Context: an optimization exercise on an open-source flow, tuned for small area and a short achievable clock period. The choices shown serve that exercise and are no tape-out recipe. Where RTL was checked, it was by simulation tests only, not by an equivalence proof against the original. Some runs may be left out. An edit can pass the tests and still lose a function that they never use. The RTL of runs 2 to 4 and 8 to 12 was laid out without a check of its function.

==> design/flow/design.v <==
module stage1(x0,x4,x2,x6, y0r,y0i,y1r,y1i,y2r,y2i,y3r,y3i);
input [31:0] x0,x4,x2,x6;
output reg[31:0] y0r,y1r,y2r,y3r,y0i,y1i,y2i,y3i;
reg [31:0] A,B,C,D,x4bar,x6bar,Cbar,Dbar;
always@(x0 or x4 or x2 or x6) 
begin
x4bar=comp(x4);  
x6bar=comp(x6);
A=fpaddsub(x0,x4);  
B=fpaddsub(x0,x4bar); 
C=fpaddsub (x2,x6); 
D=fpaddsub (x2,x6bar); 
Cbar=comp (C);
Dbar=comp (D);
y0r=fpaddsub(A,C); 
y0i=0; 
y1r=B;  
y1i=Dbar; 
y2r=fpaddsub(A,Cbar); 
y2i=0; 
y3r=B; 
y3i=D;  
end
function [31:0]fmul;
input [31:0] num1;
reg [31:0] num2;
reg [47:0]temp;
reg sgn_out;
reg [7:0]exp_res;
reg [23:0]multiplier,multiplicand;
integer i,a;
reg[5:0]count;
begin:mul
count=0;
temp=48'b0;
num2=32'b0_01111110_01101001111110111110100; 
multiplier={1'b1,num1[22:0]};
multiplicand={1'b1,num2[22:0]};
for(i=0; i<24; i=i+1)
          if( multiplier[i] == 1'b1 ) temp = temp + ( multiplicand << i );
if(temp[22]==1) temp={temp[47:23],1'b1,22'b0};
else temp={temp[47:23],1'b0,22'b0};
a=temp[47];
for(i=0; i< 24; i=i+1)
begin
case(a)
0:begin
temp=temp<<1;
a=temp[47];
count=count+1;
end
1:begin
temp=temp<<1;
a=2;
if(count==0) count=2;
end
default:a=2;
endcase
end
 exp_res=num1[30:23]+num2[30:23]-127+count-1;
sgn_out=num1[31]^num2[31];
fmul={sgn_out,exp_res,temp[47:25]} ;   
end
endfunction
function [31:0]fpaddsub;
input[31:0] a,b; 
reg [31:0] c; 
reg [7:0] exp_a,exp_b; 
reg signed [7:0] exp_diff; 
reg [7:0] exp_c;
reg [23:0] mant_a,mant_b; 
reg [23:0] mant_c;  
reg sign_a,sign_b,sign_c,carry;  
integer i,count;
reg[1:0] z;
begin:add
carry=0;
count=0;
c=32'b0;
exp_a = a[30:23];
exp_b = b[30:23];
sign_a = a[31];
sign_b = b[31];
mant_a = {1'b1,a[22:0]};
mant_b = {1'b1,b[22:0]};
exp_diff =exp_a - exp_b;
	if(exp_diff <0) 
	begin
        mant_a = mant_a >>(-1*exp_diff);
	exp_c = exp_b;
        end
	else
	begin
	mant_b = mant_b >> exp_diff;  
	exp_c = exp_a;
        end
if(sign_a^sign_b)
begin
if(exp_diff>=0)
begin 
if(mant_a>mant_b)
begin mant_c=mant_a-mant_b;end 
else begin mant_c=mant_b-mant_a; end 
end
else 
begin
if(mant_a>mant_b)begin mant_c=mant_a-mant_b;end 
else begin mant_c=mant_b-mant_a; end 
end
if(exp_diff>0) sign_c=sign_a;
else if(exp_diff==0) begin sign_c=(mant_a>mant_b)?sign_a:sign_b; end
else sign_c=sign_b;
end
else
begin
{carry,mant_c} = mant_a + mant_b;
if(carry==1) begin exp_c=exp_c+1;mant_c={carry,mant_c[23:1]}; end
if(exp_diff>0) sign_c=sign_a;
else if(exp_diff==0) begin sign_c=(mant_a>mant_b)?sign_a:sign_b; end
else sign_c=sign_b;
end
z=mant_c[23];
for(i=0; i< 24; i=i+1)
begin
case(z)
2'b00:begin
mant_c=mant_c<<1;
z=mant_c[23];
count=count+1;
end
2'b01:begin
mant_c=mant_c<<1;
z=2'b10;
count=count+1;
end
default:z=2'b10;
endcase
end
count=count-1;
exp_c=exp_c-count;
fpaddsub={sign_c,exp_c,mant_c[23:1]};
end
endfunction
function [31:0]comp;
input [31:0]c;
begin comp={~c[31],c[30:0]}; end
endfunction
endmodule
module stage2(x0r,x0i,x1r,x1i,x2r,x2i,x3r,x3i,x4r,x4i,x5r,x5i,x6r,x6i,x7r,x7i,p,b,dbar,r,d,t,f,hbar,v,h);
input [31:0] p,b,dbar,r,d,t,f,hbar,v,h;
output reg[31:0] x0r,x0i,x1r,x1i,x2r,x2i,x3r,x3i,x4r,x4i,x5r,x5i,x6r,x6i,x7r,x7i;
reg [31:0] temp1,temp2,temp3,temp4,temp5;
always@(*)
begin
temp1=fmul(f);  
temp2=comp(temp1); 
temp3=fmul(h);  
temp4=fmul(hbar);  
x0r=fpaddsub(p,t);
x0i=0;
temp5=fpaddsub(b,temp1);  
x1r=fpaddsub(temp5,temp4); 
temp5=fpaddsub(dbar,temp2); 
x1i=fpaddsub(temp5,temp4); 
x2r=r;  
x2i=comp(v);  
temp5=fpaddsub(b,temp2); 
x3r=fpaddsub(temp5,temp3); 
temp5=fpaddsub(d,temp2); 
x3i=fpaddsub(temp5,temp3); 
temp5=comp(t);
x4r=fpaddsub(p,t);
x4i=0;
x5r=x3r;
x5i=comp(x3i);
x6r=x2r;
x6i=comp(x2i);
x7r=x1r;
x7i=comp(x1i);
end
function [31:0]fpaddsub;
input[31:0] a,b; 
reg [31:0] c; 
reg [7:0] exp_a,exp_b; 
reg signed [7:0] exp_diff; 
reg [7:0] exp_c;
reg [23:0] mant_a,mant_b; 
reg [23:0] mant_c;  
reg sign_a,sign_b,sign_c,carry;  
integer i,count;
reg[1:0] z;
begin:add
carry=0;
count=0;
c=32'b0;
exp_a = a[30:23];
exp_b = b[30:23];
sign_a = a[31];
sign_b = b[31];
mant_a = {1'b1,a[22:0]};
mant_b = {1'b1,b[22:0]};
exp_diff =exp_a - exp_b;
	if(exp_diff <0) 
	begin
        mant_a = mant_a >>(-1*exp_diff);
	exp_c = exp_b;
        end
	else
	begin
	mant_b = mant_b >> exp_diff;  
	exp_c = exp_a;
        end
if(sign_a^sign_b)
begin
if(exp_diff>=0)
begin 
if(mant_a>mant_b)
begin mant_c=mant_a-mant_b;end 
else begin mant_c=mant_b-mant_a; end 
end
else 
begin
if(mant_a>mant_b)begin mant_c=mant_a-mant_b;end 
else begin mant_c=mant_b-mant_a; end 
end
if(exp_diff>0) sign_c=sign_a;
else if(exp_diff==0) begin sign_c=(mant_a>mant_b)?sign_a:sign_b; end
else sign_c=sign_b;
end
else
begin
{carry,mant_c} = mant_a + mant_b;
if(carry==1) begin exp_c=exp_c+1;mant_c={carry,mant_c[23:1]}; end
if(exp_diff>0) sign_c=sign_a;
else if(exp_diff==0) begin sign_c=(mant_a>mant_b)?sign_a:sign_b; end
else sign_c=sign_b;
end
z=mant_c[23];
for(i=0; i< 24; i=i+1)
begin
case(z)
2'b00:begin
mant_c=mant_c<<1;
z=mant_c[23];
count=count+1;
end
2'b01:begin
mant_c=mant_c<<1;
z=2'b10;
count=count+1;
end
default:z=2'b10;
endcase
end
count=count-1;
exp_c=exp_c-count;
fpaddsub={sign_c,exp_c,mant_c[23:1]};
end
endfunction
function [31:0]comp;
input [31:0]c;
begin comp={~c[31],c[30:0]}; end
endfunction
function [31:0]fmul;
input [31:0] num1;
reg [31:0] num2;
reg [47:0]temp;
reg sgn_out;
reg [7:0]exp_res;
reg [23:0]multiplier,multiplicand;
integer i,a;
reg[5:0]count;
begin:mul
count=0;
temp=48'b0;
num2=32'b0_01111110_01101001111110111110100; 
multiplier={1'b1,num1[22:0]};
multiplicand={1'b1,num2[22:0]};
for(i=0; i<24; i=i+1)
          if( multiplier[i] == 1'b1 ) temp = temp + ( multiplicand << i );
if(temp[22]==1) temp={temp[47:23],1'b1,22'b0};
else temp={temp[47:23],1'b0,22'b0};
a=temp[47];
for(i=0; i< 24; i=i+1)
begin
case(a)
0:begin
temp=temp<<1;
a=temp[47];
count=count+1;
end
1:begin
temp=temp<<1;
a=2;
if(count==0) count=2;
end
default:a=2;
endcase
end
 exp_res=num1[30:23]+num2[30:23]-127+count-1;
sgn_out=num1[31]^num2[31];
fmul={sgn_out,exp_res,temp[47:25]} ;   
end
endfunction
endmodule
module mux8to1(X0r,X0i,X1r,X1i,X2r,X2i,X3r,X3i,X4r,X4i,X5r,X5i,X6r,X6i,X7r,X7i,real_out,img_out,s,clk);
input clk;
input[2:0]s;
input [31:0] X0r,X0i,X1r,X1i,X2r,X2i,X3r,X3i,X4r,X4i,X5r,X5i,X6r,X6i,X7r,X7i;
reg [63:0]out;
output [31:0]real_out,img_out;
always@(posedge clk)
begin
case(s)
3'b000:out={X0r,X0i};
3'b001:out={X1r,X1i};
3'b010:out={X2r,X2i};
3'b011:out={X3r,X3i};
3'b100:out={X4r,X4i};
3'b101:out={X5r,X5i};
3'b110:out={X6r,X6i};
3'b111:out={X7r,X7i};
endcase
end
assign real_out=out[63:32];
assign img_out=out[31:0];
endmodule
module fft(rst,s,x0,x1,x2,x3,x4,x5,x6,x7,real_out,img_out,clk);
input rst;
reg [31:0] q[7:0];
input [31:0] x0,x1,x2,x3,x4,x5,x6,x7;
input [2:0] s;
input clk;
output[31:0] real_out,img_out;
wire [31:0] ins[7:0];
wire [31:0] X0r,X0i,X1r,X1i,X2r,X2i,X3r,X3i,X4r,X4i,X5r,X5i,X6r,X6i,X7r,X7i;
wire [31:0] pr,pi,qr,qi,rr,ri,sr,si,tr,ti,ur,ui,vr,vi,wr,wi;
assign ins[0]=q[0],ins[1]=q[1],ins[2]=q[2],ins[3]=q[3],ins[4]=q[4],ins[5]=q[5],ins[6]=q[6],ins[7]=q[7];
stage1 s1(.x0(ins[0]),.x4(ins[4]),.x2(ins[2]),.x6(ins[6]),.y0r(pr),.y0i(pi),.y1r(qr),.y1i(qi),.y2r(rr),.y2i(ri),.y3r(sr),.y3i(si));
stage1 s2(.x0(ins[1]),.x4(ins[5]),.x2(ins[3]),.x6(ins[7]),.y0r(tr),.y0i(ti),.y1r(ur),.y1i(ui),.y2r(vr),.y2i(vi),.y3r(wr),.y3i(wi));
stage2 st2(X0r,X0i,X1r,X1i,X2r,X2i,X3r,X3i,X4r,X4i,X5r,X5i,X6r,X6i,X7r,X7i,pr,qr,qi,rr,si,tr,ur,ui,vr,wi);
mux8to1 m1(X0r,X0i,X1r,X1i,X2r,X2i,X3r,X3i,X4r,X4i,X5r,X5i,X6r,X6i,X7r,X7i,real_out,img_out,s,clk);
always @(posedge clk)
begin
if(rst) 
begin
q[0]<=32'b0;
q[1]<=32'b0;
q[2]<=32'b0;
q[3]<=32'b0;
q[4]<=32'b0;
q[5]<=32'b0;
q[6]<=32'b0;
q[7]<=32'b0;
end
else
begin
q[0]<=x0;
q[1]<=x1;
q[2]<=x2;
q[3]<=x3;
q[4]<=x4;
q[5]<=x5;
q[6]<=x6;
q[7]<=x7;
end
end
endmodule
==> design/flow/run.sh <==
#!/bin/bash
# synth_recipe.tcl (not shown) runs the flow's synth.tcl, then flattens the netlist and writes it again
# the make line also repeats each setting of config.mk as NAME=value (left out here)
make -C /OpenROAD-flow-scripts/flow DESIGN_CONFIG=/design/flow/config.mk WORK_HOME=/design/flow/orfs CLKGATE_MAP_FILE= SYNTH_SCRIPT=/design/flow/synth_recipe.tcl finish
==> design/flow/config.mk <==
export PLATFORM = sky130hd
export DESIGN_NAME = fft
export DESIGN_NICKNAME = fft
export VERILOG_FILES = /design/flow/design.v
export SDC_FILE = /design/flow/constraint.sdc
export NUM_CORES = 8
export LEC_CHECK = 0
export CAP_MARGIN = 20
export CORE_MARGIN = 2
export CORE_UTILIZATION = 40
export SLEW_MARGIN = 20
==> design/flow/constraint.sdc <==
create_clock -name core_clock -period 72.0 [get_ports {clk}]
set_input_delay 14.4000 -clock core_clock [delete_from_list [all_inputs] [get_ports {clk}]]
set_output_delay 14.4000 -clock core_clock [all_outputs]
set_load 0.01 [all_outputs]
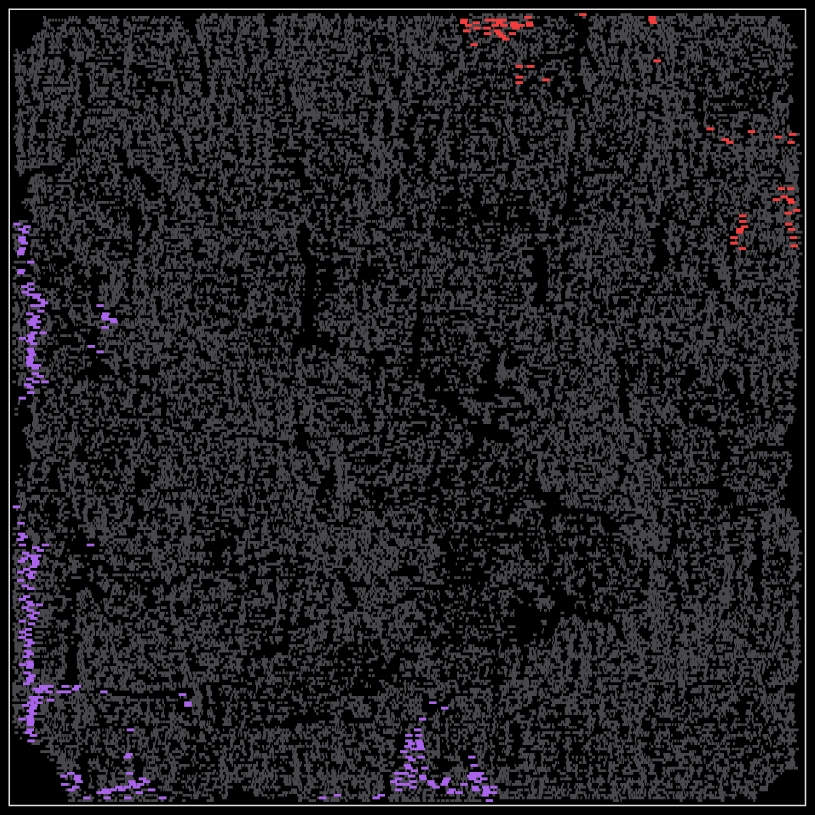
Run 1: register map, names as in the netlist
Drawn at 1 px/um. Other cells in gray.
Purple is `q`, sequential cells 256. Red is `m1.out`, sequential cells 64.
Seq/total area: 2.22%
final core utilization: 46.4%

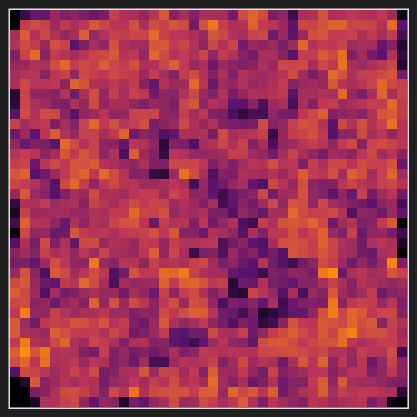
Run 1: placement density heat map
Drawn at 0.5 px/um. 40 x 40 tiles, from black (low) to pale yellow (high), 0 to 100% covered.
The mean over all tiles is 44%. 0.10% of the tiles are over 75% full. The fullest tile reaches 76%. 0.60% of the tiles are nearly empty.
Initial Utilization: 40.1%
core region area: 623000 sq um

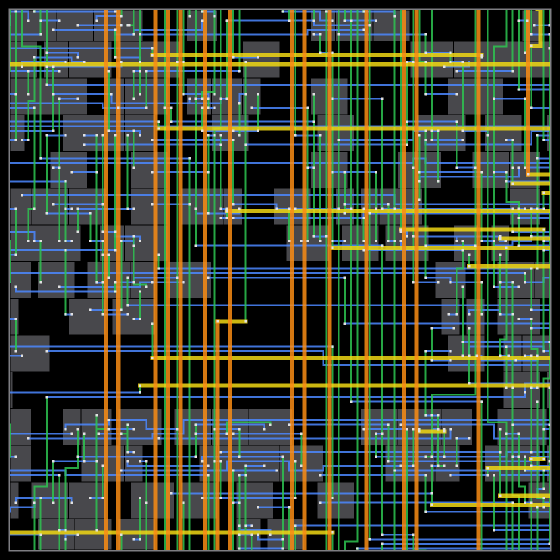
Run 1: zoomed window
Region (377, 218) to (417, 258) um. Cells in gray, sequential cells in the stronger gray; small squares are vias.
Blue is metal 1. Green is metal 2. Orange is metal 4. Yellow is metal 3.
Sequential cells in the window: 0. Most frequent: buf_4 (32), xnor2_1 (9), xor2_1 (7). 99 logic cells have their middle in the window.

==> impl_results.md, run 1 <==
* Status: complete, no violations
* Skew-Pair Late Insertion Delay at 0.80 ns
* First-pass GRT wire length at 1710000 um
* Non-Clock Buffer Area Fraction at 10.8%
* Area growth syn-to-layout at 15.5%
* Total setup buffers inserted after CTS at 3
* First-pass iteration count of the detailed router at 7
* Synth top cells by count: nor2_1, nand2_1, a21oi_1, o21ai_0, mux2i_1
* Post-CTS Resized at 11
* Hold path depth at 8
* Row count at 290
* Compound-gate portion of the synthesized area at 32.1%
* Multi-input combinational area share at 80.6%
* Commonest cells after routing, fill and taps aside: nand2_1, nor2_1, buf_4
* Routability congestion estimate from global placement at 1.05
* Clk tree area frac at 0.502%
* Register area at 6410 sq um
* Main area contributors after synthesis: ha_1, mux2i_1, a21oi_1
* CP endpoint kind: flop
* Fill cell total of the finished layout at 65791
* Worst path slowest cell: or4b_2
* H-tree levels at 2
* Max FFs per register at 256
* Crit start category: flop
* M1 wire length at 501000 um
* FMAX at 14.5 MHz
* Leading cell kind: multi-input gates
* R2R setup slack at 3.24 ns
* Overflow after GRT at 0
* Pins Over Slew Limit at 0
* DPL Wire Length at 946000 um
* Vias per inst at 6.14
* Worst hold slack at 1.96 ns
* CP Data Required Time at 72.66 ns
* Post-Syn Area at 250000 sq um
* CP Class: flop to flop
* CTS Root Cell: clkbuf_16
* Finished Cell Area at 289000 sq um
* CP Depth at 340
* Footprint of the multi-input gates at 233000 sq um
* Setup ws final at 3.24 ns
* CP Max Fanout at 14
* Met2 WL post-DR at 508000 um
* GR Util met3 at 3.58%
* # diodes at 15
* Share of layout cells above drive strength 1 at 14.9%
* Signal inverters at 1756
* #MultiIn Comb at 34435
* Tap Cells at 8322
## Run 2: what changed since run 1
==> design/flow/design.v (replaced) <==
module fa_dual(input [31:0] a, input [31:0] b, output [31:0] y, output [31:0] z);
  wire sa = a[31], sb = b[31];
  wire [7:0] ea = a[30:23], eb = b[30:23];
  wire [22:0] fa = a[22:0], fb = b[22:0];
  wire [7:0] d = ea - eb;
  wire [7:0] dn = eb - ea;
  wire dz = (ea == eb);
  wire fgt = fa > fb;
  wire swap = d[7] | (dz & ~fgt);
  wire [7:0] sh = d[7] ? dn : d;
  wire [7:0] eg = swap ? eb : ea;
  wire [23:0] mg = {1'b1, swap ? fb : fa};
  wire [23:0] ml0 = {1'b1, swap ? fa : fb};
  wire [23:0] ml = (sh > 8'd23) ? 24'd0 : (ml0 >> sh[4:0]);
  wire [24:0] s = mg + ml;
  wire [22:0] fs = s[24] ? s[23:1] : s[22:0];
  wire [7:0] es = eg + {7'd0, s[24]};
  wire [23:0] df = mg - ml;
  reg [4:0] L;
  integer i;
  always @* begin
    L = 5'd23;
    for (i = 0; i < 24; i = i + 1)
      if (df[i]) L = 5'd23 - i[4:0];
  end
  wire [23:0] dn2 = df << L;
  wire [22:0] fd = dn2[22:0];
  wire [7:0] ed = eg - {3'd0, L};
  wire sy = swap ? sb : sa;
  wire sz = swap ? ~sb : sa;
  wire eff = sa ^ sb;
  assign y = eff ? {sy, ed, fd} : {sy, es, fs};
  assign z = eff ? {sz, es, fs} : {sz, ed, fd};
endmodule
module stage1(x0,x4,x2,x6,A,B,C,D);
  input [31:0] x0,x4,x2,x6;
  output [31:0] A,B,C,D;
  fa_dual u0(.a(x0), .b(x4), .y(A), .z(B));
  fa_dual u1(.a(x2), .b(x6), .y(C), .z(D));
endmodule
module fm707(input [31:0] a, output [31:0] y);
  wire [23:0] m = {1'b1, a[22:0]};
  wire [47:0] p = m * 24'hB4FDF4;
  assign y = p[47] ? {a[31], a[30:23], p[46:24]} : {a[31], a[30:23] - 8'd1, p[45:23]};
endmodule
module stage2(s,A1,B1,C1,D1,A2,B2,C2,D2,X,Y,M3);
  input [2:0] s;
  input [31:0] A1,B1,C1,D1,A2,B2,C2,D2;
  output [31:0] X,Y,M3;
  wire [31:0] M1;
  fm707 m1(.a(B2), .y(M1));
  fm707 m3(.a(D2), .y(M3));
  wire odd = s[0];
  wire rho = s[1] ^ s[2];
  wire sg = odd ? rho : s[1];
  wire [31:0] ra = odd ? B1 : A1;
  wire [31:0] rb = odd ? M1 : C1;
  wire [31:0] ia = odd ? D1 : A2;
  wire [31:0] ib = odd ? M1 : C2;
  wire [31:0] unused_x, unused_y;
  fa_dual ur(.a(ra), .b({rb[31] ^ sg, rb[30:0]}), .y(X), .z(unused_x));
  fa_dual ui(.a(ia), .b({ib[31] ^ sg, ib[30:0]}), .y(Y), .z(unused_y));
endmodule
module mux8to1(s,X,Y,M3,real_out,img_out);
  input [2:0] s;
  input [31:0] X,Y,M3;
  output [31:0] real_out,img_out;
  wire odd = s[0];
  wire rho = s[1] ^ s[2];
  wire [31:0] w = odd ? {M3[31] ^ ~rho, M3[30:0]} : Y;
  wire [31:0] rs, is, unused_r, unused_i;
  fa_dual ur(.a(X), .b(w), .y(rs), .z(unused_r));
  fa_dual ui(.a(Y), .b(M3), .y(is), .z(unused_i));
  assign real_out = (odd | ~s[1]) ? rs : X;
  assign img_out = odd ? {is[31] ^ ~s[1], is[30:0]} :
                   (~s[1] ? 32'd0 : {Y[31] ^ ~s[2], Y[30:0]});
endmodule
module fft(rst,s,x0,x1,x2,x3,x4,x5,x6,x7,real_out,img_out,clk);
input rst;
input [31:0] x0,x1,x2,x3,x4,x5,x6,x7;
input [2:0] s;
input clk;
output [31:0] real_out,img_out;
wire [31:0] A1,B1,C1,D1,A2,B2,C2,D2;
stage1 s1(.x0(x0),.x4(x4),.x2(x2),.x6(x6),.A(A1),.B(B1),.C(C1),.D(D1));
stage1 s2(.x0(x1),.x4(x5),.x2(x3),.x6(x7),.A(A2),.B(B2),.C(C2),.D(D2));
reg [31:0] qA1,qB1,qC1,qD1,qA2,qB2,qC2,qD2;
always @(posedge clk)
begin
if(rst)
begin
qA1<=32'h00800000; qB1<=32'hF4800000; qC1<=32'h00800000; qD1<=32'hF4800000;
qA2<=32'h00800000; qB2<=32'hF4800000; qC2<=32'h00800000; qD2<=32'hF4800000;
end
else
begin
qA1<=A1; qB1<=B1; qC1<=C1; qD1<=D1;
qA2<=A2; qB2<=B2; qC2<=C2; qD2<=D2;
end
end
wire [31:0] X,Y,M3;
stage2 st2(.s(s),.A1(qA1),.B1(qB1),.C1(qC1),.D1(qD1),.A2(qA2),.B2(qB2),.C2(qC2),.D2(qD2),.X(X),.Y(Y),.M3(M3));
reg [31:0] qX,qY,qM3;
reg [2:0] qs;
always @(posedge clk)
begin
qX<=X; qY<=Y; qM3<=M3; qs<=s;
end
mux8to1 m1(.s(qs),.X(qX),.Y(qY),.M3(qM3),.real_out(real_out),.img_out(img_out));
endmodule
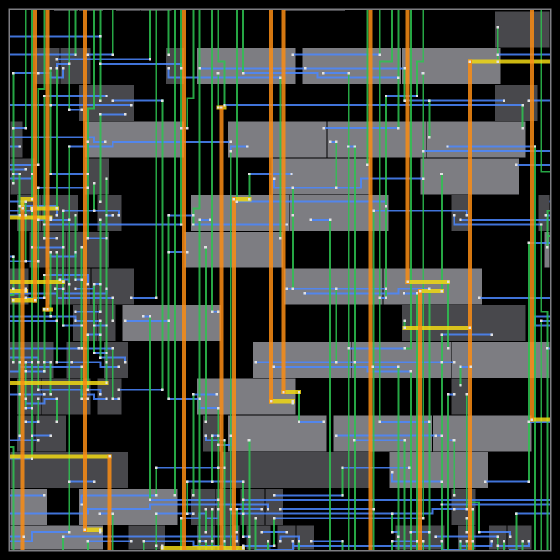
Run 2: zoomed window
Region (224, 126) to (264, 166) um. Cells in gray, sequential cells in the stronger gray; small squares are vias.
Green is metal 2. Blue is metal 1. Orange is metal 4. Yellow is metal 3.
Most frequent: dfxtp_1 (25), nand2_1 (10), a21oi_1 (9). 75 logic cells have their middle in the window. Netlist names of flops here include `qC2` (21), `qD2` (4). Sequential cells in the window: 25.

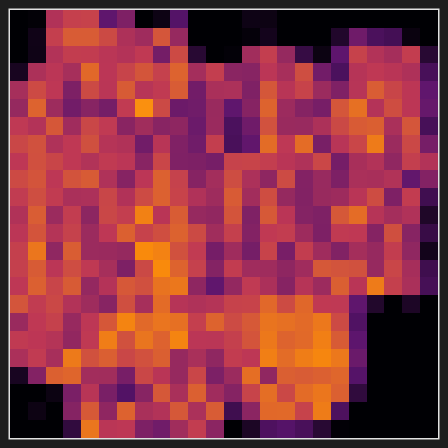
Run 2: placement density heat map
24 x 24 tiles, from black (low) to pale yellow (high), 0 to 100% covered.
The fullest tile reaches 76%. 0.20% of the tiles are over 75% full. 12% of the tiles are nearly empty. The emptiest ninth of the die: south-east. The mean over all tiles is 41%.
Initial Utilization: 40.3%
final core utilization: 43.5%

==> run 2 against run 1 <==
Compared with the run above: hold slack got worse by 1.5 ns; first-iteration DRC count decreased by 75%; via count decreased by 71%; largest cell class unchanged; routed wire length fell by 71%; area after synthesis shrank 62%; sequential cell count rose by 35; synthesized cell count fell by 69%.
==> impl_results.md, run 2 <==
* # diodes at 1
* CP Data Required Time at 57.60 ns
* Worst hold slack at 0.486 ns
* Worst path slowest cell: buf_4
* M1 wire length at 151000 um
* Footprint of the multi-input gates at 79100 sq um
* CP Max Fanout at 88
* Crit start category: flop
* Vias per inst at 5.84
* Post-CTS Resized at 0
* Area growth syn-to-layout at 8.06%
* CP endpoint kind: output port
* Core region area at 233000 sq um
* CTS Root Cell: clkbuf_16
* Status: complete, no violations
* Leading cell kind: multi-input gates
* FMAX at 35.9 MHz
* Post-Syn Area at 93800 sq um
* Seq/total area at 7.01%
* DPL Wire Length at 281000 um
* Met2 WL post-DR at 148000 um
* Register area at 7110 sq um
* First-pass GRT wire length at 511000 um
* Pins Over Slew Limit at 0
* Clk tree area frac at 1.41%
* Tap Cells at 3132
* Total setup buffers inserted after CTS at 0
* H-tree levels at 2
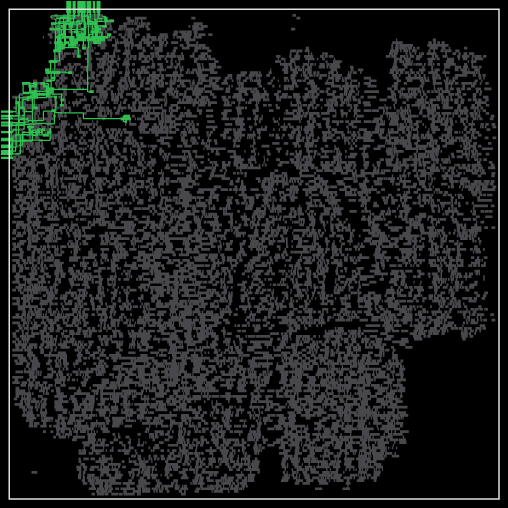
Run 2: port wiring
Drawn at 1 px/um.
Green is `x0`, direction input, edge 18 north, 14 west, end cells 93, buffers 32, wire 2210 um.
number of port buffers: 324
# IOs: 325

==> run 3: a larger rewrite; changed files in full <==
==> design/flow/design.v <==
module fa_dual(input [31:0] a, input [31:0] b, output [31:0] y, output [31:0] z);
  wire sa = a[31], sb = b[31];
  wire [7:0] ea = a[30:23], eb = b[30:23];
  wire [22:0] fa = a[22:0], fb = b[22:0];
  wire [7:0] d = ea - eb;
  wire [7:0] dn = eb - ea;
  wire dz = (ea == eb);
  wire fgt = fa > fb;
  wire swap = d[7] | (dz & ~fgt);
  wire [7:0] sh = d[7] ? dn : d;
  wire [7:0] eg = swap ? eb : ea;
  wire [23:0] mg = {1'b1, swap ? fb : fa};
  wire [23:0] ml0 = {1'b1, swap ? fa : fb};
  wire [23:0] ml = (sh > 8'd23) ? 24'd0 : (ml0 >> sh[4:0]);
  wire [24:0] s = mg + ml;
  wire [22:0] fs = s[24] ? s[23:1] : s[22:0];
  wire [7:0] es = eg + {7'd0, s[24]};
  wire [23:0] df = mg - ml;
  reg [4:0] L;
  integer i;
  always @* begin
    L = 5'd23;
    for (i = 0; i < 24; i = i + 1)
      if (df[i]) L = 5'd23 - i[4:0];
  end
  wire [23:0] dn2 = df << L;
  wire [22:0] fd = dn2[22:0];
  wire [7:0] ed = eg - {3'd0, L};
  wire sy = swap ? sb : sa;
  wire sz = swap ? ~sb : sa;
  wire eff = sa ^ sb;
  assign y = eff ? {sy, ed, fd} : {sy, es, fs};
  assign z = eff ? {sz, es, fs} : {sz, ed, fd};
endmodule
module fa_one(input [31:0] a, input [31:0] b, output [31:0] y);
  wire sa = a[31], sb = b[31];
  wire [7:0] ea = a[30:23], eb = b[30:23];
  wire [22:0] fa = a[22:0], fb = b[22:0];
  wire [7:0] d = ea - eb;
  wire [7:0] dn = eb - ea;
  wire dz = (ea == eb);
  wire fgt = fa > fb;
  wire swap = d[7] | (dz & ~fgt);
  wire [7:0] sh = d[7] ? dn : d;
  wire [7:0] eg = swap ? eb : ea;
  wire [23:0] mg = {1'b1, swap ? fb : fa};
  wire [23:0] ml0 = {1'b1, swap ? fa : fb};
  wire [23:0] ml = (sh > 8'd23) ? 24'd0 : (ml0 >> sh[4:0]);
  wire eff = sa ^ sb;
  wire [24:0] r = {1'b0, mg} + ({1'b0, ml} ^ {25{eff}}) + {24'd0, eff};
  wire [24:0] rm = {r[24] & ~eff, r[23:0]};
  reg [4:0] L;
  integer i;
  always @* begin
    L = 5'd24;
    for (i = 0; i < 25; i = i + 1)
      if (rm[i]) L = 5'd24 - i[4:0];
  end
  wire [24:0] nr = rm << L;
  wire [7:0] e = eg + 8'd1 - {3'd0, L};
  assign y = {swap ? sb : sa, e, nr[23:1]};
endmodule
module stage1(x0,x4,x2,x6,A,B,C,D);
  input [31:0] x0,x4,x2,x6;
  output [31:0] A,B,C,D;
  fa_dual u0(.a(x0), .b(x4), .y(A), .z(B));
  fa_dual u1(.a(x2), .b(x6), .y(C), .z(D));
endmodule
module fm707(input [31:0] a, output [31:0] y);
  wire [22:0] f = a[22:0];
  wire [22:0] fn = ~a[22:0];
  wire t1 = f[2] ^ f[4];
  wire t2 = f[2] & f[4];
  wire t3 = f[3] ^ f[5];
  wire t4 = f[3] & f[5];
  wire t5 = f[4] ^ f[6] ^ f[20];
  wire t6 = (f[4] & f[6]) | (f[4] & f[20]) | (f[6] & f[20]);
  wire t7 = fn[0] ^ fn[2];
  wire t8 = fn[0] & fn[2];
  wire t9 = f[5] ^ f[7] ^ f[21];
  wire t10 = (f[5] & f[7]) | (f[5] & f[21]) | (f[7] & f[21]);
  wire t11 = fn[1] ^ fn[3];
  wire t12 = fn[1] & fn[3];
  wire t13 = f[0] ^ f[6] ^ f[8];
  wire t14 = (f[0] & f[6]) | (f[0] & f[8]) | (f[6] & f[8]);
  wire t15 = f[22] ^ fn[2] ^ fn[4];
  wire t16 = (f[22] & fn[2]) | (f[22] & fn[4]) | (fn[2] & fn[4]);
  wire t17 = f[1] ^ f[7] ^ f[9];
  wire t18 = (f[1] & f[7]) | (f[1] & f[9]) | (f[7] & f[9]);
  wire t19 = fn[3] ^ fn[5] ^ fn[16];
  wire t20 = (fn[3] & fn[5]) | (fn[3] & fn[16]) | (fn[5] & fn[16]);
  wire t21 = f[2] ^ f[8] ^ f[10];
  wire t22 = (f[2] & f[8]) | (f[2] & f[10]) | (f[8] & f[10]);
  wire t23 = fn[4] ^ fn[6];
  wire t24 = fn[4] & fn[6];
  wire t25 = f[3] ^ f[9] ^ f[11];
  wire t26 = (f[3] & f[9]) | (f[3] & f[11]) | (f[9] & f[11]);
  wire t27 = f[4] ^ f[10] ^ f[12];
  wire t28 = (f[4] & f[10]) | (f[4] & f[12]) | (f[10] & f[12]);
  wire t29 = f[5] ^ f[11] ^ f[13];
  wire t30 = (f[5] & f[11]) | (f[5] & f[13]) | (f[11] & f[13]);
  wire t31 = f[6] ^ f[12] ^ f[14];
  wire t32 = (f[6] & f[12]) | (f[6] & f[14]) | (f[12] & f[14]);
  wire t33 = f[7] ^ f[13] ^ f[15];
  wire t34 = (f[7] & f[13]) | (f[7] & f[15]) | (f[13] & f[15]);
  wire t35 = f[8] ^ f[14];
  wire t36 = f[8] & f[14];
  wire t37 = f[0] ^ f[2];
  wire t38 = f[0] & f[2];
  wire t39 = f[1] ^ f[3] ^ f[17];
  wire t40 = (f[1] & f[3]) | (f[1] & f[17]) | (f[3] & f[17]);
  wire t41 = f[18] ^ fn[0] ^ fn[11];
  wire t42 = (f[18] & fn[0]) | (f[18] & fn[11]) | (fn[0] & fn[11]);
  wire t43 = fn[16] ^ 1'b1;
  wire t44 = fn[16] & 1'b1;
  wire t45 = t2 ^ f[19] ^ fn[1];
  wire t46 = (t2 & f[19]) | (t2 & fn[1]) | (f[19] & fn[1]);
  wire t47 = fn[12] ^ fn[17] ^ t3;
  wire t48 = (fn[12] & fn[17]) | (fn[12] & t3) | (fn[17] & t3);
  wire t49 = t4 ^ fn[13] ^ fn[18];
  wire t50 = (t4 & fn[13]) | (t4 & fn[18]) | (fn[13] & fn[18]);
  wire t51 = 1'b1 ^ t5 ^ t7;
  wire t52 = (1'b1 & t5) | (1'b1 & t7) | (t5 & t7);
  wire t53 = t6 ^ t8 ^ fn[14];
  wire t54 = (t6 & t8) | (t6 & fn[14]) | (t8 & fn[14]);
  wire t55 = fn[19] ^ t9 ^ t11;
  wire t56 = (fn[19] & t9) | (fn[19] & t11) | (t9 & t11);
  wire t57 = t10 ^ t12 ^ fn[15];
  wire t58 = (t10 & t12) | (t10 & fn[15]) | (t12 & fn[15]);
  wire t59 = fn[20] ^ t13 ^ t15;
  wire t60 = (fn[20] & t13) | (fn[20] & t15) | (t13 & t15);
  wire t61 = t14 ^ t16 ^ fn[21];
  wire t62 = (t14 & t16) | (t14 & fn[21]) | (t16 & fn[21]);
  wire t63 = 1'b1 ^ t17 ^ t19;
  wire t64 = (1'b1 & t17) | (1'b1 & t19) | (t17 & t19);
  wire t65 = t18 ^ t20 ^ fn[17];
  wire t66 = (t18 & t20) | (t18 & fn[17]) | (t20 & fn[17]);
  wire t67 = fn[22] ^ t21 ^ t23;
  wire t68 = (fn[22] & t21) | (fn[22] & t23) | (t21 & t23);
  wire t69 = t22 ^ t24 ^ fn[5];
  wire t70 = (t22 & t24) | (t22 & fn[5]) | (t24 & fn[5]);
  wire t71 = fn[7] ^ fn[18] ^ t25;
  wire t72 = (fn[7] & fn[18]) | (fn[7] & t25) | (fn[18] & t25);
  wire t73 = t26 ^ fn[6] ^ fn[8];
  wire t74 = (t26 & fn[6]) | (t26 & fn[8]) | (fn[6] & fn[8]);
  wire t75 = fn[19] ^ 1'b1 ^ t27;
  wire t76 = (fn[19] & 1'b1) | (fn[19] & t27) | (1'b1 & t27);
  wire t77 = t28 ^ fn[7] ^ fn[9];
  wire t78 = (t28 & fn[7]) | (t28 & fn[9]) | (fn[7] & fn[9]);
  wire t79 = fn[20] ^ 1'b1 ^ t29;
  wire t80 = (fn[20] & 1'b1) | (fn[20] & t29) | (1'b1 & t29);
  wire t81 = t30 ^ fn[8] ^ fn[10];
  wire t82 = (t30 & fn[8]) | (t30 & fn[10]) | (fn[8] & fn[10]);
  wire t83 = fn[21] ^ 1'b1 ^ t31;
  wire t84 = (fn[21] & 1'b1) | (fn[21] & t31) | (1'b1 & t31);
  wire t85 = t32 ^ fn[9] ^ fn[11];
  wire t86 = (t32 & fn[9]) | (t32 & fn[11]) | (fn[9] & fn[11]);
  wire t87 = fn[22] ^ 1'b1 ^ t33;
  wire t88 = (fn[22] & 1'b1) | (fn[22] & t33) | (1'b1 & t33);
  wire t89 = t34 ^ f[16] ^ fn[10];
  wire t90 = (t34 & f[16]) | (t34 & fn[10]) | (f[16] & fn[10]);
  wire t91 = fn[12] ^ 1'b1 ^ t35;
  wire t92 = (fn[12] & 1'b1) | (fn[12] & t35) | (1'b1 & t35);
  wire t93 = t36 ^ f[9] ^ f[15];
  wire t94 = (t36 & f[9]) | (t36 & f[15]) | (f[9] & f[15]);
  wire t95 = f[17] ^ fn[11] ^ fn[13];
  wire t96 = (f[17] & fn[11]) | (f[17] & fn[13]) | (fn[11] & fn[13]);
  wire t97 = f[10] ^ f[16] ^ f[18];
  wire t98 = (f[10] & f[16]) | (f[10] & f[18]) | (f[16] & f[18]);
  wire t99 = fn[12] ^ fn[14] ^ 1'b1;
  wire t100 = (fn[12] & fn[14]) | (fn[12] & 1'b1) | (fn[14] & 1'b1);
  wire t101 = f[11] ^ f[17] ^ f[19];
  wire t102 = (f[11] & f[17]) | (f[11] & f[19]) | (f[17] & f[19]);
  wire t103 = fn[13] ^ fn[15] ^ 1'b1;
  wire t104 = (fn[13] & fn[15]) | (fn[13] & 1'b1) | (fn[15] & 1'b1);
  wire t105 = f[12] ^ f[18] ^ f[20];
  wire t106 = (f[12] & f[18]) | (f[12] & f[20]) | (f[18] & f[20]);
  wire t107 = fn[14] ^ fn[16] ^ 1'b1;
  wire t108 = (fn[14] & fn[16]) | (fn[14] & 1'b1) | (fn[16] & 1'b1);
  wire t109 = f[13] ^ f[19] ^ f[21];
  wire t110 = (f[13] & f[19]) | (f[13] & f[21]) | (f[19] & f[21]);
  wire t111 = fn[15] ^ fn[17] ^ 1'b1;
  wire t112 = (fn[15] & fn[17]) | (fn[15] & 1'b1) | (fn[17] & 1'b1);
  wire t113 = f[14] ^ f[20] ^ f[22];
  wire t114 = (f[14] & f[20]) | (f[14] & f[22]) | (f[20] & f[22]);
  wire t115 = fn[16] ^ fn[18] ^ 1'b1;
  wire t116 = (fn[16] & fn[18]) | (fn[16] & 1'b1) | (fn[18] & 1'b1);
  wire t117 = f[15] ^ f[21] ^ fn[17];
  wire t118 = (f[15] & f[21]) | (f[15] & fn[17]) | (f[21] & fn[17]);
  wire t119 = f[16] ^ f[22];
  wire t120 = f[16] & f[22];
  wire t121 = f[17] ^ fn[19];
  wire t122 = f[17] & fn[19];
  wire t123 = f[7] ^ fn[0];
  wire t124 = f[7] & fn[0];
  wire t125 = f[8] ^ fn[1];
  wire t126 = f[8] & fn[1];
  wire t127 = f[9] ^ fn[2];
  wire t128 = f[9] & fn[2];
  wire t129 = f[10] ^ fn[3];
  wire t130 = f[10] & fn[3];
  wire t131 = f[11] ^ fn[4];
  wire t132 = f[11] & fn[4];
  wire t133 = f[12] ^ fn[5];
  wire t134 = f[12] & fn[5];
  wire t135 = f[13] ^ fn[6];
  wire t136 = f[13] & fn[6];
  wire t137 = f[0] ^ f[14] ^ fn[7];
  wire t138 = (f[0] & f[14]) | (f[0] & fn[7]) | (f[14] & fn[7]);
  wire t139 = f[1] ^ f[15] ^ fn[8];
  wire t140 = (f[1] & f[15]) | (f[1] & fn[8]) | (f[15] & fn[8]);
  wire t141 = f[16] ^ fn[9] ^ fn[14];
  wire t142 = (f[16] & fn[9]) | (f[16] & fn[14]) | (fn[9] & fn[14]);
  wire t143 = t38 ^ fn[10] ^ fn[15];
  wire t144 = (t38 & fn[10]) | (t38 & fn[15]) | (fn[10] & fn[15]);
  wire t145 = t40 ^ t1 ^ t41;
  wire t146 = (t40 & t1) | (t40 & t41) | (t1 & t41);
  wire t147 = t42 ^ t44 ^ t45;
  wire t148 = (t42 & t44) | (t42 & t45) | (t44 & t45);
  wire t149 = t46 ^ t48 ^ t49;
  wire t150 = (t46 & t48) | (t46 & t49) | (t48 & t49);
  wire t151 = t50 ^ t52 ^ t53;
  wire t152 = (t50 & t52) | (t50 & t53) | (t52 & t53);
  wire t153 = t54 ^ t56 ^ t57;
  wire t154 = (t54 & t56) | (t54 & t57) | (t56 & t57);
  wire t155 = t58 ^ t60 ^ t61;
  wire t156 = (t58 & t60) | (t58 & t61) | (t60 & t61);
  wire t157 = t62 ^ t64 ^ t65;
  wire t158 = (t62 & t64) | (t62 & t65) | (t64 & t65);
  wire t159 = t66 ^ t68 ^ t69;
  wire t160 = (t66 & t68) | (t66 & t69) | (t68 & t69);
  wire t161 = t70 ^ t72 ^ t73;
  wire t162 = (t70 & t72) | (t70 & t73) | (t72 & t73);
  wire t163 = t74 ^ t76 ^ t77;
  wire t164 = (t74 & t76) | (t74 & t77) | (t76 & t77);
  wire t165 = t78 ^ t80 ^ t81;
  wire t166 = (t78 & t80) | (t78 & t81) | (t80 & t81);
  wire t167 = t82 ^ t84 ^ t85;
  wire t168 = (t82 & t84) | (t82 & t85) | (t84 & t85);
  wire t169 = t86 ^ t88 ^ t89;
  wire t170 = (t86 & t88) | (t86 & t89) | (t88 & t89);
  wire t171 = t90 ^ t92 ^ t93;
  wire t172 = (t90 & t92) | (t90 & t93) | (t92 & t93);
  wire t173 = t94 ^ t96 ^ t97;
  wire t174 = (t94 & t96) | (t94 & t97) | (t96 & t97);
  wire t175 = t98 ^ t100 ^ t101;
  wire t176 = (t98 & t100) | (t98 & t101) | (t100 & t101);
  wire t177 = t102 ^ t104 ^ t105;
  wire t178 = (t102 & t104) | (t102 & t105) | (t104 & t105);
  wire t179 = t106 ^ t108 ^ t109;
  wire t180 = (t106 & t108) | (t106 & t109) | (t108 & t109);
  wire t181 = t110 ^ t112 ^ t113;
  wire t182 = (t110 & t112) | (t110 & t113) | (t112 & t113);
  wire t183 = t114 ^ t116 ^ fn[19];
  wire t184 = (t114 & t116) | (t114 & fn[19]) | (t116 & fn[19]);
  wire t185 = t118 ^ fn[18] ^ fn[20];
  wire t186 = (t118 & fn[18]) | (t118 & fn[20]) | (fn[18] & fn[20]);
  wire t187 = t120 ^ fn[21] ^ 1'b1;
  wire t188 = (t120 & fn[21]) | (t120 & 1'b1) | (fn[21] & 1'b1);
  wire t189 = t122 ^ f[18] ^ fn[20];
  wire t190 = (t122 & f[18]) | (t122 & fn[20]) | (f[18] & fn[20]);
  wire t191 = f[2] ^ fn[0];
  wire t192 = f[2] & fn[0];
  wire t193 = f[3] ^ fn[1];
  wire t194 = f[3] & fn[1];
  wire t195 = f[4] ^ fn[2];
  wire t196 = f[4] & fn[2];
  wire t197 = f[5] ^ fn[3];
  wire t198 = f[5] & fn[3];
  wire t199 = f[6] ^ fn[4];
  wire t200 = f[6] & fn[4];
  wire t201 = fn[5] ^ 1'b1 ^ t123;
  wire t202 = (fn[5] & 1'b1) | (fn[5] & t123) | (1'b1 & t123);
  wire t203 = t124 ^ fn[6] ^ t125;
  wire t204 = (t124 & fn[6]) | (t124 & t125) | (fn[6] & t125);
  wire t205 = t126 ^ fn[7] ^ t127;
  wire t206 = (t126 & fn[7]) | (t126 & t127) | (fn[7] & t127);
  wire t207 = t128 ^ fn[8] ^ t129;
  wire t208 = (t128 & fn[8]) | (t128 & t129) | (fn[8] & t129);
  wire t209 = t130 ^ fn[9] ^ t131;
  wire t210 = (t130 & fn[9]) | (t130 & t131) | (fn[9] & t131);
  wire t211 = t132 ^ fn[10] ^ t133;
  wire t212 = (t132 & fn[10]) | (t132 & t133) | (fn[10] & t133);
  wire t213 = t134 ^ fn[11] ^ t135;
  wire t214 = (t134 & fn[11]) | (t134 & t135) | (fn[11] & t135);
  wire t215 = t136 ^ fn[12] ^ t137;
  wire t216 = (t136 & fn[12]) | (t136 & t137) | (fn[12] & t137);
  wire t217 = t138 ^ fn[13] ^ t139;
  wire t218 = (t138 & fn[13]) | (t138 & t139) | (fn[13] & t139);
  wire t219 = t140 ^ t37 ^ t141;
  wire t220 = (t140 & t37) | (t140 & t141) | (t37 & t141);
  wire t221 = t142 ^ t39 ^ t143;
  wire t222 = (t142 & t39) | (t142 & t143) | (t39 & t143);
  wire t223 = t144 ^ t43 ^ t145;
  wire t224 = (t144 & t43) | (t144 & t145) | (t43 & t145);
  wire t225 = t146 ^ t47 ^ t147;
  wire t226 = (t146 & t47) | (t146 & t147) | (t47 & t147);
  wire t227 = t148 ^ t51 ^ t149;
  wire t228 = (t148 & t51) | (t148 & t149) | (t51 & t149);
  wire t229 = t150 ^ t55 ^ t151;
  wire t230 = (t150 & t55) | (t150 & t151) | (t55 & t151);
  wire t231 = t152 ^ t59 ^ t153;
  wire t232 = (t152 & t59) | (t152 & t153) | (t59 & t153);
  wire t233 = t154 ^ t63 ^ t155;
  wire t234 = (t154 & t63) | (t154 & t155) | (t63 & t155);
  wire t235 = t156 ^ t67 ^ t157;
  wire t236 = (t156 & t67) | (t156 & t157) | (t67 & t157);
  wire t237 = t158 ^ t71 ^ t159;
  wire t238 = (t158 & t71) | (t158 & t159) | (t71 & t159);
  wire t239 = t160 ^ t75 ^ t161;
  wire t240 = (t160 & t75) | (t160 & t161) | (t75 & t161);
  wire t241 = t162 ^ t79 ^ t163;
  wire t242 = (t162 & t79) | (t162 & t163) | (t79 & t163);
  wire t243 = t164 ^ t83 ^ t165;
  wire t244 = (t164 & t83) | (t164 & t165) | (t83 & t165);
  wire t245 = t166 ^ t87 ^ t167;
  wire t246 = (t166 & t87) | (t166 & t167) | (t87 & t167);
  wire t247 = t168 ^ t91 ^ t169;
  wire t248 = (t168 & t91) | (t168 & t169) | (t91 & t169);
  wire t249 = t170 ^ t95 ^ t171;
  wire t250 = (t170 & t95) | (t170 & t171) | (t95 & t171);
  wire t251 = t172 ^ t99 ^ t173;
  wire t252 = (t172 & t99) | (t172 & t173) | (t99 & t173);
  wire t253 = t174 ^ t103 ^ t175;
  wire t254 = (t174 & t103) | (t174 & t175) | (t103 & t175);
  wire t255 = t176 ^ t107 ^ t177;
  wire t256 = (t176 & t107) | (t176 & t177) | (t107 & t177);
  wire t257 = t178 ^ t111 ^ t179;
  wire t258 = (t178 & t111) | (t178 & t179) | (t111 & t179);
  wire t259 = t180 ^ t115 ^ t181;
  wire t260 = (t180 & t115) | (t180 & t181) | (t115 & t181);
  wire t261 = t182 ^ t117 ^ t183;
  wire t262 = (t182 & t117) | (t182 & t183) | (t117 & t183);
  wire t263 = t184 ^ t119 ^ t185;
  wire t264 = (t184 & t119) | (t184 & t185) | (t119 & t185);
  wire t265 = t186 ^ t121 ^ t187;
  wire t266 = (t186 & t121) | (t186 & t187) | (t121 & t187);
  wire t267 = t188 ^ fn[22] ^ t189;
  wire t268 = (t188 & fn[22]) | (t188 & t189) | (fn[22] & t189);
  wire t269 = t190 ^ f[19] ^ fn[21];
  wire t270 = (t190 & f[19]) | (t190 & fn[21]) | (f[19] & fn[21]);
  wire t271 = f[20] ^ fn[22] ^ 1'b1;
  wire t272 = (f[20] & fn[22]) | (f[20] & 1'b1) | (fn[22] & 1'b1);
  wire t273 = f[21] ^ 1'b1;
  wire t274 = f[21] & 1'b1;
  wire [45:0] ra = {1'b0, t274, t272, t270, t268, t266, t264, t262, t260, t258, t256, t254, t252, t250, t248, t246, t244, t242, t240, t238, t236, t234, t232, t230, t228, t226, t224, t222, t220, t218, t216, t214, t212, t210, t208, t206, t204, t202, t200, t198, t196, t194, t192, 1'b1, f[1], f[0]};
  wire [45:0] rb = {1'b0, f[22], t273, t271, t269, t267, t265, t263, t261, t259, t257, t255, t253, t251, t249, t247, t245, t243, t241, t239, t237, t235, t233, t231, t229, t227, t225, t223, t221, t219, t217, t215, t213, t211, t209, t207, t205, t203, t201, t199, t197, t195, t193, t191, 1'b0, 1'b0};
  wire [45:0] q = ra + rb;
  wire [47:0] p = {q, 2'b00};
  assign y = p[47] ? {a[31], a[30:23], p[46:24]} : {a[31], a[30:23] - 8'd1, p[45:23]};
endmodule
module stage2(s,A1,B1,C1,D1,A2,B2,C2,D2,X,Y,M3);
  input [2:0] s;
  input [31:0] A1,B1,C1,D1,A2,B2,C2,D2;
  output [31:0] X,Y,M3;
  wire [31:0] M1;
  fm707 m1(.a(B2), .y(M1));
  fm707 m3(.a(D2), .y(M3));
  wire odd = s[0];
  wire rho = s[1] ^ s[2];
  wire sg = odd ? rho : s[1];
  wire [31:0] ra = odd ? B1 : A1;
  wire [31:0] rb = odd ? M1 : C1;
  wire [31:0] ia = odd ? D1 : A2;
  wire [31:0] ib = odd ? M1 : C2;
  fa_one ur(.a(ra), .b({rb[31] ^ sg, rb[30:0]}), .y(X));
  fa_one ui(.a(ia), .b({ib[31] ^ sg, ib[30:0]}), .y(Y));
endmodule
module mux8to1(s,X,Y,M3,real_out,img_out);
  input [2:0] s;
  input [31:0] X,Y,M3;
  output [31:0] real_out,img_out;
  wire odd = s[0];
  wire rho = s[1] ^ s[2];
  wire [31:0] w = odd ? {M3[31] ^ ~rho, M3[30:0]} : Y;
  wire [31:0] rs, is;
  fa_one ur(.a(X), .b(w), .y(rs));
  fa_one ui(.a(Y), .b(M3), .y(is));
  assign real_out = (odd | ~s[1]) ? rs : X;
  assign img_out = odd ? {is[31] ^ ~s[1], is[30:0]} :
                   (~s[1] ? 32'd0 : {Y[31] ^ ~s[2], Y[30:0]});
endmodule
module fft(rst,s,x0,x1,x2,x3,x4,x5,x6,x7,real_out,img_out,clk);
input rst;
input [31:0] x0,x1,x2,x3,x4,x5,x6,x7;
input [2:0] s;
input clk;
output [31:0] real_out,img_out;
wire [31:0] A1,B1,C1,D1,A2,B2,C2,D2;
stage1 s1(.x0(x0),.x4(x4),.x2(x2),.x6(x6),.A(A1),.B(B1),.C(C1),.D(D1));
stage1 s2(.x0(x1),.x4(x5),.x2(x3),.x6(x7),.A(A2),.B(B2),.C(C2),.D(D2));
reg [31:0] qA1,qB1,qC1,qD1,qA2,qB2,qC2,qD2;
always @(posedge clk)
begin
if(rst)
begin
qA1<=32'h00800000; qB1<=32'hF4800000; qC1<=32'h00800000; qD1<=32'hF4800000;
qA2<=32'h00800000; qB2<=32'hF4800000; qC2<=32'h00800000; qD2<=32'hF4800000;
end
else
begin
qA1<=A1; qB1<=B1; qC1<=C1; qD1<=D1;
qA2<=A2; qB2<=B2; qC2<=C2; qD2<=D2;
end
end
wire [31:0] X,Y,M3;
stage2 st2(.s(s),.A1(qA1),.B1(qB1),.C1(qC1),.D1(qD1),.A2(qA2),.B2(qB2),.C2(qC2),.D2(qD2),.X(X),.Y(Y),.M3(M3));
reg [31:0] qX,qY,qM3;
reg [2:0] qs;
always @(posedge clk)
begin
qX<=X; qY<=Y; qM3<=M3; qs<=s;
end
mux8to1 m1(.s(qs),.X(qX),.Y(qY),.M3(qM3),.real_out(real_out),.img_out(img_out));
endmodule
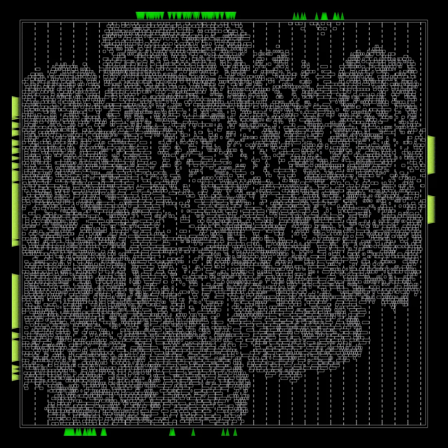
Run 3: placed standard cells
fill cell total of the finished layout: 19375
Seq/total area: 8.61%
core region area: 187000 sq um
Tap Cells: 2495

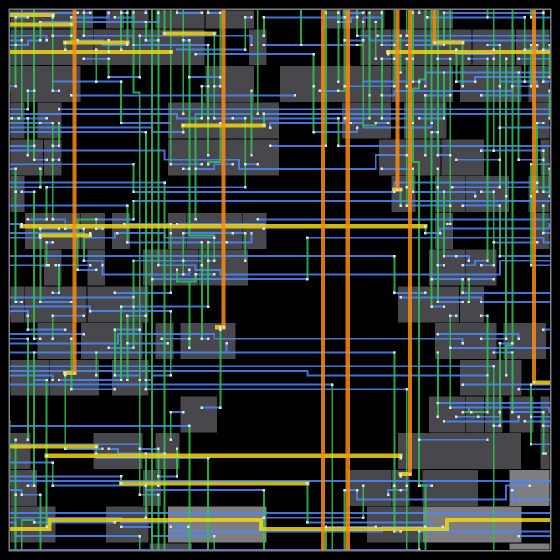
Run 3: zoomed window
Region (199, 111) to (239, 151) um. Cells in gray, sequential cells in the stronger gray; small squares are vias.
Blue is metal 1. Yellow is metal 3. Green is metal 2. Orange is metal 4.
Most frequent: nand2_1 (14), ha_1 (9). Sequential cells in the window: 2. Netlist names of flops here include `qB2` (1), `qD2` (1). 86 logic cells have their middle in the window.

==> run 3 against run 2 <==
Compared with the run above: still clean; clock-buffer cell count decreased by 3; worst setup slack got worse by 1.2 ns; sequential cell count unchanged.
==> impl_results.md, run 3 <==
* Hold path depth at 1
* Commonest cells after routing, fill and taps aside: nand2_1, inv_1, mux2i_1
* Footprint of the multi-input gates at 62800 sq um
* M1 wire length at 124000 um
* Initial Utilization at 40.2%
* Worst path slowest cell: clkdlybuf4s50_1
* Finished Cell Area at 82600 sq um
* Row count at 159
* Clk tree area frac at 1.86%
* CP endpoint kind: output port
* Signal inverters at 1034
* Setup ws final at 42.95 ns
* Crit start category: flop
* Vias per inst at 5.77
* Routability congestion estimate from global placement at 0.985
* Reg-to-reg endpoint: qX[30]
* GR Util met3 at 1.86%
* # IOs at 325
* CP Max Fanout at 53
* Pins Over Slew Limit at 0
* CP Depth at 49
* FMAX at 34.4 MHz
* CP Class: flop to output port
* H-tree levels at 2
* #MultiIn Comb at 8400
* Register area at 7110 sq um
* Non-Clock Buffer Area Fraction at 5.01%
* Final core utilization at 44.1%
* Most frequent CP cell: a21oi_1
* Number of port buffers at 324
* Status: complete, no violations
* Worst hold slack at 0.450 ns
* Share of layout cells above drive strength 1 at 5.88%
* First-pass GRT wire length at 415000 um
* Leading cell kind: multi-input gates
* Overflow after GRT at 0
* Synth top cells by count: nand2_1, inv_1, mux2i_1, a21oi_1, nor2_1
* CTS Root Cell: clkbuf_16
* Multi-input combinational area share at 76.0%
* Skew-Pair Late Insertion Delay at 0.62 ns
* Post-CTS Resized at 0
* R2R setup slack at 52.91 ns
* # diodes at 4
* Main area contributors after synthesis: ha_1, mux2i_1, dfxtp_1
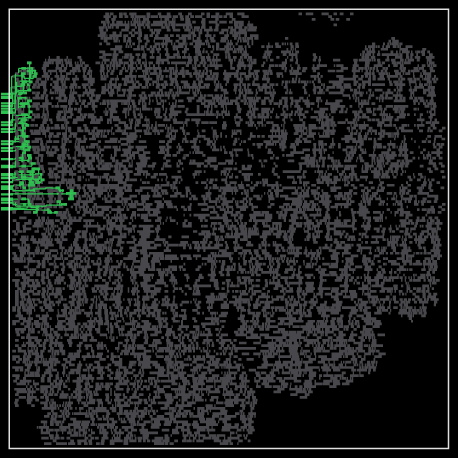
Run 3: port wiring
Drawn at 1 px/um.
Green is `x0`, direction input, edge west, end cells 95, buffers 32, wire 1120 um.

## Run 4: what changed since run 3
--- a/design/flow/config.mk
+++ b/design/flow/config.mk
@@ -6,4 +6,5 @@
 export NUM_CORES = 8
 export LEC_CHECK = 0
+export ABC_AREA = 1
 export CAP_MARGIN = 20
 export CORE_MARGIN = 2
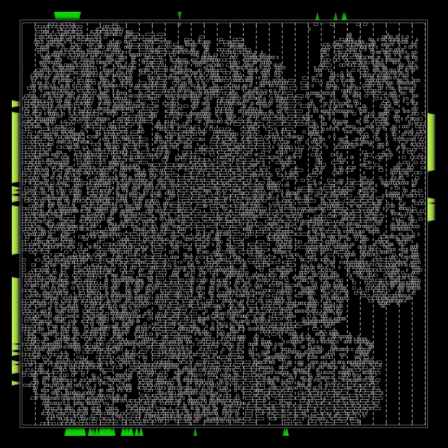
Run 4: placed standard cells
final core utilization: 43.6%
Tap Cells: 2464
core region area: 183000 sq um
Finished Layout Cells: 14763
seq_cells: 355

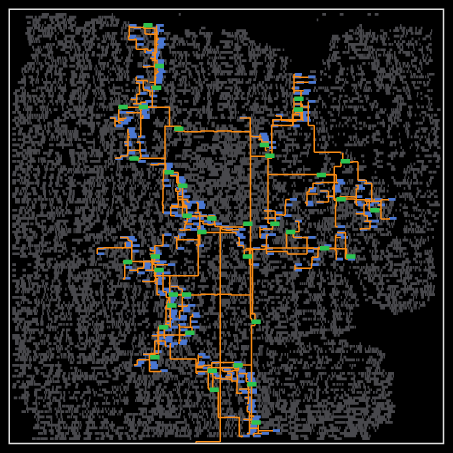
Run 4: routed clock nets over the placement
Drawn at 1 px/um.
Blue is flip-flops, count 355. Orange is clock wires, length 5380 um. Green is clock drivers, count 41.
There are 42 routed clock nets.
worst clock skew: 0.0324 ns
Skew-Pair Late Insertion Delay: 0.60 ns

==> run 4 against run 3 <==
Compared with the run above: still clean on timing, DRC and antenna; via count up 7.3%; clock-buffer cell count grew 7; first-iteration DRC count is 15% higher; fmax is 5.4% higher; non-clock buffer count decreased by 47; area after synthesis shrank 2.3%; critical path type unchanged.
==> impl_results.md, run 4 <==
* Status: complete, no violations
* Finished Cell Area at 79700 sq um
* First-pass GRT wire length at 417000 um
* CP Max Fanout at 71
* Row count at 157
* Pre-CTS setup slack at 45.13 ns
* H-tree levels at 2
* #MultiIn Comb at 9630
* First-pass iteration count of the detailed router at 7
* Footprint of the multi-input gates at 57400 sq um
* Total setup buffers inserted after CTS at 0
* Synth top cells by count: nand2_1, inv_1, o21ai_0, nand3_1, ha_1
* CP Data Required Time at 57.60 ns
* Share of layout cells above drive strength 1 at 3.04%
* Fill cell total of the finished layout at 19852
* R2R setup slack at 54.34 ns
* Non-Clock Buffer Area Fraction at 4.75%
* Met2 WL post-DR at 115000 um
* Hold path depth at 1
* Seq/total area at 8.92%
* CP Depth at 59
* Worst path slowest cell: clkdlybuf4s50_1
* Vias per inst at 5.37
* Routability congestion estimate from global placement at 0.982
* Signal inverters at 1839
* CTS Root Cell: clkbuf_16
* Crit start category: flop
* CP Class: flop to output port
* Reg-to-reg endpoint: qY[29]
* Most frequent CP cell: nand2_1
* Leading cell kind: multi-input gates
* Compound-gate portion of the synthesized area at 22.0%
* Number of port buffers at 324
* FMAX at 36.3 MHz
* Area growth syn-to-layout at 8.33%
* Sequential-to-total area share from yosys stat at 9.66%
* Setup ws final at 44.44 ns
* Non-clk bufs at 395
* CP endpoint kind: output port
* Post-Syn Area at 73500 sq um
* Tmin final at 27.56 ns
* Clk tree area frac at 1.75%
* Register area at 7110 sq um
* GR Util met3 at 2.24%
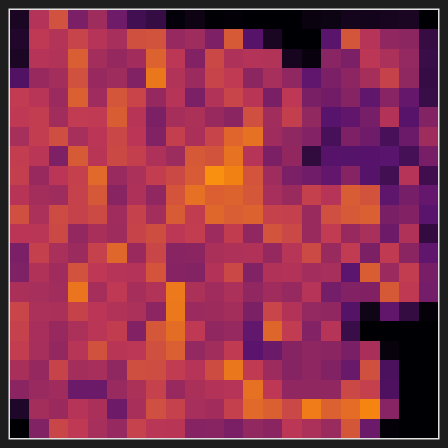
Run 4: placement density heat map
22 x 22 tiles, from black (low) to pale yellow (high), 0 to 100% covered.
5.6% of the tiles are nearly empty. The fullest tile reaches 76%. 0.20% of the tiles are over 75% full.
Initial Utilization: 40.2%

## Run 5: what changed since run 4
--- a/design/flow/design.v
+++ b/design/flow/design.v
@@ -1,3 +1,4 @@
-module fa_dual(input [31:0] a, input [31:0] b, output [31:0] y, output [31:0] z);
+module fa_pair(input [31:0] a, input [31:0] b, output [30:0] rs, output [30:0] rd,
+               output sy, output sz, output eff);
   wire sa = a[31], sb = b[31];
   wire [7:0] ea = a[30:23], eb = b[30:23];
@@ -27,9 +28,16 @@
   wire [22:0] fd = dn2[22:0];
   wire [7:0] ed = eg - {3'd0, L};
-  wire sy = swap ? sb : sa;
-  wire sz = swap ? ~sb : sa;
-  wire eff = sa ^ sb;
-  assign y = eff ? {sy, ed, fd} : {sy, es, fs};
-  assign z = eff ? {sz, es, fs} : {sz, ed, fd};
+  assign sy = swap ? sb : sa;
+  assign sz = swap ? ~sb : sa;
+  assign eff = sa ^ sb;
+  assign rs = {es, fs};
+  assign rd = {ed, fd};
+endmodule
+module fa_dual(input [31:0] a, input [31:0] b, output [31:0] y, output [31:0] z);
+  wire [30:0] rs, rd;
+  wire sy, sz, eff;
+  fa_pair u(.a(a), .b(b), .rs(rs), .rd(rd), .sy(sy), .sz(sz), .eff(eff));
+  assign y = eff ? {sy, rd} : {sy, rs};
+  assign z = eff ? {sz, rs} : {sz, rd};
 endmodule
 module fa_one(input [31:0] a, input [31:0] b, output [31:0] y);
@@ -61,9 +69,9 @@
   assign y = {swap ? sb : sa, e, nr[23:1]};
 endmodule
-module stage1(x0,x4,x2,x6,A,B,C,D);
+module stage1(x0,x4,x2,x6,P,Q);
   input [31:0] x0,x4,x2,x6;
-  output [31:0] A,B,C,D;
-  fa_dual u0(.a(x0), .b(x4), .y(A), .z(B));
-  fa_dual u1(.a(x2), .b(x6), .y(C), .z(D));
+  output [64:0] P,Q;
+  fa_pair u0(.a(x0), .b(x4), .rs(P[61:31]), .rd(P[30:0]), .sy(P[64]), .eff(P[63]), .sz(P[62]));
+  fa_pair u1(.a(x2), .b(x6), .rs(Q[61:31]), .rd(Q[30:0]), .sy(Q[64]), .eff(Q[63]), .sz(Q[62]));
 endmodule
 module fm707(input [31:0] a, output [31:0] y);
@@ -350,8 +358,18 @@
   assign y = p[47] ? {a[31], a[30:23], p[46:24]} : {a[31], a[30:23] - 8'd1, p[45:23]};
 endmodule
-module stage2(s,A1,B1,C1,D1,A2,B2,C2,D2,X,Y,M3);
+module stage2(s,P1,Q1,P2,Q2,X,Y,M3);
   input [2:0] s;
-  input [31:0] A1,B1,C1,D1,A2,B2,C2,D2;
+  input [64:0] P1,Q1,P2,Q2;
   output [31:0] X,Y,M3;
+  function [31:0] sum_of;
+    input [64:0] p;
+    sum_of = p[63] ? {p[64], p[30:0]} : {p[64], p[61:31]};
+  endfunction
+  function [31:0] diff_of;
+    input [64:0] p;
+    diff_of = p[63] ? {p[62], p[61:31]} : {p[62], p[30:0]};
+  endfunction
+  wire [31:0] A1 = sum_of(P1), B1 = diff_of(P1), C1 = sum_of(Q1), D1 = diff_of(Q1);
+  wire [31:0] A2 = sum_of(P2), B2 = diff_of(P2), C2 = sum_of(Q2), D2 = diff_of(Q2);
   wire [31:0] M1;
   fm707 m1(.a(B2), .y(M1));
@@ -387,23 +405,22 @@
 input clk;
 output [31:0] real_out,img_out;
-wire [31:0] A1,B1,C1,D1,A2,B2,C2,D2;
-stage1 s1(.x0(x0),.x4(x4),.x2(x2),.x6(x6),.A(A1),.B(B1),.C(C1),.D(D1));
-stage1 s2(.x0(x1),.x4(x5),.x2(x3),.x6(x7),.A(A2),.B(B2),.C(C2),.D(D2));
-reg [31:0] qA1,qB1,qC1,qD1,qA2,qB2,qC2,qD2;
+wire [64:0] P1,Q1,P2,Q2;
+stage1 s1(.x0(x0),.x4(x4),.x2(x2),.x6(x6),.P(P1),.Q(Q1));
+stage1 s2(.x0(x1),.x4(x5),.x2(x3),.x6(x7),.P(P2),.Q(Q2));
+localparam [64:0] ZP = {1'b0, 1'b0, 1'b1, 8'h01, 23'd0, 8'hE9, 23'd0};
+reg [64:0] qP1,qQ1,qP2,qQ2;
 always @(posedge clk)
 begin
 if(rst)
 begin
-qA1<=32'h00800000; qB1<=32'hF4800000; qC1<=32'h00800000; qD1<=32'hF4800000;
-qA2<=32'h00800000; qB2<=32'hF4800000; qC2<=32'h00800000; qD2<=32'hF4800000;
+qP1<=ZP; qQ1<=ZP; qP2<=ZP; qQ2<=ZP;
 end
 else
 begin
-qA1<=A1; qB1<=B1; qC1<=C1; qD1<=D1;
-qA2<=A2; qB2<=B2; qC2<=C2; qD2<=D2;
+qP1<=P1; qQ1<=Q1; qP2<=P2; qQ2<=Q2;
 end
 end
 wire [31:0] X,Y,M3;
-stage2 st2(.s(s),.A1(qA1),.B1(qB1),.C1(qC1),.D1(qD1),.A2(qA2),.B2(qB2),.C2(qC2),.D2(qD2),.X(X),.Y(Y),.M3(M3));
+stage2 st2(.s(s),.P1(qP1),.Q1(qQ1),.P2(qP2),.Q2(qQ2),.X(X),.Y(Y),.M3(M3));
 reg [31:0] qX,qY,qM3;
 reg [2:0] qs;
--- a/design/flow/config.mk
+++ b/design/flow/config.mk
@@ -9,4 +9,5 @@
 export CAP_MARGIN = 20
 export CORE_MARGIN = 2
-export CORE_UTILIZATION = 40
+export CORE_UTILIZATION = 65
+export PLACE_DENSITY = 0.75
 export SLEW_MARGIN = 20
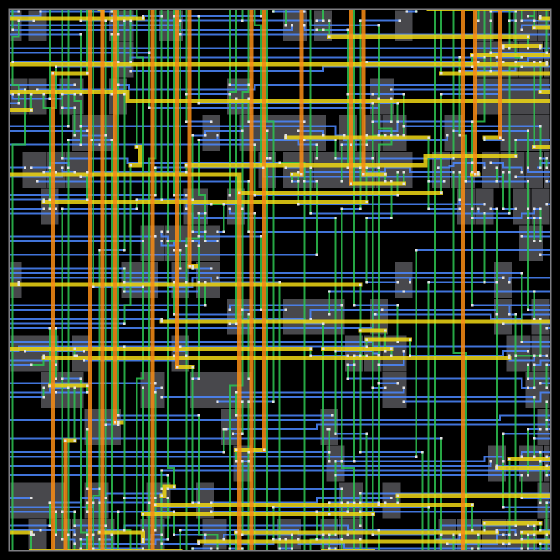
Run 5: zoomed window
Region (150, 82) to (190, 122) um. Cells in gray, sequential cells in the stronger gray; small squares are vias.
Orange is metal 4. Yellow is metal 3. Green is metal 2. Blue is metal 1.
Most frequent: nand2_1 (34), nand3_1 (17), o21ai_0 (15). Sequential cells in the window: 0. 102 logic cells have their middle in the window.

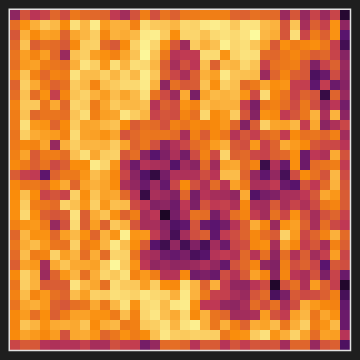
Run 5: placement density heat map
Drawn at 1 px/um. 34 x 34 tiles, from black (low) to pale yellow (high), 0 to 100% covered.
The emptiest ninth of the die: center. The fullest tile reaches 99%. The mean over all tiles is 67%. 38% of the tiles are over 75% full.
Initial Utilization: 65.3%
final core utilization: 70.2%

==> run 5 against run 4 <==
Compared with the run above: sequential cell count grew 4; largest cell class unchanged.
==> impl_results.md, run 5 <==
* Status: complete, no violations
* Signal inverters at 1881
* Commonest cells after routing, fill and taps aside: nand2_1, inv_1, o21ai_0
* Overflow after GRT at 0
* Finished Cell Area at 78800 sq um
* Post-CTS Resized at 0
* Most frequent CP cell: nand2_1
* Number of port buffers at 324
* Seq_cells at 359
* M1 wire length at 103000 um
* Main area contributors after synthesis: nand2_1, ha_1, dfxtp_1
* # IOs at 325
* R2R setup slack at 54.74 ns
* Crit start category: flop
* Sequential-to-total area share from yosys stat at 9.81%
* Routability congestion estimate from global placement at 1.12
* Compound-gate portion of the synthesized area at 21.1%
* CP endpoint kind: output port
* Pre-CTS setup slack at 45.83 ns
* Total setup buffers inserted after CTS at 0
* Footprint of the multi-input gates at 57100 sq um
* Multi-input combinational area share at 72.5%
* Synth top cells by count: nand2_1, inv_1, o21ai_0, nor2_1, nand3_1
* Area growth syn-to-layout at 7.49%
* DPL Wire Length at 222000 um
* Worst hold slack at 0.588 ns
* CP Max Fanout at 92
* # diodes at 6
* H-tree levels at 2
* #MultiIn Comb at 9606
* Non-clk bufs at 425
* First-pass iteration count of the detailed router at 9
* Setup ws final at 44.94 ns
* Clk tree area frac at 1.84%
* Tmin final at 27.06 ns
* Hold path depth at 0
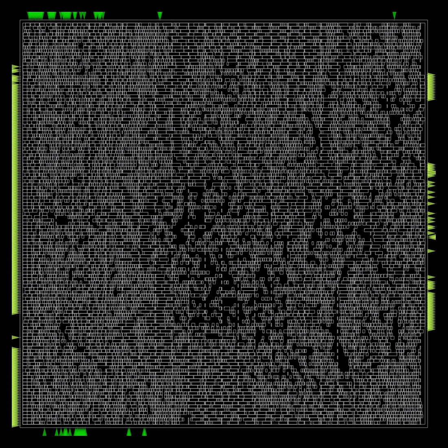
Run 5: placed standard cells
Finished Layout Cells: 13849
fill cell total of the finished layout: 9659
Tap Cells: 1500
Seq/total area: 9.13%
row count: 123

## Run 6: what changed since run 5
--- a/design/flow/config.mk
+++ b/design/flow/config.mk
@@ -9,5 +9,4 @@
 export CAP_MARGIN = 20
 export CORE_MARGIN = 2
-export CORE_UTILIZATION = 65
-export PLACE_DENSITY = 0.75
+export CORE_UTILIZATION = 40
 export SLEW_MARGIN = 20
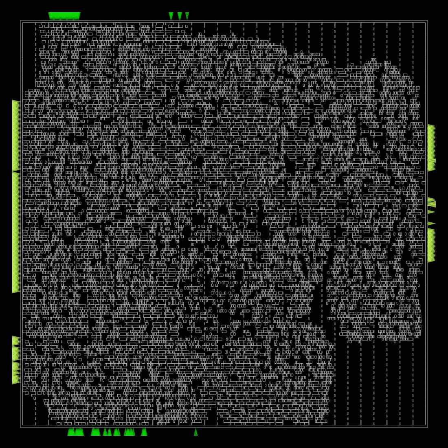
Run 6: placed standard cells
Finished Layout Cells: 14737
row count: 157
final core utilization: 43.7%
seq_cells: 359
Seq/total area: 9.01%

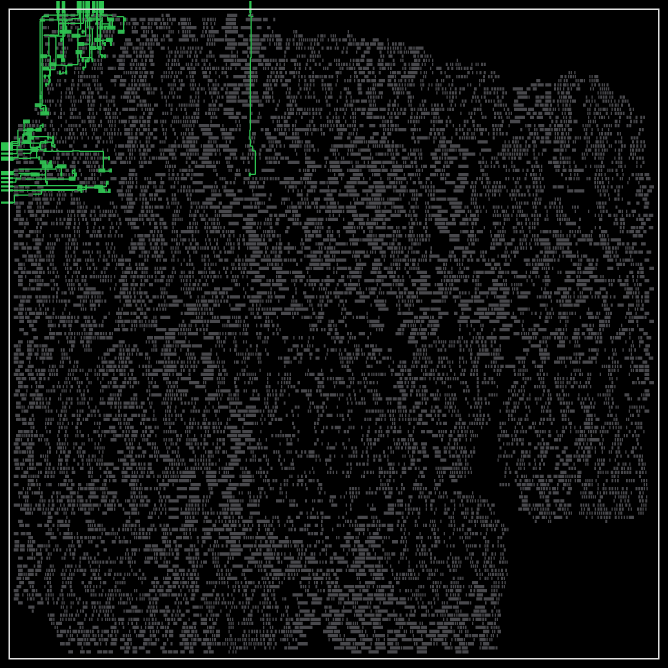
Run 6: port wiring
Drawn at 1.5 px/um.
Green is `x0`, direction input, edge 18 north, 14 west, end cells 91, buffers 32, wire 1540 um.

==> run 6 against run 5 <==
Compared with the run above: still clean on timing, DRC and antenna; core utilization down 26 points; worst setup slack worse by 0.11 ns; non-clock buffer count up 3; clock skew down 0.0083 ns; global-route usage down 15 points; cell count up 6.4%; routed wire length up 4.5%; largest cell class unchanged.
==> impl_results.md, run 6 <==
* Area growth syn-to-layout at 8.92%
* Clk tree area frac at 1.71%
* Post-CTS Resized at 0
* Tap Cells at 2385
* Most frequent CP cell: nand2_1
* First-pass GRT wire length at 428000 um
* Core region area at 182000 sq um
* Main area contributors after synthesis: nand2_1, ha_1, dfxtp_1
* CP endpoint kind: output port
* Share of layout cells above drive strength 1 at 3.51%
* # IOs at 325
* Footprint of the multi-input gates at 57100 sq um
* R2R setup slack at 53.69 ns
* Sequential-to-total area share from yosys stat at 9.81%
* Fill cell total of the finished layout at 19768
* Overflow after GRT at 0
* FMAX at 36.8 MHz
* CP Depth at 60
* CP Class: flop to output port
* #MultiIn Comb at 9606
* Finished Cell Area at 79800 sq um
* Status: complete, no violations
* Synth top cells by count: nand2_1, inv_1, o21ai_0, nor2_1, nand3_1
* Pre-CTS setup slack at 45.57 ns
* Met2 WL post-DR at 120000 um
* Vias per inst at 5.41
* Pins Over Slew Limit at 0
* Routability congestion estimate from global placement at 1.05
* CP Max Fanout at 72
* M1 wire length at 128000 um
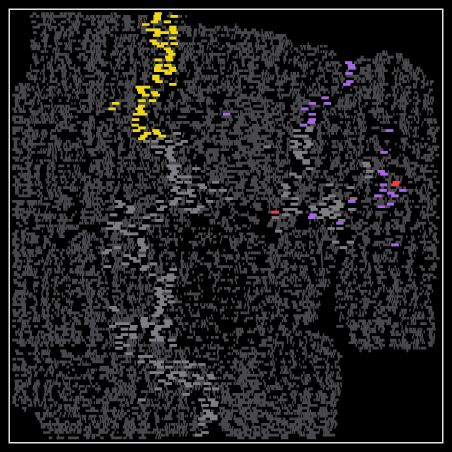
Run 6: register map, names as in the netlist
Drawn at 1 px/um. Other sequential cells in the stronger gray, the rest of the logic in the fainter gray.
Red is `qs`, sequential cells 3. Purple is `qX`, sequential cells 32. Yellow is `qP1`, sequential cells 65.
Another 259 sequential cells are not colored.
register area: 7190 sq um

## Run 7: what changed since run 6
==> design/flow/flow/run.sh (new file) <==
#!/bin/bash
export SETUP_SLACK_MARGIN=47
bash standard.sh > standard.log 2>&1
==> design/flow/standard.sh (new file) <==
#!/bin/bash
# synth_recipe.tcl (not shown) runs the flow's synth.tcl, then flattens the netlist and writes it again
# the make line also repeats each setting of config.mk as NAME=value (left out here)
make -C /OpenROAD-flow-scripts/flow DESIGN_CONFIG=/design/flow/config.mk WORK_HOME=/design/flow/orfs CLKGATE_MAP_FILE= SYNTH_SCRIPT=/design/flow/synth_recipe.tcl "${@:-finish}"
removed: design/flow/run.sh
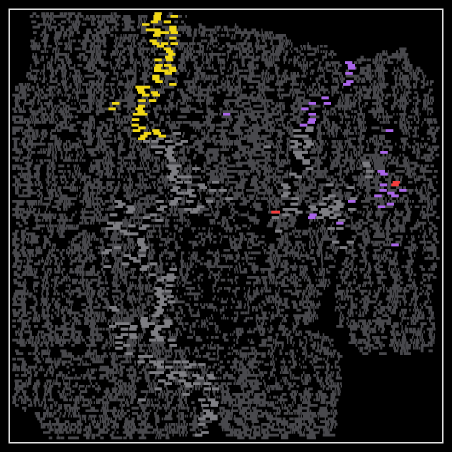
Run 7: register map, names as in the netlist
Drawn at 1 px/um. Other sequential cells in the stronger gray, the rest of the logic in the fainter gray.
Red is `qs`, sequential cells 3. Yellow is `qP1`, sequential cells 65. Purple is `qX`, sequential cells 32.
Another 259 sequential cells are not colored.
register area: 7200 sq um
Seq/total area: 8.83%
final core utilization: 44.7%

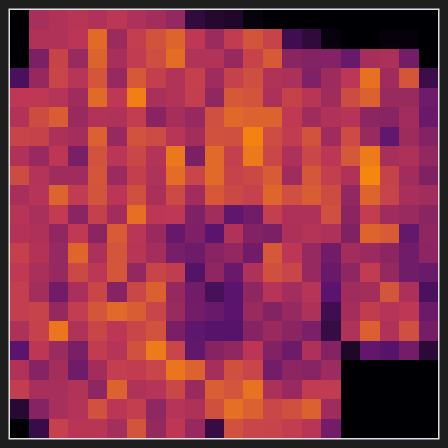
Run 7: placement density heat map
22 x 22 tiles, from black (low) to pale yellow (high), 0 to 100% covered.
The emptiest ninth of the die: south-east. The fullest tile reaches 74%. The mean over all tiles is 42%. 8.3% of the tiles are nearly empty.
Initial Utilization: 40.2%
core region area: 182000 sq um

==> run 7 against run 6 <==
Compared with the run above: register-to-register slack better by 1.1 ns; critical path depth is 3 lower; sequential cell count did not move; die area stayed put; core utilization up 0.96 points; routed wire length rose by 2.1%; clock-buffer cell count stayed put; first-iteration DRC count increased by 2.8%; design area rose by 2.2%; global-route usage is 0.18 points higher; clock skew down 0.0039 ns; largest cell class unchanged.
==> impl_results.md, run 7 <==
* Status: complete, no violations
* Seq_cells at 359
* First-pass GRT wire length at 430000 um
* Non-clk bufs at 475
* Skew-Pair Late Insertion Delay at 0.63 ns
* CP Depth at 57
* CP Data Required Time at 57.60 ns
* Share of layout cells above drive strength 1 at 5.13%
* CP Class: flop to output port
* Footprint of the multi-input gates at 58100 sq um
* Reg-to-reg endpoint: qX[30]
* Post-Syn Area at 73300 sq um
* CP endpoint kind: output port
* Number of port buffers at 324
* Area growth syn-to-layout at 11.3%
* Pins Over Slew Limit at 0
* First-pass iteration count of the detailed router at 8
* Crit start category: flop
* Non-Clock Buffer Area Fraction at 5.77%
* Row count at 157
* Leading cell kind: multi-input gates
* Total setup buffers inserted after CTS at 11
* Setup ws final at 47.53 ns
* M1 wire length at 130000 um
* Synth top cells by count: nand2_1, inv_1, o21ai_0, nor2_1, nand3_1
* # IOs at 325
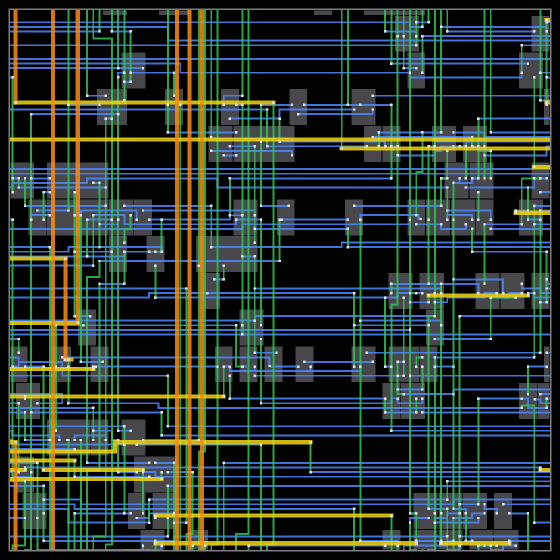
Run 7: zoomed window
Region (196, 110) to (236, 150) um. Cells in gray, sequential cells in the stronger gray; small squares are vias.
Green is metal 2. Yellow is metal 3. Blue is metal 1. Orange is metal 4.
79 logic cells have their middle in the window. Most frequent: nand2_1 (28), nand3_1 (25), o21ai_0 (7). Sequential cells in the window: 0.

==> run 8: too many edits to list; what changed since run 7 <==
design/flow/design.v: 432 -> 1273 lines; modules unchanged: 3
  fa_pair: edited, 35 -> 38 lines
  fa_one: edited, 28 -> 30 lines
  pa_a8: new, 28 lines
  pa_a23: new, 86 lines
  pa_a24: new, 88 lines
  pa_a25: new, 92 lines
  fm707: edited, 283 -> 283 lines
  fm707_add: new, 170 lines
  fm707s: new, 283 lines
  fm707s_add: new, 96 lines
  stage2: edited, 27 -> 27 lines
  removed: fa_dual
==> module pa_a23 as of run 8 <==
module pa_a23(input [22:0] a, input [22:0] b, input cin, output [22:0] s, output cout);
  wire [22:0] g0 = a & b; wire [22:0] p0 = a ^ b;
  wire G1 = g0[0] | (p0[0] & cin);
  wire G2 = g0[2] | (p0[2] & g0[1]);
  wire P2 = p0[2] & p0[1];
  wire G3 = g0[4] | (p0[4] & g0[3]);
  wire P3 = p0[4] & p0[3];
  wire G4 = g0[6] | (p0[6] & g0[5]);
  wire P4 = p0[6] & p0[5];
  wire G5 = g0[8] | (p0[8] & g0[7]);
  wire P5 = p0[8] & p0[7];
  wire G6 = g0[10] | (p0[10] & g0[9]);
  wire P6 = p0[10] & p0[9];
  wire G7 = g0[12] | (p0[12] & g0[11]);
  wire P7 = p0[12] & p0[11];
  wire G8 = g0[14] | (p0[14] & g0[13]);
  wire P8 = p0[14] & p0[13];
  wire G9 = g0[16] | (p0[16] & g0[15]);
  wire P9 = p0[16] & p0[15];
  wire G10 = g0[18] | (p0[18] & g0[17]);
  wire P10 = p0[18] & p0[17];
  wire G11 = g0[20] | (p0[20] & g0[19]);
  wire P11 = p0[20] & p0[19];
  wire G12 = g0[22] | (p0[22] & g0[21]);
  wire P12 = p0[22] & p0[21];
  wire G13 = G2 | (P2 & G1);
  wire G14 = G4 | (P4 & G3);
  wire P14 = P4 & P3;
  wire G15 = G6 | (P6 & G5);
  wire P15 = P6 & P5;
  wire G16 = G8 | (P8 & G7);
  wire P16 = P8 & P7;
  wire G17 = G10 | (P10 & G9);
  wire P17 = P10 & P9;
  wire G18 = G12 | (P12 & G11);
  wire P18 = P12 & P11;
  wire G19 = G14 | (P14 & G13);
  wire G20 = G16 | (P16 & G15);
  wire P20 = P16 & P15;
  wire G21 = G18 | (P18 & G17);
  wire P21 = P18 & P17;
  wire G22 = G20 | (P20 & G19);
  wire G23 = G21 | (P21 & G22);
  wire G24 = G15 | (P15 & G19);
  wire G25 = G17 | (P17 & G22);
  wire G26 = G3 | (P3 & G13);
  wire G27 = G5 | (P5 & G19);
  wire G28 = G7 | (P7 & G24);
  wire G29 = G9 | (P9 & G22);
  wire G30 = G11 | (P11 & G25);
  wire G31 = g0[1] | (p0[1] & G1);
  wire G32 = g0[3] | (p0[3] & G13);
  wire G33 = g0[5] | (p0[5] & G26);
  wire G34 = g0[7] | (p0[7] & G19);
  wire G35 = g0[9] | (p0[9] & G27);
  wire G36 = g0[11] | (p0[11] & G24);
  wire G37 = g0[13] | (p0[13] & G28);
  wire G38 = g0[15] | (p0[15] & G22);
  wire G39 = g0[17] | (p0[17] & G29);
  wire G40 = g0[19] | (p0[19] & G25);
  wire G41 = g0[21] | (p0[21] & G30);
  assign s[0] = p0[0] ^ cin;
  assign s[1] = p0[1] ^ G1;
  assign s[2] = p0[2] ^ G31;
  assign s[3] = p0[3] ^ G13;
  assign s[4] = p0[4] ^ G32;
  assign s[5] = p0[5] ^ G26;
  assign s[6] = p0[6] ^ G33;
  assign s[7] = p0[7] ^ G19;
  assign s[8] = p0[8] ^ G34;
  assign s[9] = p0[9] ^ G27;
  assign s[10] = p0[10] ^ G35;
  assign s[11] = p0[11] ^ G24;
  assign s[12] = p0[12] ^ G36;
  assign s[13] = p0[13] ^ G28;
  assign s[14] = p0[14] ^ G37;
  assign s[15] = p0[15] ^ G22;
  assign s[16] = p0[16] ^ G38;
  assign s[17] = p0[17] ^ G29;
  assign s[18] = p0[18] ^ G39;
  assign s[19] = p0[19] ^ G25;
  assign s[20] = p0[20] ^ G40;
  assign s[21] = p0[21] ^ G30;
  assign s[22] = p0[22] ^ G41;
  assign cout = G23;
endmodule
==> module pa_a24 as of run 8 <==
module pa_a24(input [23:0] a, input [23:0] b, input cin, output [23:0] s, output cout);
  wire [23:0] g0 = a & b; wire [23:0] p0 = a ^ b;
  wire G1 = g0[0] | (p0[0] & cin);
  wire G2 = g0[2] | (p0[2] & g0[1]);
  wire P2 = p0[2] & p0[1];
  wire G3 = g0[4] | (p0[4] & g0[3]);
  wire P3 = p0[4] & p0[3];
  wire G4 = g0[6] | (p0[6] & g0[5]);
  wire P4 = p0[6] & p0[5];
  wire G5 = g0[8] | (p0[8] & g0[7]);
  wire P5 = p0[8] & p0[7];
  wire G6 = g0[10] | (p0[10] & g0[9]);
  wire P6 = p0[10] & p0[9];
  wire G7 = g0[12] | (p0[12] & g0[11]);
  wire P7 = p0[12] & p0[11];
  wire G8 = g0[14] | (p0[14] & g0[13]);
  wire P8 = p0[14] & p0[13];
  wire G9 = g0[16] | (p0[16] & g0[15]);
  wire P9 = p0[16] & p0[15];
  wire G10 = g0[18] | (p0[18] & g0[17]);
  wire P10 = p0[18] & p0[17];
  wire G11 = g0[20] | (p0[20] & g0[19]);
  wire P11 = p0[20] & p0[19];
  wire G12 = g0[22] | (p0[22] & g0[21]);
  wire P12 = p0[22] & p0[21];
  wire G13 = G2 | (P2 & G1);
  wire G14 = G4 | (P4 & G3);
  wire P14 = P4 & P3;
  wire G15 = G6 | (P6 & G5);
  wire P15 = P6 & P5;
  wire G16 = G8 | (P8 & G7);
  wire P16 = P8 & P7;
  wire G17 = G10 | (P10 & G9);
  wire P17 = P10 & P9;
  wire G18 = G12 | (P12 & G11);
  wire P18 = P12 & P11;
  wire G19 = G14 | (P14 & G13);
  wire G20 = G16 | (P16 & G15);
  wire P20 = P16 & P15;
  wire G21 = G18 | (P18 & G17);
  wire P21 = P18 & P17;
  wire G22 = G20 | (P20 & G19);
  wire G23 = G21 | (P21 & G22);
  wire G24 = G15 | (P15 & G19);
  wire G25 = G17 | (P17 & G22);
  wire G26 = G3 | (P3 & G13);
  wire G27 = G5 | (P5 & G19);
  wire G28 = G7 | (P7 & G24);
  wire G29 = G9 | (P9 & G22);
  wire G30 = G11 | (P11 & G25);
  wire G31 = g0[1] | (p0[1] & G1);
  wire G32 = g0[3] | (p0[3] & G13);
  wire G33 = g0[5] | (p0[5] & G26);
  wire G34 = g0[7] | (p0[7] & G19);
  wire G35 = g0[9] | (p0[9] & G27);
  wire G36 = g0[11] | (p0[11] & G24);
  wire G37 = g0[13] | (p0[13] & G28);
  wire G38 = g0[15] | (p0[15] & G22);
  wire G39 = g0[17] | (p0[17] & G29);
  wire G40 = g0[19] | (p0[19] & G25);
  wire G41 = g0[21] | (p0[21] & G30);
  wire G42 = g0[23] | (p0[23] & G23);
  assign s[0] = p0[0] ^ cin;
  assign s[1] = p0[1] ^ G1;
  assign s[2] = p0[2] ^ G31;
  assign s[3] = p0[3] ^ G13;
  assign s[4] = p0[4] ^ G32;
  assign s[5] = p0[5] ^ G26;
  assign s[6] = p0[6] ^ G33;
  assign s[7] = p0[7] ^ G19;
  assign s[8] = p0[8] ^ G34;
  assign s[9] = p0[9] ^ G27;
  assign s[10] = p0[10] ^ G35;
  assign s[11] = p0[11] ^ G24;
  assign s[12] = p0[12] ^ G36;
  assign s[13] = p0[13] ^ G28;
  assign s[14] = p0[14] ^ G37;
  assign s[15] = p0[15] ^ G22;
  assign s[16] = p0[16] ^ G38;
  assign s[17] = p0[17] ^ G29;
  assign s[18] = p0[18] ^ G39;
  assign s[19] = p0[19] ^ G25;
  assign s[20] = p0[20] ^ G40;
  assign s[21] = p0[21] ^ G30;
  assign s[22] = p0[22] ^ G41;
  assign s[23] = p0[23] ^ G23;
  assign cout = G42;
endmodule
==> module pa_a8 as of run 8 <==
module pa_a8(input [7:0] a, input [7:0] b, input cin, output [7:0] s, output cout);
  wire [7:0] g0 = a & b; wire [7:0] p0 = a ^ b;
  wire G1 = g0[0] | (p0[0] & cin);
  wire G2 = g0[2] | (p0[2] & g0[1]);
  wire P2 = p0[2] & p0[1];
  wire G3 = g0[4] | (p0[4] & g0[3]);
  wire P3 = p0[4] & p0[3];
  wire G4 = g0[6] | (p0[6] & g0[5]);
  wire P4 = p0[6] & p0[5];
  wire G5 = G2 | (P2 & G1);
  wire G6 = G4 | (P4 & G3);
  wire P6 = P4 & P3;
  wire G7 = G6 | (P6 & G5);
  wire G8 = G3 | (P3 & G5);
  wire G9 = g0[1] | (p0[1] & G1);
  wire G10 = g0[3] | (p0[3] & G5);
  wire G11 = g0[5] | (p0[5] & G8);
  wire G12 = g0[7] | (p0[7] & G7);
  assign s[0] = p0[0] ^ cin;
  assign s[1] = p0[1] ^ G1;
  assign s[2] = p0[2] ^ G9;
  assign s[3] = p0[3] ^ G5;
  assign s[4] = p0[4] ^ G10;
  assign s[5] = p0[5] ^ G8;
  assign s[6] = p0[6] ^ G11;
  assign s[7] = p0[7] ^ G7;
  assign cout = G12;
endmodule
==> module stage2 as of run 8 <==
module stage2(s,P1,Q1,P2,Q2,X,Y,M3);
  input [2:0] s;
  input [64:0] P1,Q1,P2,Q2;
  output [31:0] X,Y,M3;
  function [31:0] sum_of;
    input [64:0] p;
    sum_of = p[63] ? {p[64], p[30:0]} : {p[64], p[61:31]};
  endfunction
  function [31:0] diff_of;
    input [64:0] p;
    diff_of = p[63] ? {p[62], p[61:31]} : {p[62], p[30:0]};
  endfunction
  wire [31:0] A1 = sum_of(P1), B1 = diff_of(P1), C1 = sum_of(Q1), D1 = diff_of(Q1);
  wire [31:0] A2 = sum_of(P2), B2 = diff_of(P2), C2 = sum_of(Q2), D2 = diff_of(Q2);
  wire [31:0] M1;
  fm707 m1(.a(B2), .y(M1));
  fm707s m3(.a(D2), .y(M3));
  wire odd = s[0];
  wire rho = s[1] ^ s[2];
  wire sg = odd ? rho : s[1];
  wire [31:0] ra = odd ? B1 : A1;
  wire [31:0] rb = odd ? M1 : C1;
  wire [31:0] ia = odd ? D1 : A2;
  wire [31:0] ib = odd ? M1 : C2;
  fa_one ur(.a(ra), .b({rb[31] ^ sg, rb[30:0]}), .y(X));
  fa_one ui(.a(ia), .b({ib[31] ^ sg, ib[30:0]}), .y(Y));
endmodule
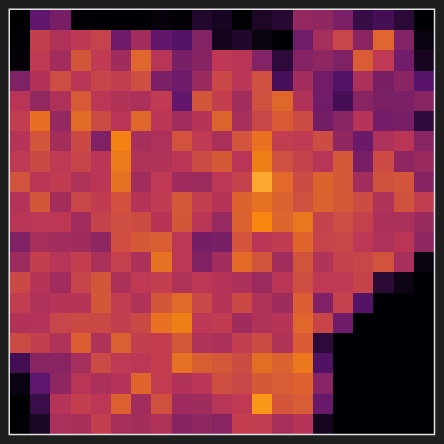
Run 8: placement density heat map
Drawn at 1 px/um. 21 x 21 tiles, from black (low) to pale yellow (high), 0 to 100% covered.
The emptiest ninth of the die: south-east. The mean over all tiles is 42%. 11% of the tiles are nearly empty. The fullest tile reaches 81%. 0.50% of the tiles are over 75% full.
final core utilization: 44.5%
Initial Utilization: 40.2%
core region area: 176000 sq um

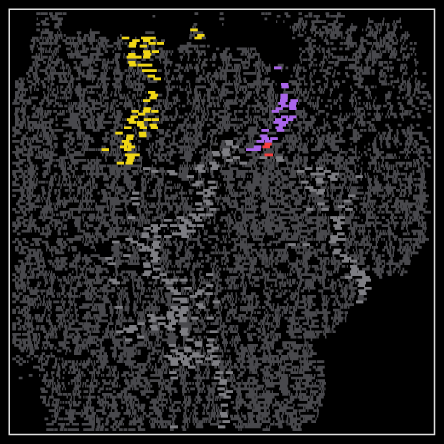
Run 8: register map, names as in the netlist
Drawn at 1 px/um. Other sequential cells in the stronger gray, the rest of the logic in the fainter gray.
Red is `qs`, sequential cells 3. Yellow is `qP1`, sequential cells 65. Purple is `qX`, sequential cells 32.
register area: 7200 sq um
Seq/total area: 9.21%

==> run 8 against run 7 <==
Compared with the run above: via count down 10%; synthesized cell count is 9.6% lower; fmax barely moved; core utilization is 0.20 points lower; register-to-register slack improved by 1.6 ns; worst setup slack improved by 0.011 ns; area after synthesis down 3.8%; sequential cell count unchanged; first-iteration DRC count fell by 6.4%; critical endpoint is now img_out[25].
==> impl_results.md, run 8 <==
* Status: complete, no violations
* Pins Over Slew Limit at 0
* CP endpoint kind: output port
* Routability congestion estimate from global placement at 1.01
* Share of layout cells above drive strength 1 at 5.73%
* Skew-Pair Late Insertion Delay at 0.60 ns
* Commonest cells after routing, fill and taps aside: nand2_1, inv_1, o21ai_0
* #MultiIn Comb at 8302
* DPL Wire Length at 211000 um
* Crit start category: flop
* Row count at 154
* # IOs at 325
* FMAX at 40.9 MHz
* Sequential-to-total area share from yosys stat at 10.2%
* CP Depth at 48
* Seq_cells at 359
* Footprint of the multi-input gates at 54400 sq um
* Setup ws final at 47.54 ns
* Synth top cells by count: nand2_1, inv_1, o21ai_0, ha_1, nor2_1
* Overflow after GRT at 0
* Clk tree area frac at 1.75%
* Area growth syn-to-layout at 10.8%
* Leading cell kind: multi-input gates
* Worst path slowest cell: clkdlybuf4s50_1
* M1 wire length at 116000 um
* Main area contributors after synthesis: ha_1, nand2_1, fa_1
* R2R setup slack at 56.37 ns
* Post-CTS Resized at 35
* Worst hold slack at 0.327 ns
* Most frequent CP cell: o21ai_0
* CP Class: flop to output port
* # diodes at 1
* First-pass GRT wire length at 383000 um
* Hold path depth at 0
* CTS Root Cell: clkbuf_16
* First-pass iteration count of the detailed router at 7
* Total setup buffers inserted after CTS at 10
* CP Max Fanout at 45
* Tmin final at 24.46 ns
* Number of port buffers at 324
* H-tree levels at 2
* Post-Syn Area at 70500 sq um
* Met2 WL post-DR at 109000 um
* Non-Clock Buffer Area Fraction at 5.78%
* Finished Layout Cells at 13555
* Compound-gate portion of the synthesized area at 21.9%
* Worst clock skew at 0.0451 ns
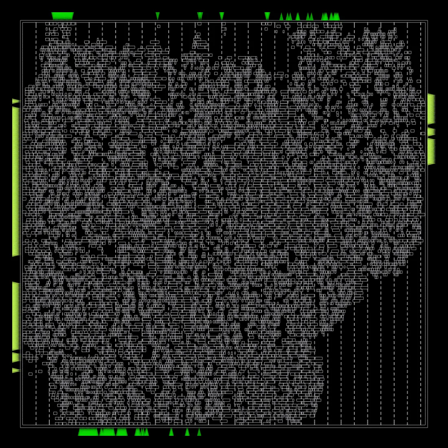
Run 8: placed standard cells
fill cell total of the finished layout: 18488
Tap Cells: 2340

## Run 9: what changed since run 8
--- a/design/flow/config.mk
+++ b/design/flow/config.mk
@@ -9,4 +9,5 @@
 export CAP_MARGIN = 20
 export CORE_MARGIN = 2
-export CORE_UTILIZATION = 40
+export CORE_UTILIZATION = 65
+export PLACE_DENSITY = 0.75
 export SLEW_MARGIN = 20
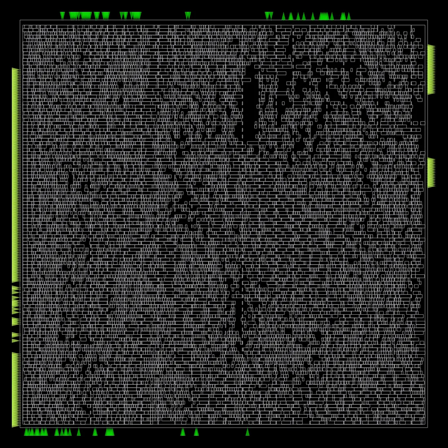
Run 9: placed standard cells
Finished Layout Cells: 12604
Tap Cells: 1403
final core utilization: 71.5%
row count: 120

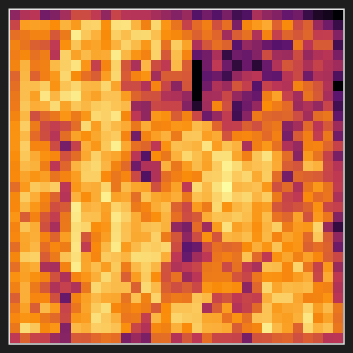
Run 9: placement density heat map
Drawn at 1 px/um. 33 x 33 tiles, from black (low) to pale yellow (high), 0 to 100% covered.
0.60% of the tiles are nearly empty. The fullest tile reaches 100%. The emptiest ninth of the die: north-east. 42% of the tiles are over 75% full.
Initial Utilization: 65.7%
core region area: 107000 sq um

==> run 9 against run 8 <==
Compared with the run above: fmax fell by 0.31%; synthesized cell count stayed put; hold slack better by 0.020 ns.
==> impl_results.md, run 9 <==
* Area growth syn-to-layout at 8.86%
* Non-clk bufs at 455
* Hold path depth at 0
* Sequential-to-total area share from yosys stat at 10.2%
* Multi-input combinational area share at 70.7%
* Pre-CTS setup slack at 45.74 ns
* Commonest cells after routing, fill and taps aside: nand2_1, inv_1, o21ai_0
* Status: complete, no violations
* Finished Cell Area at 76700 sq um
* Worst path slowest cell: o21ai_0
* CP Data Required Time at 57.60 ns
* Vias per inst at 6.08
* Synth top cells by count: nand2_1, inv_1, o21ai_0, ha_1, nor2_1
* Most frequent CP cell: o21ai_0
* Tmin final at 24.53 ns
* FMAX at 40.8 MHz
* Share of layout cells above drive strength 1 at 5.47%
* Clk tree area frac at 1.78%
* M1 wire length at 97800 um
* Number of port buffers at 324
* Worst clock skew at 0.0646 ns
* GR Util met3 at 7.87%
* Footprint of the multi-input gates at 54300 sq um
* CP Depth at 49
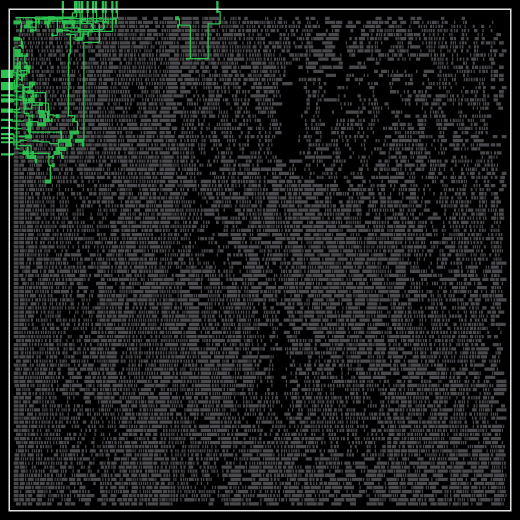
Run 9: port wiring
Drawn at 1.5 px/um.
Green is `x0`, direction input, edge 19 west, 13 north, end cells 92, buffers 32, wire 1380 um.

## Run 10: what changed since run 9
==> design/flow/flow/run.sh (replaced) <==
#!/bin/bash
export SETUP_SLACK_MARGIN=47
export BUFFER_PORTS_ARGS="-buffer_cell sky130_fd_sc_hd__buf_2"
bash standard.sh > standard.log 2>&1
--- a/design/flow/config.mk
+++ b/design/flow/config.mk
@@ -9,5 +9,4 @@
 export CAP_MARGIN = 20
 export CORE_MARGIN = 2
-export CORE_UTILIZATION = 65
-export PLACE_DENSITY = 0.75
+export CORE_UTILIZATION = 40
 export SLEW_MARGIN = 20
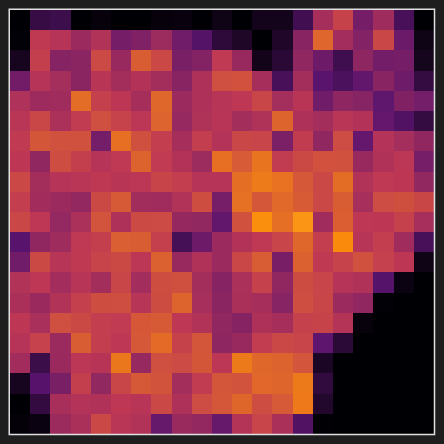
Run 10: placement density heat map
Drawn at 1 px/um. 21 x 21 tiles, from black (low) to pale yellow (high), 0 to 100% covered.
The mean over all tiles is 41%. 0.50% of the tiles are over 75% full. 10% of the tiles are nearly empty. The emptiest ninth of the die: south-east. The fullest tile reaches 77%.
final core utilization: 43.3%
Initial Utilization: 40.2%

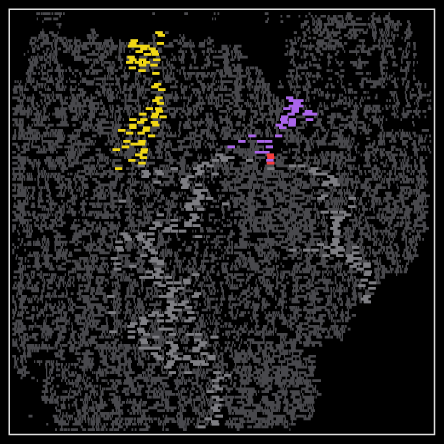
Run 10: register map, names as in the netlist
Drawn at 1 px/um. Other sequential cells in the stronger gray, the rest of the logic in the fainter gray.
Purple is `qX`, sequential cells 32. Yellow is `qP1`, sequential cells 65. Red is `qs`, sequential cells 3.
Another 259 sequential cells are not colored.
register area: 7190 sq um
Seq/total area: 9.47%

==> run 10 against run 9 <==
Compared with the run above: area after synthesis stayed put; global-route usage is 16 points lower; clock skew is 0.045 ns lower; worst setup slack better by 0.26 ns; largest cell class unchanged; fmax is 1.1% higher; hold slack worse by 0.013 ns; cell count is 7.4% higher; clock-buffer cell count is 2 higher; first-iteration DRC count is 33% lower; design area is 0.95% lower; via count is 5.9% lower.
==> impl_results.md, run 10 <==
* #MultiIn Comb at 8301
* Leading cell kind: multi-input gates
* Compound-gate portion of the synthesized area at 21.9%
* Crit start category: flop
* Non-Clock Buffer Area Fraction at 3.63%
* Routability congestion estimate from global placement at 1.00
* Row count at 154
* Skew-Pair Late Insertion Delay at 0.59 ns
* CP Depth at 56
* H-tree levels at 2
* Area growth syn-to-layout at 7.83%
* Synth top cells by count: nand2_1, inv_1, o21ai_0, ha_1, nor2_1
* # IOs at 325
* Worst clock skew at 0.0198 ns
* Total setup buffers inserted after CTS at 6
* FMAX at 41.2 MHz
* Clk tree area frac at 1.66%
* DPL Wire Length at 211000 um
* Vias per inst at 5.33
* Post-CTS Resized at 20
* Status: complete, no violations
* Tmin final at 24.28 ns
* CTS Root Cell: clkbuf_16
* Commonest cells after routing, fill and taps aside: nand2_1, inv_1, o21ai_0
* CP endpoint kind: output port
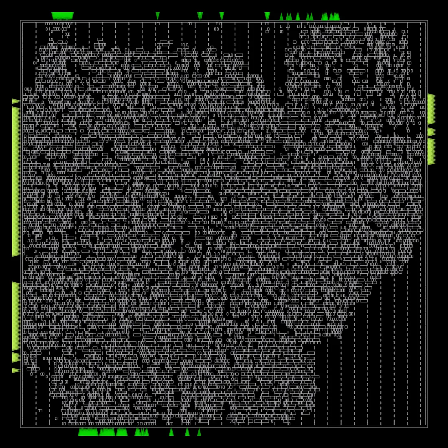
Run 10: placed standard cells
core region area: 176000 sq um
fill cell total of the finished layout: 18740

## Run 11: what changed since run 10
--- a/design/flow/design.v
+++ b/design/flow/design.v
@@ -1211,6 +1211,10 @@
     diff_of = p[63] ? {p[62], p[61:31]} : {p[62], p[30:0]};
   endfunction
-  wire [31:0] A1 = sum_of(P1), B1 = diff_of(P1), C1 = sum_of(Q1), D1 = diff_of(Q1);
-  wire [31:0] A2 = sum_of(P2), B2 = diff_of(P2), C2 = sum_of(Q2), D2 = diff_of(Q2);
+  wire [30:0] mA1 = P1[63] ? P1[30:0] : P1[61:31];
+  wire [30:0] mC1 = Q1[63] ? Q1[30:0] : Q1[61:31];
+  wire [30:0] mD1 = Q1[63] ? Q1[61:31] : Q1[30:0];
+  wire [30:0] mA2 = P2[63] ? P2[30:0] : P2[61:31];
+  wire [30:0] mC2 = Q2[63] ? Q2[30:0] : Q2[61:31];
+  wire [31:0] B2 = diff_of(P2), D2 = diff_of(Q2);
   wire [31:0] M1;
   fm707 m1(.a(B2), .y(M1));
@@ -1219,8 +1223,8 @@
   wire rho = s[1] ^ s[2];
   wire sg = odd ? rho : s[1];
-  wire [31:0] ra = odd ? B1 : A1;
-  wire [31:0] rb = odd ? M1 : C1;
-  wire [31:0] ia = odd ? D1 : A2;
-  wire [31:0] ib = odd ? M1 : C2;
+  wire [31:0] ra = {odd ? P1[62] : P1[64], (odd == P1[63]) ? P1[61:31] : P1[30:0]};
+  wire [31:0] rb = odd ? M1 : {Q1[64], mC1};
+  wire [31:0] ia = odd ? {Q1[62], mD1} : {P2[64], mA2};
+  wire [31:0] ib = odd ? M1 : {Q2[64], mC2};
   fa_one ur(.a(ra), .b({rb[31] ^ sg, rb[30:0]}), .y(X));
   fa_one ui(.a(ia), .b({ib[31] ^ sg, ib[30:0]}), .y(Y));
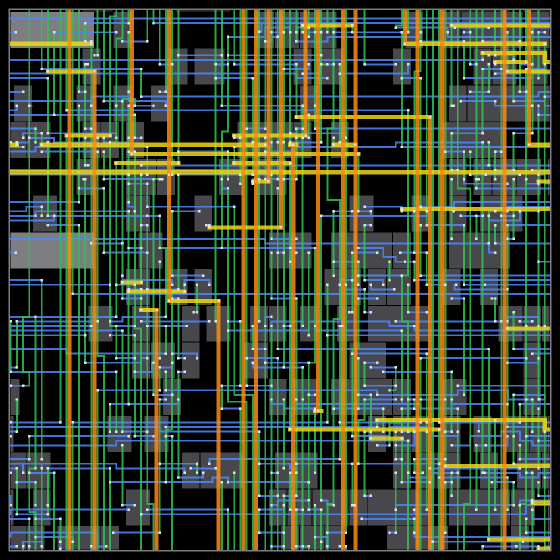
Run 11: zoomed window
Region (192, 107) to (232, 147) um. Cells in gray, sequential cells in the stronger gray; small squares are vias.
Yellow is metal 3. Orange is metal 4. Green is metal 2. Blue is metal 1.
Sequential cells in the window: 2. 133 logic cells have their middle in the window. Most frequent: nor2_1 (28), nand2_1 (28), o21ai_0 (27). Netlist names of flops here include `qQ1` (2).

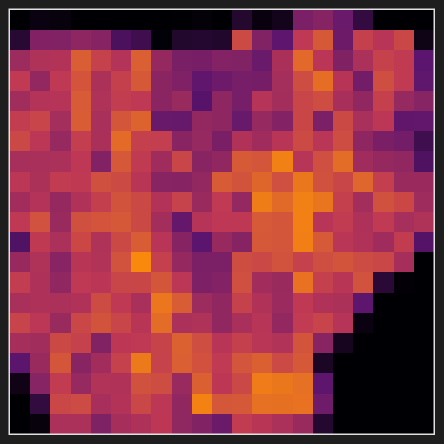
Run 11: placement density heat map
Drawn at 1 px/um. 21 x 21 tiles, from black (low) to pale yellow (high), 0 to 100% covered.
11% of the tiles are nearly empty. The fullest tile reaches 74%. The emptiest ninth of the die: south-east. The mean over all tiles is 41%.
final core utilization: 43.6%
Initial Utilization: 40.4%
core region area: 174000 sq um

==> run 11 against run 10 <==
Compared with the run above: area after synthesis down 0.12%; first-iteration DRC count down 5.0%; routed wire length up 0.13%; synthesized cell count up 0.39%; largest cell class unchanged; worst setup slack worse by 0.069 ns; still clean on timing, DRC and antenna; cell count up 0.16%; clock-buffer cell count down 1; fmax down 0.28%; register-to-register slack better by 0.06 ns; critical endpoint is now qY[30].
==> impl_results.md, run 11 <==
* Number of port buffers at 324
* FMAX at 41.1 MHz
* CP endpoint kind: flop
* DR WL/cell at 18.3 um
* Skew-Pair Late Insertion Delay at 0.62 ns
* Clk tree area frac at 1.79%
* Reg-to-reg endpoint: qX[30]
* #MultiIn Comb at 8341
* Pre-CTS setup slack at 44.64 ns
* R2R setup slack at 56.15 ns
* Hold path depth at 0
* Sequential-to-total area share from yosys stat at 10.2%
* Pins Over Slew Limit at 0
* H-tree levels at 2
* Footprint of the multi-input gates at 54300 sq um
* Most numerous cell in the Yosys netlist: nand2_1
* Setup ws final at 47.66 ns
* Finished Cell Area at 76100 sq um
* # diodes at 3
* Area growth syn-to-layout at 8.07%
* Worst hold slack at 0.326 ns
* Worst clock skew at 0.0578 ns
* Status: complete, no violations
* Ys flop type: dfxtp_1
* Overflow after GRT at 0
* Worst path slowest cell: a31oi_1
* Most frequent CP cell: nand2_1
* GR Util met3 at 1.52%
* First-pass iteration count of the detailed router at 10
* CTS Root Cell: clkbuf_16
* Synth warnings at 4
* Tmin final at 24.34 ns
* Signal inverters at 2009
* Non-Clock Buffer Area Fraction at 3.53%
* CP Data Required Time at 72.45 ns
* Commonest cells after routing, fill and taps aside: nand2_1, inv_1, o21ai_0
* First-pass GRT wire length at 383000 um
* Placed Cells at 13442
* Total setup buffers inserted after CTS at 0
* Via count at 72080
* Compound-gate portion of the synthesized area at 22.2%
* Vias per inst at 5.32
* Routability congestion estimate from global placement at 0.986
* Post-CTS Resized at 44
* CTS tree: built
* CP Depth at 50
* Register area at 7190 sq um
* Leading cell kind: multi-input gates
* Crit start category: primary input
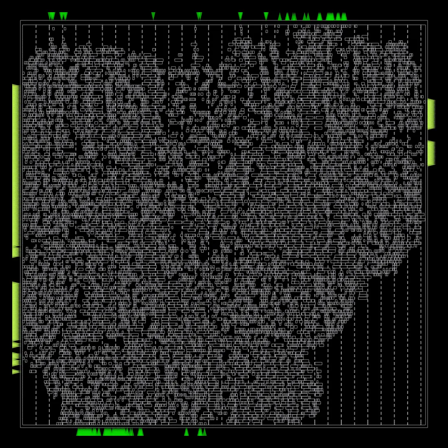
Run 11: placed standard cells
Finished Layout Cells: 13555
fill cell total of the finished layout: 18748
row count: 153
Tap Cells: 2325
Seq/total area: 9.46%

## Run 12: what changed since run 11
--- a/design/flow/design.v
+++ b/design/flow/design.v
@@ -1230,14 +1230,13 @@
   fa_one ui(.a(ia), .b({ib[31] ^ sg, ib[30:0]}), .y(Y));
 endmodule
-module mux8to1(s,X,Y,M3,real_out,img_out);
+module mux8to1(s,X,Y,W,M3s,real_out,img_out);
   input [2:0] s;
-  input [31:0] X,Y,M3;
+  input [31:0] X,Y,W;
+  input M3s;
   output [31:0] real_out,img_out;
   wire odd = s[0];
-  wire rho = s[1] ^ s[2];
-  wire [31:0] w = odd ? {M3[31] ^ ~rho, M3[30:0]} : Y;
   wire [31:0] rs, is;
-  fa_one ur(.a(X), .b(w), .y(rs));
-  fa_one ui(.a(Y), .b(M3), .y(is));
+  fa_one ur(.a(X), .b(W), .y(rs));
+  fa_one ui(.a(Y), .b({M3s, W[30:0]}), .y(is));
   assign real_out = (odd | ~s[1]) ? rs : X;
   assign img_out = odd ? {is[31] ^ ~s[1], is[30:0]} :
@@ -1268,10 +1267,12 @@
 wire [31:0] X,Y,M3;
 stage2 st2(.s(s),.P1(qP1),.Q1(qQ1),.P2(qP2),.Q2(qQ2),.X(X),.Y(Y),.M3(M3));
-reg [31:0] qX,qY,qM3;
+wire [31:0] W = s[0] ? {M3[31] ^ ~(s[1] ^ s[2]), M3[30:0]} : Y;
+reg [31:0] qX,qY,qW;
+reg qM3s;
 reg [2:0] qs;
 always @(posedge clk)
 begin
-qX<=X; qY<=Y; qM3<=M3; qs<=s;
+qX<=X; qY<=Y; qW<=W; qM3s<=M3[31]; qs<=s;
 end
-mux8to1 m1(.s(qs),.X(qX),.Y(qY),.M3(qM3),.real_out(real_out),.img_out(img_out));
+mux8to1 m1(.s(qs),.X(qX),.Y(qY),.W(qW),.M3s(qM3s),.real_out(real_out),.img_out(img_out));
 endmodule
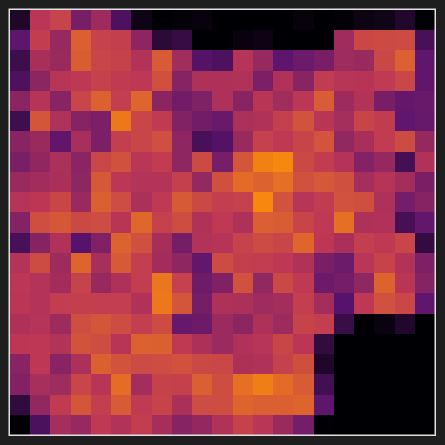
Run 12: placement density heat map
Drawn at 1 px/um. 21 x 21 tiles, from black (low) to pale yellow (high), 0 to 100% covered.
9.8% of the tiles are nearly empty. The mean over all tiles is 41%. The emptiest ninth of the die: south-east. The fullest tile reaches 74%.
Initial Utilization: 40.2%
final core utilization: 43.6%
core region area: 176000 sq um

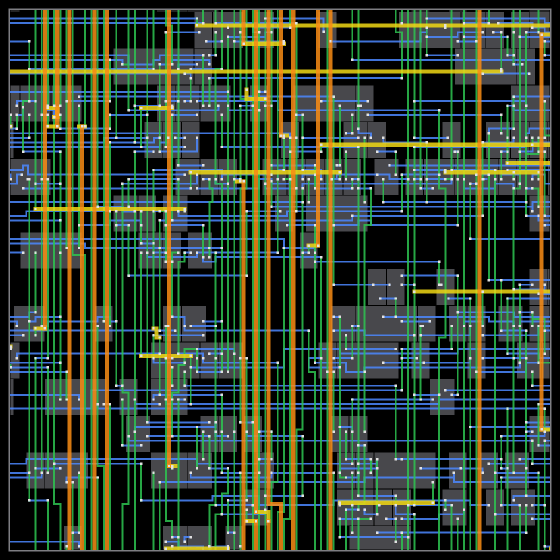
Run 12: zoomed window
Region (192, 107) to (232, 147) um. Cells in gray, sequential cells in the stronger gray; small squares are vias.
Green is metal 2. Orange is metal 4. Blue is metal 1. Yellow is metal 3.
120 logic cells have their middle in the window. Most frequent: nand2_1 (31), o21ai_0 (18), nor2_1 (18). Sequential cells in the window: 0.

==> run 12 against run 11 <==
Compared with the run above: still clean on timing, DRC and antenna; sequential cell count up 1; clock skew down 0.024 ns; die area up 0.47%; synthesized cell count up 0.40%; hold slack better by 0.15 ns; global-route usage up 0.074 points; fmax down 0.20%; routed wire length up 1.2%; non-clock buffer count up 18; largest cell class unchanged; highest routed layer unchanged.
==> impl_results.md, run 12 <==
* Fill cell total of the finished layout at 18748
* Worst hold slack at 0.476 ns
* Seq/total area at 9.42%
* Ys flop type: dfxtp_1
* Leading cell kind: multi-input gates
* Crit start category: flop
* Share of layout cells above drive strength 1 at 8.17%
* Pre-CTS setup slack at 43.97 ns
* CP endpoint kind: output port
* Footprint of the multi-input gates at 54500 sq um
* H-tree levels at 2
* Status: complete, no violations
* Hold path depth at 0
* # IOs at 325
* Post-CTS Resized at 39
* Non-Clock Buffer Area Fraction at 3.66%
* FMAX at 41.0 MHz
* CP Class: flop to output port
* GR Util met3 at 1.64%
* R2R setup slack at 55.83 ns
* Reg-to-reg endpoint: qX[30]
* Synth warnings at 4
* M1 wire length at 117000 um
* Worst clock skew at 0.0340 ns
* Post-Syn Area at 70700 sq um
* Total setup buffers inserted after CTS at 5
* Finished Cell Area at 76600 sq um
* Sequential-to-total area share from yosys stat at 10.2%
* Main area contributors after synthesis: ha_1, nand2_1, fa_1
* Pins Over Slew Limit at 0
* First-pass GRT wire length at 384000 um
* Multi-input combinational area share at 71.1%
* Routability congestion estimate from global placement at 0.987
* # diodes at 4
* First-pass iteration count of the detailed router at 9
* Row count at 154
* DPL Wire Length at 213000 um
* CTS Root Cell: clkbuf_16
* Synth top cells by count: nand2_1, inv_1, o21ai_0, ha_1, nor2_1
* Finished Layout Cells at 13648
* Compound-gate portion of the synthesized area at 22.1%
* DR WL/cell at 18.4 um
* CP Max Fanout at 47
* Setup ws final at 47.61 ns
* Clk tree area frac at 1.91%
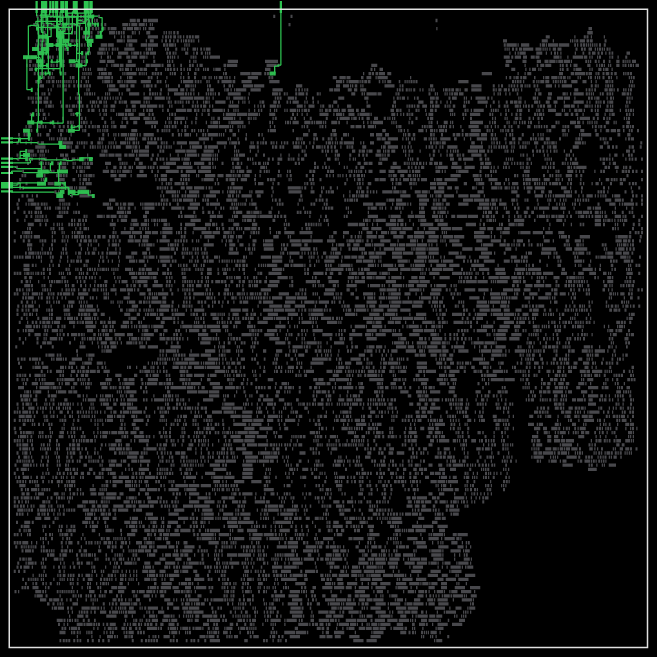
Run 12: port wiring
Drawn at 1.5 px/um.
Green is `x0`, direction input, edge 22 north, 10 west, end cells 93, buffers 32, wire 1580 um.


==> gallery <==
Placed standard cells.
shot_01.png
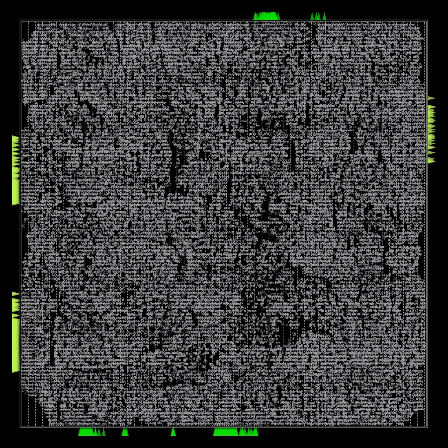
shot_02.png
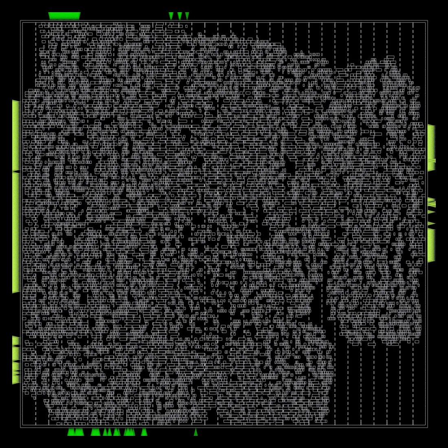
shot_03.png
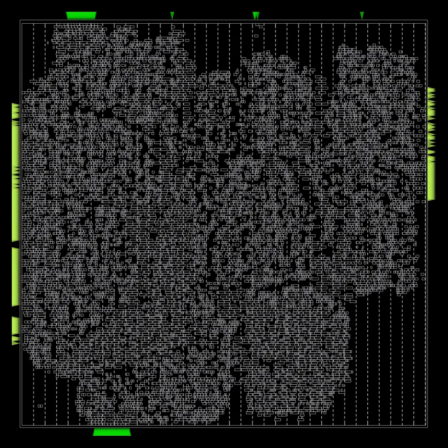
shot_03.png is run 2.
shot_02.png is run 7.
shot_01.png is run 1.

==> port drivers added, routing unchanged <==
The results above use ideal ports. As a check the final layouts listed here were re-extracted and re-timed, cells and wires unchanged. Step 1: set_driving_cell puts a clkbuf_16 on clk and a buf_2 on each other input, an assumption about the parent block. Step 2 moves the port delays by t, midway between the first and last clock arrival at a register: inputs arrive t later, outputs are due t later. That takes back most of the time a late clock gives input paths. Three values: no drivers, after step 1, after step 2; two values: the first two.
run	shift t [ns]	setup slack, ns	clock arrival spread, ns	slew at the worst register clock pin (ns)	worst slew at a driven data input, ns
run 1	0.898	3.239 / 3.239 / 3.239	0.042 / 0.042	0.08 / 0.08	0.10
run 2	0.692	44.163 / 44.087 / 44.524	0.035 / 0.035	0.07 / 0.07	0.20
run 3	0.666	42.951 / 42.889 / 43.117	0.043 / 0.043	0.07 / 0.07	0.19
run 4	0.659	44.438 / 44.363 / 44.911	0.033 / 0.032	0.07 / 0.07	0.15
run 5	0.669	44.943 / 44.881 / 45.433	0.058 / 0.058	0.08 / 0.08	0.08
run 6	0.675	44.828 / 44.761 / 45.436	0.050 / 0.050	0.11 / 0.11	0.12
run 7	0.676	47.532 / 47.466 / 47.208	0.046 / 0.046	0.10 / 0.10	0.11
run 8	0.647	47.543 / 47.473 / 47.166	0.045 / 0.045	0.07 / 0.07	0.07
run 9	0.650	47.466 / 47.407 / 47.060	0.064 / 0.064	0.07 / 0.07	0.12
run 10	0.649	47.725 / 47.655 / 47.217	0.020 / 0.020	0.07 / 0.07	0.08
run 11	0.660	47.656 / 47.585 / 47.051	0.058 / 0.058	0.07 / 0.07	0.16
run 12	0.643	47.608 / 47.542 / 47.147	0.035 / 0.035	0.07 / 0.07	0.16
After both steps setup and hold are still met in every run listed. The setup slack of run 11, which loses most, moves by -0.071 ns with the drivers and by -0.605 ns with both steps.
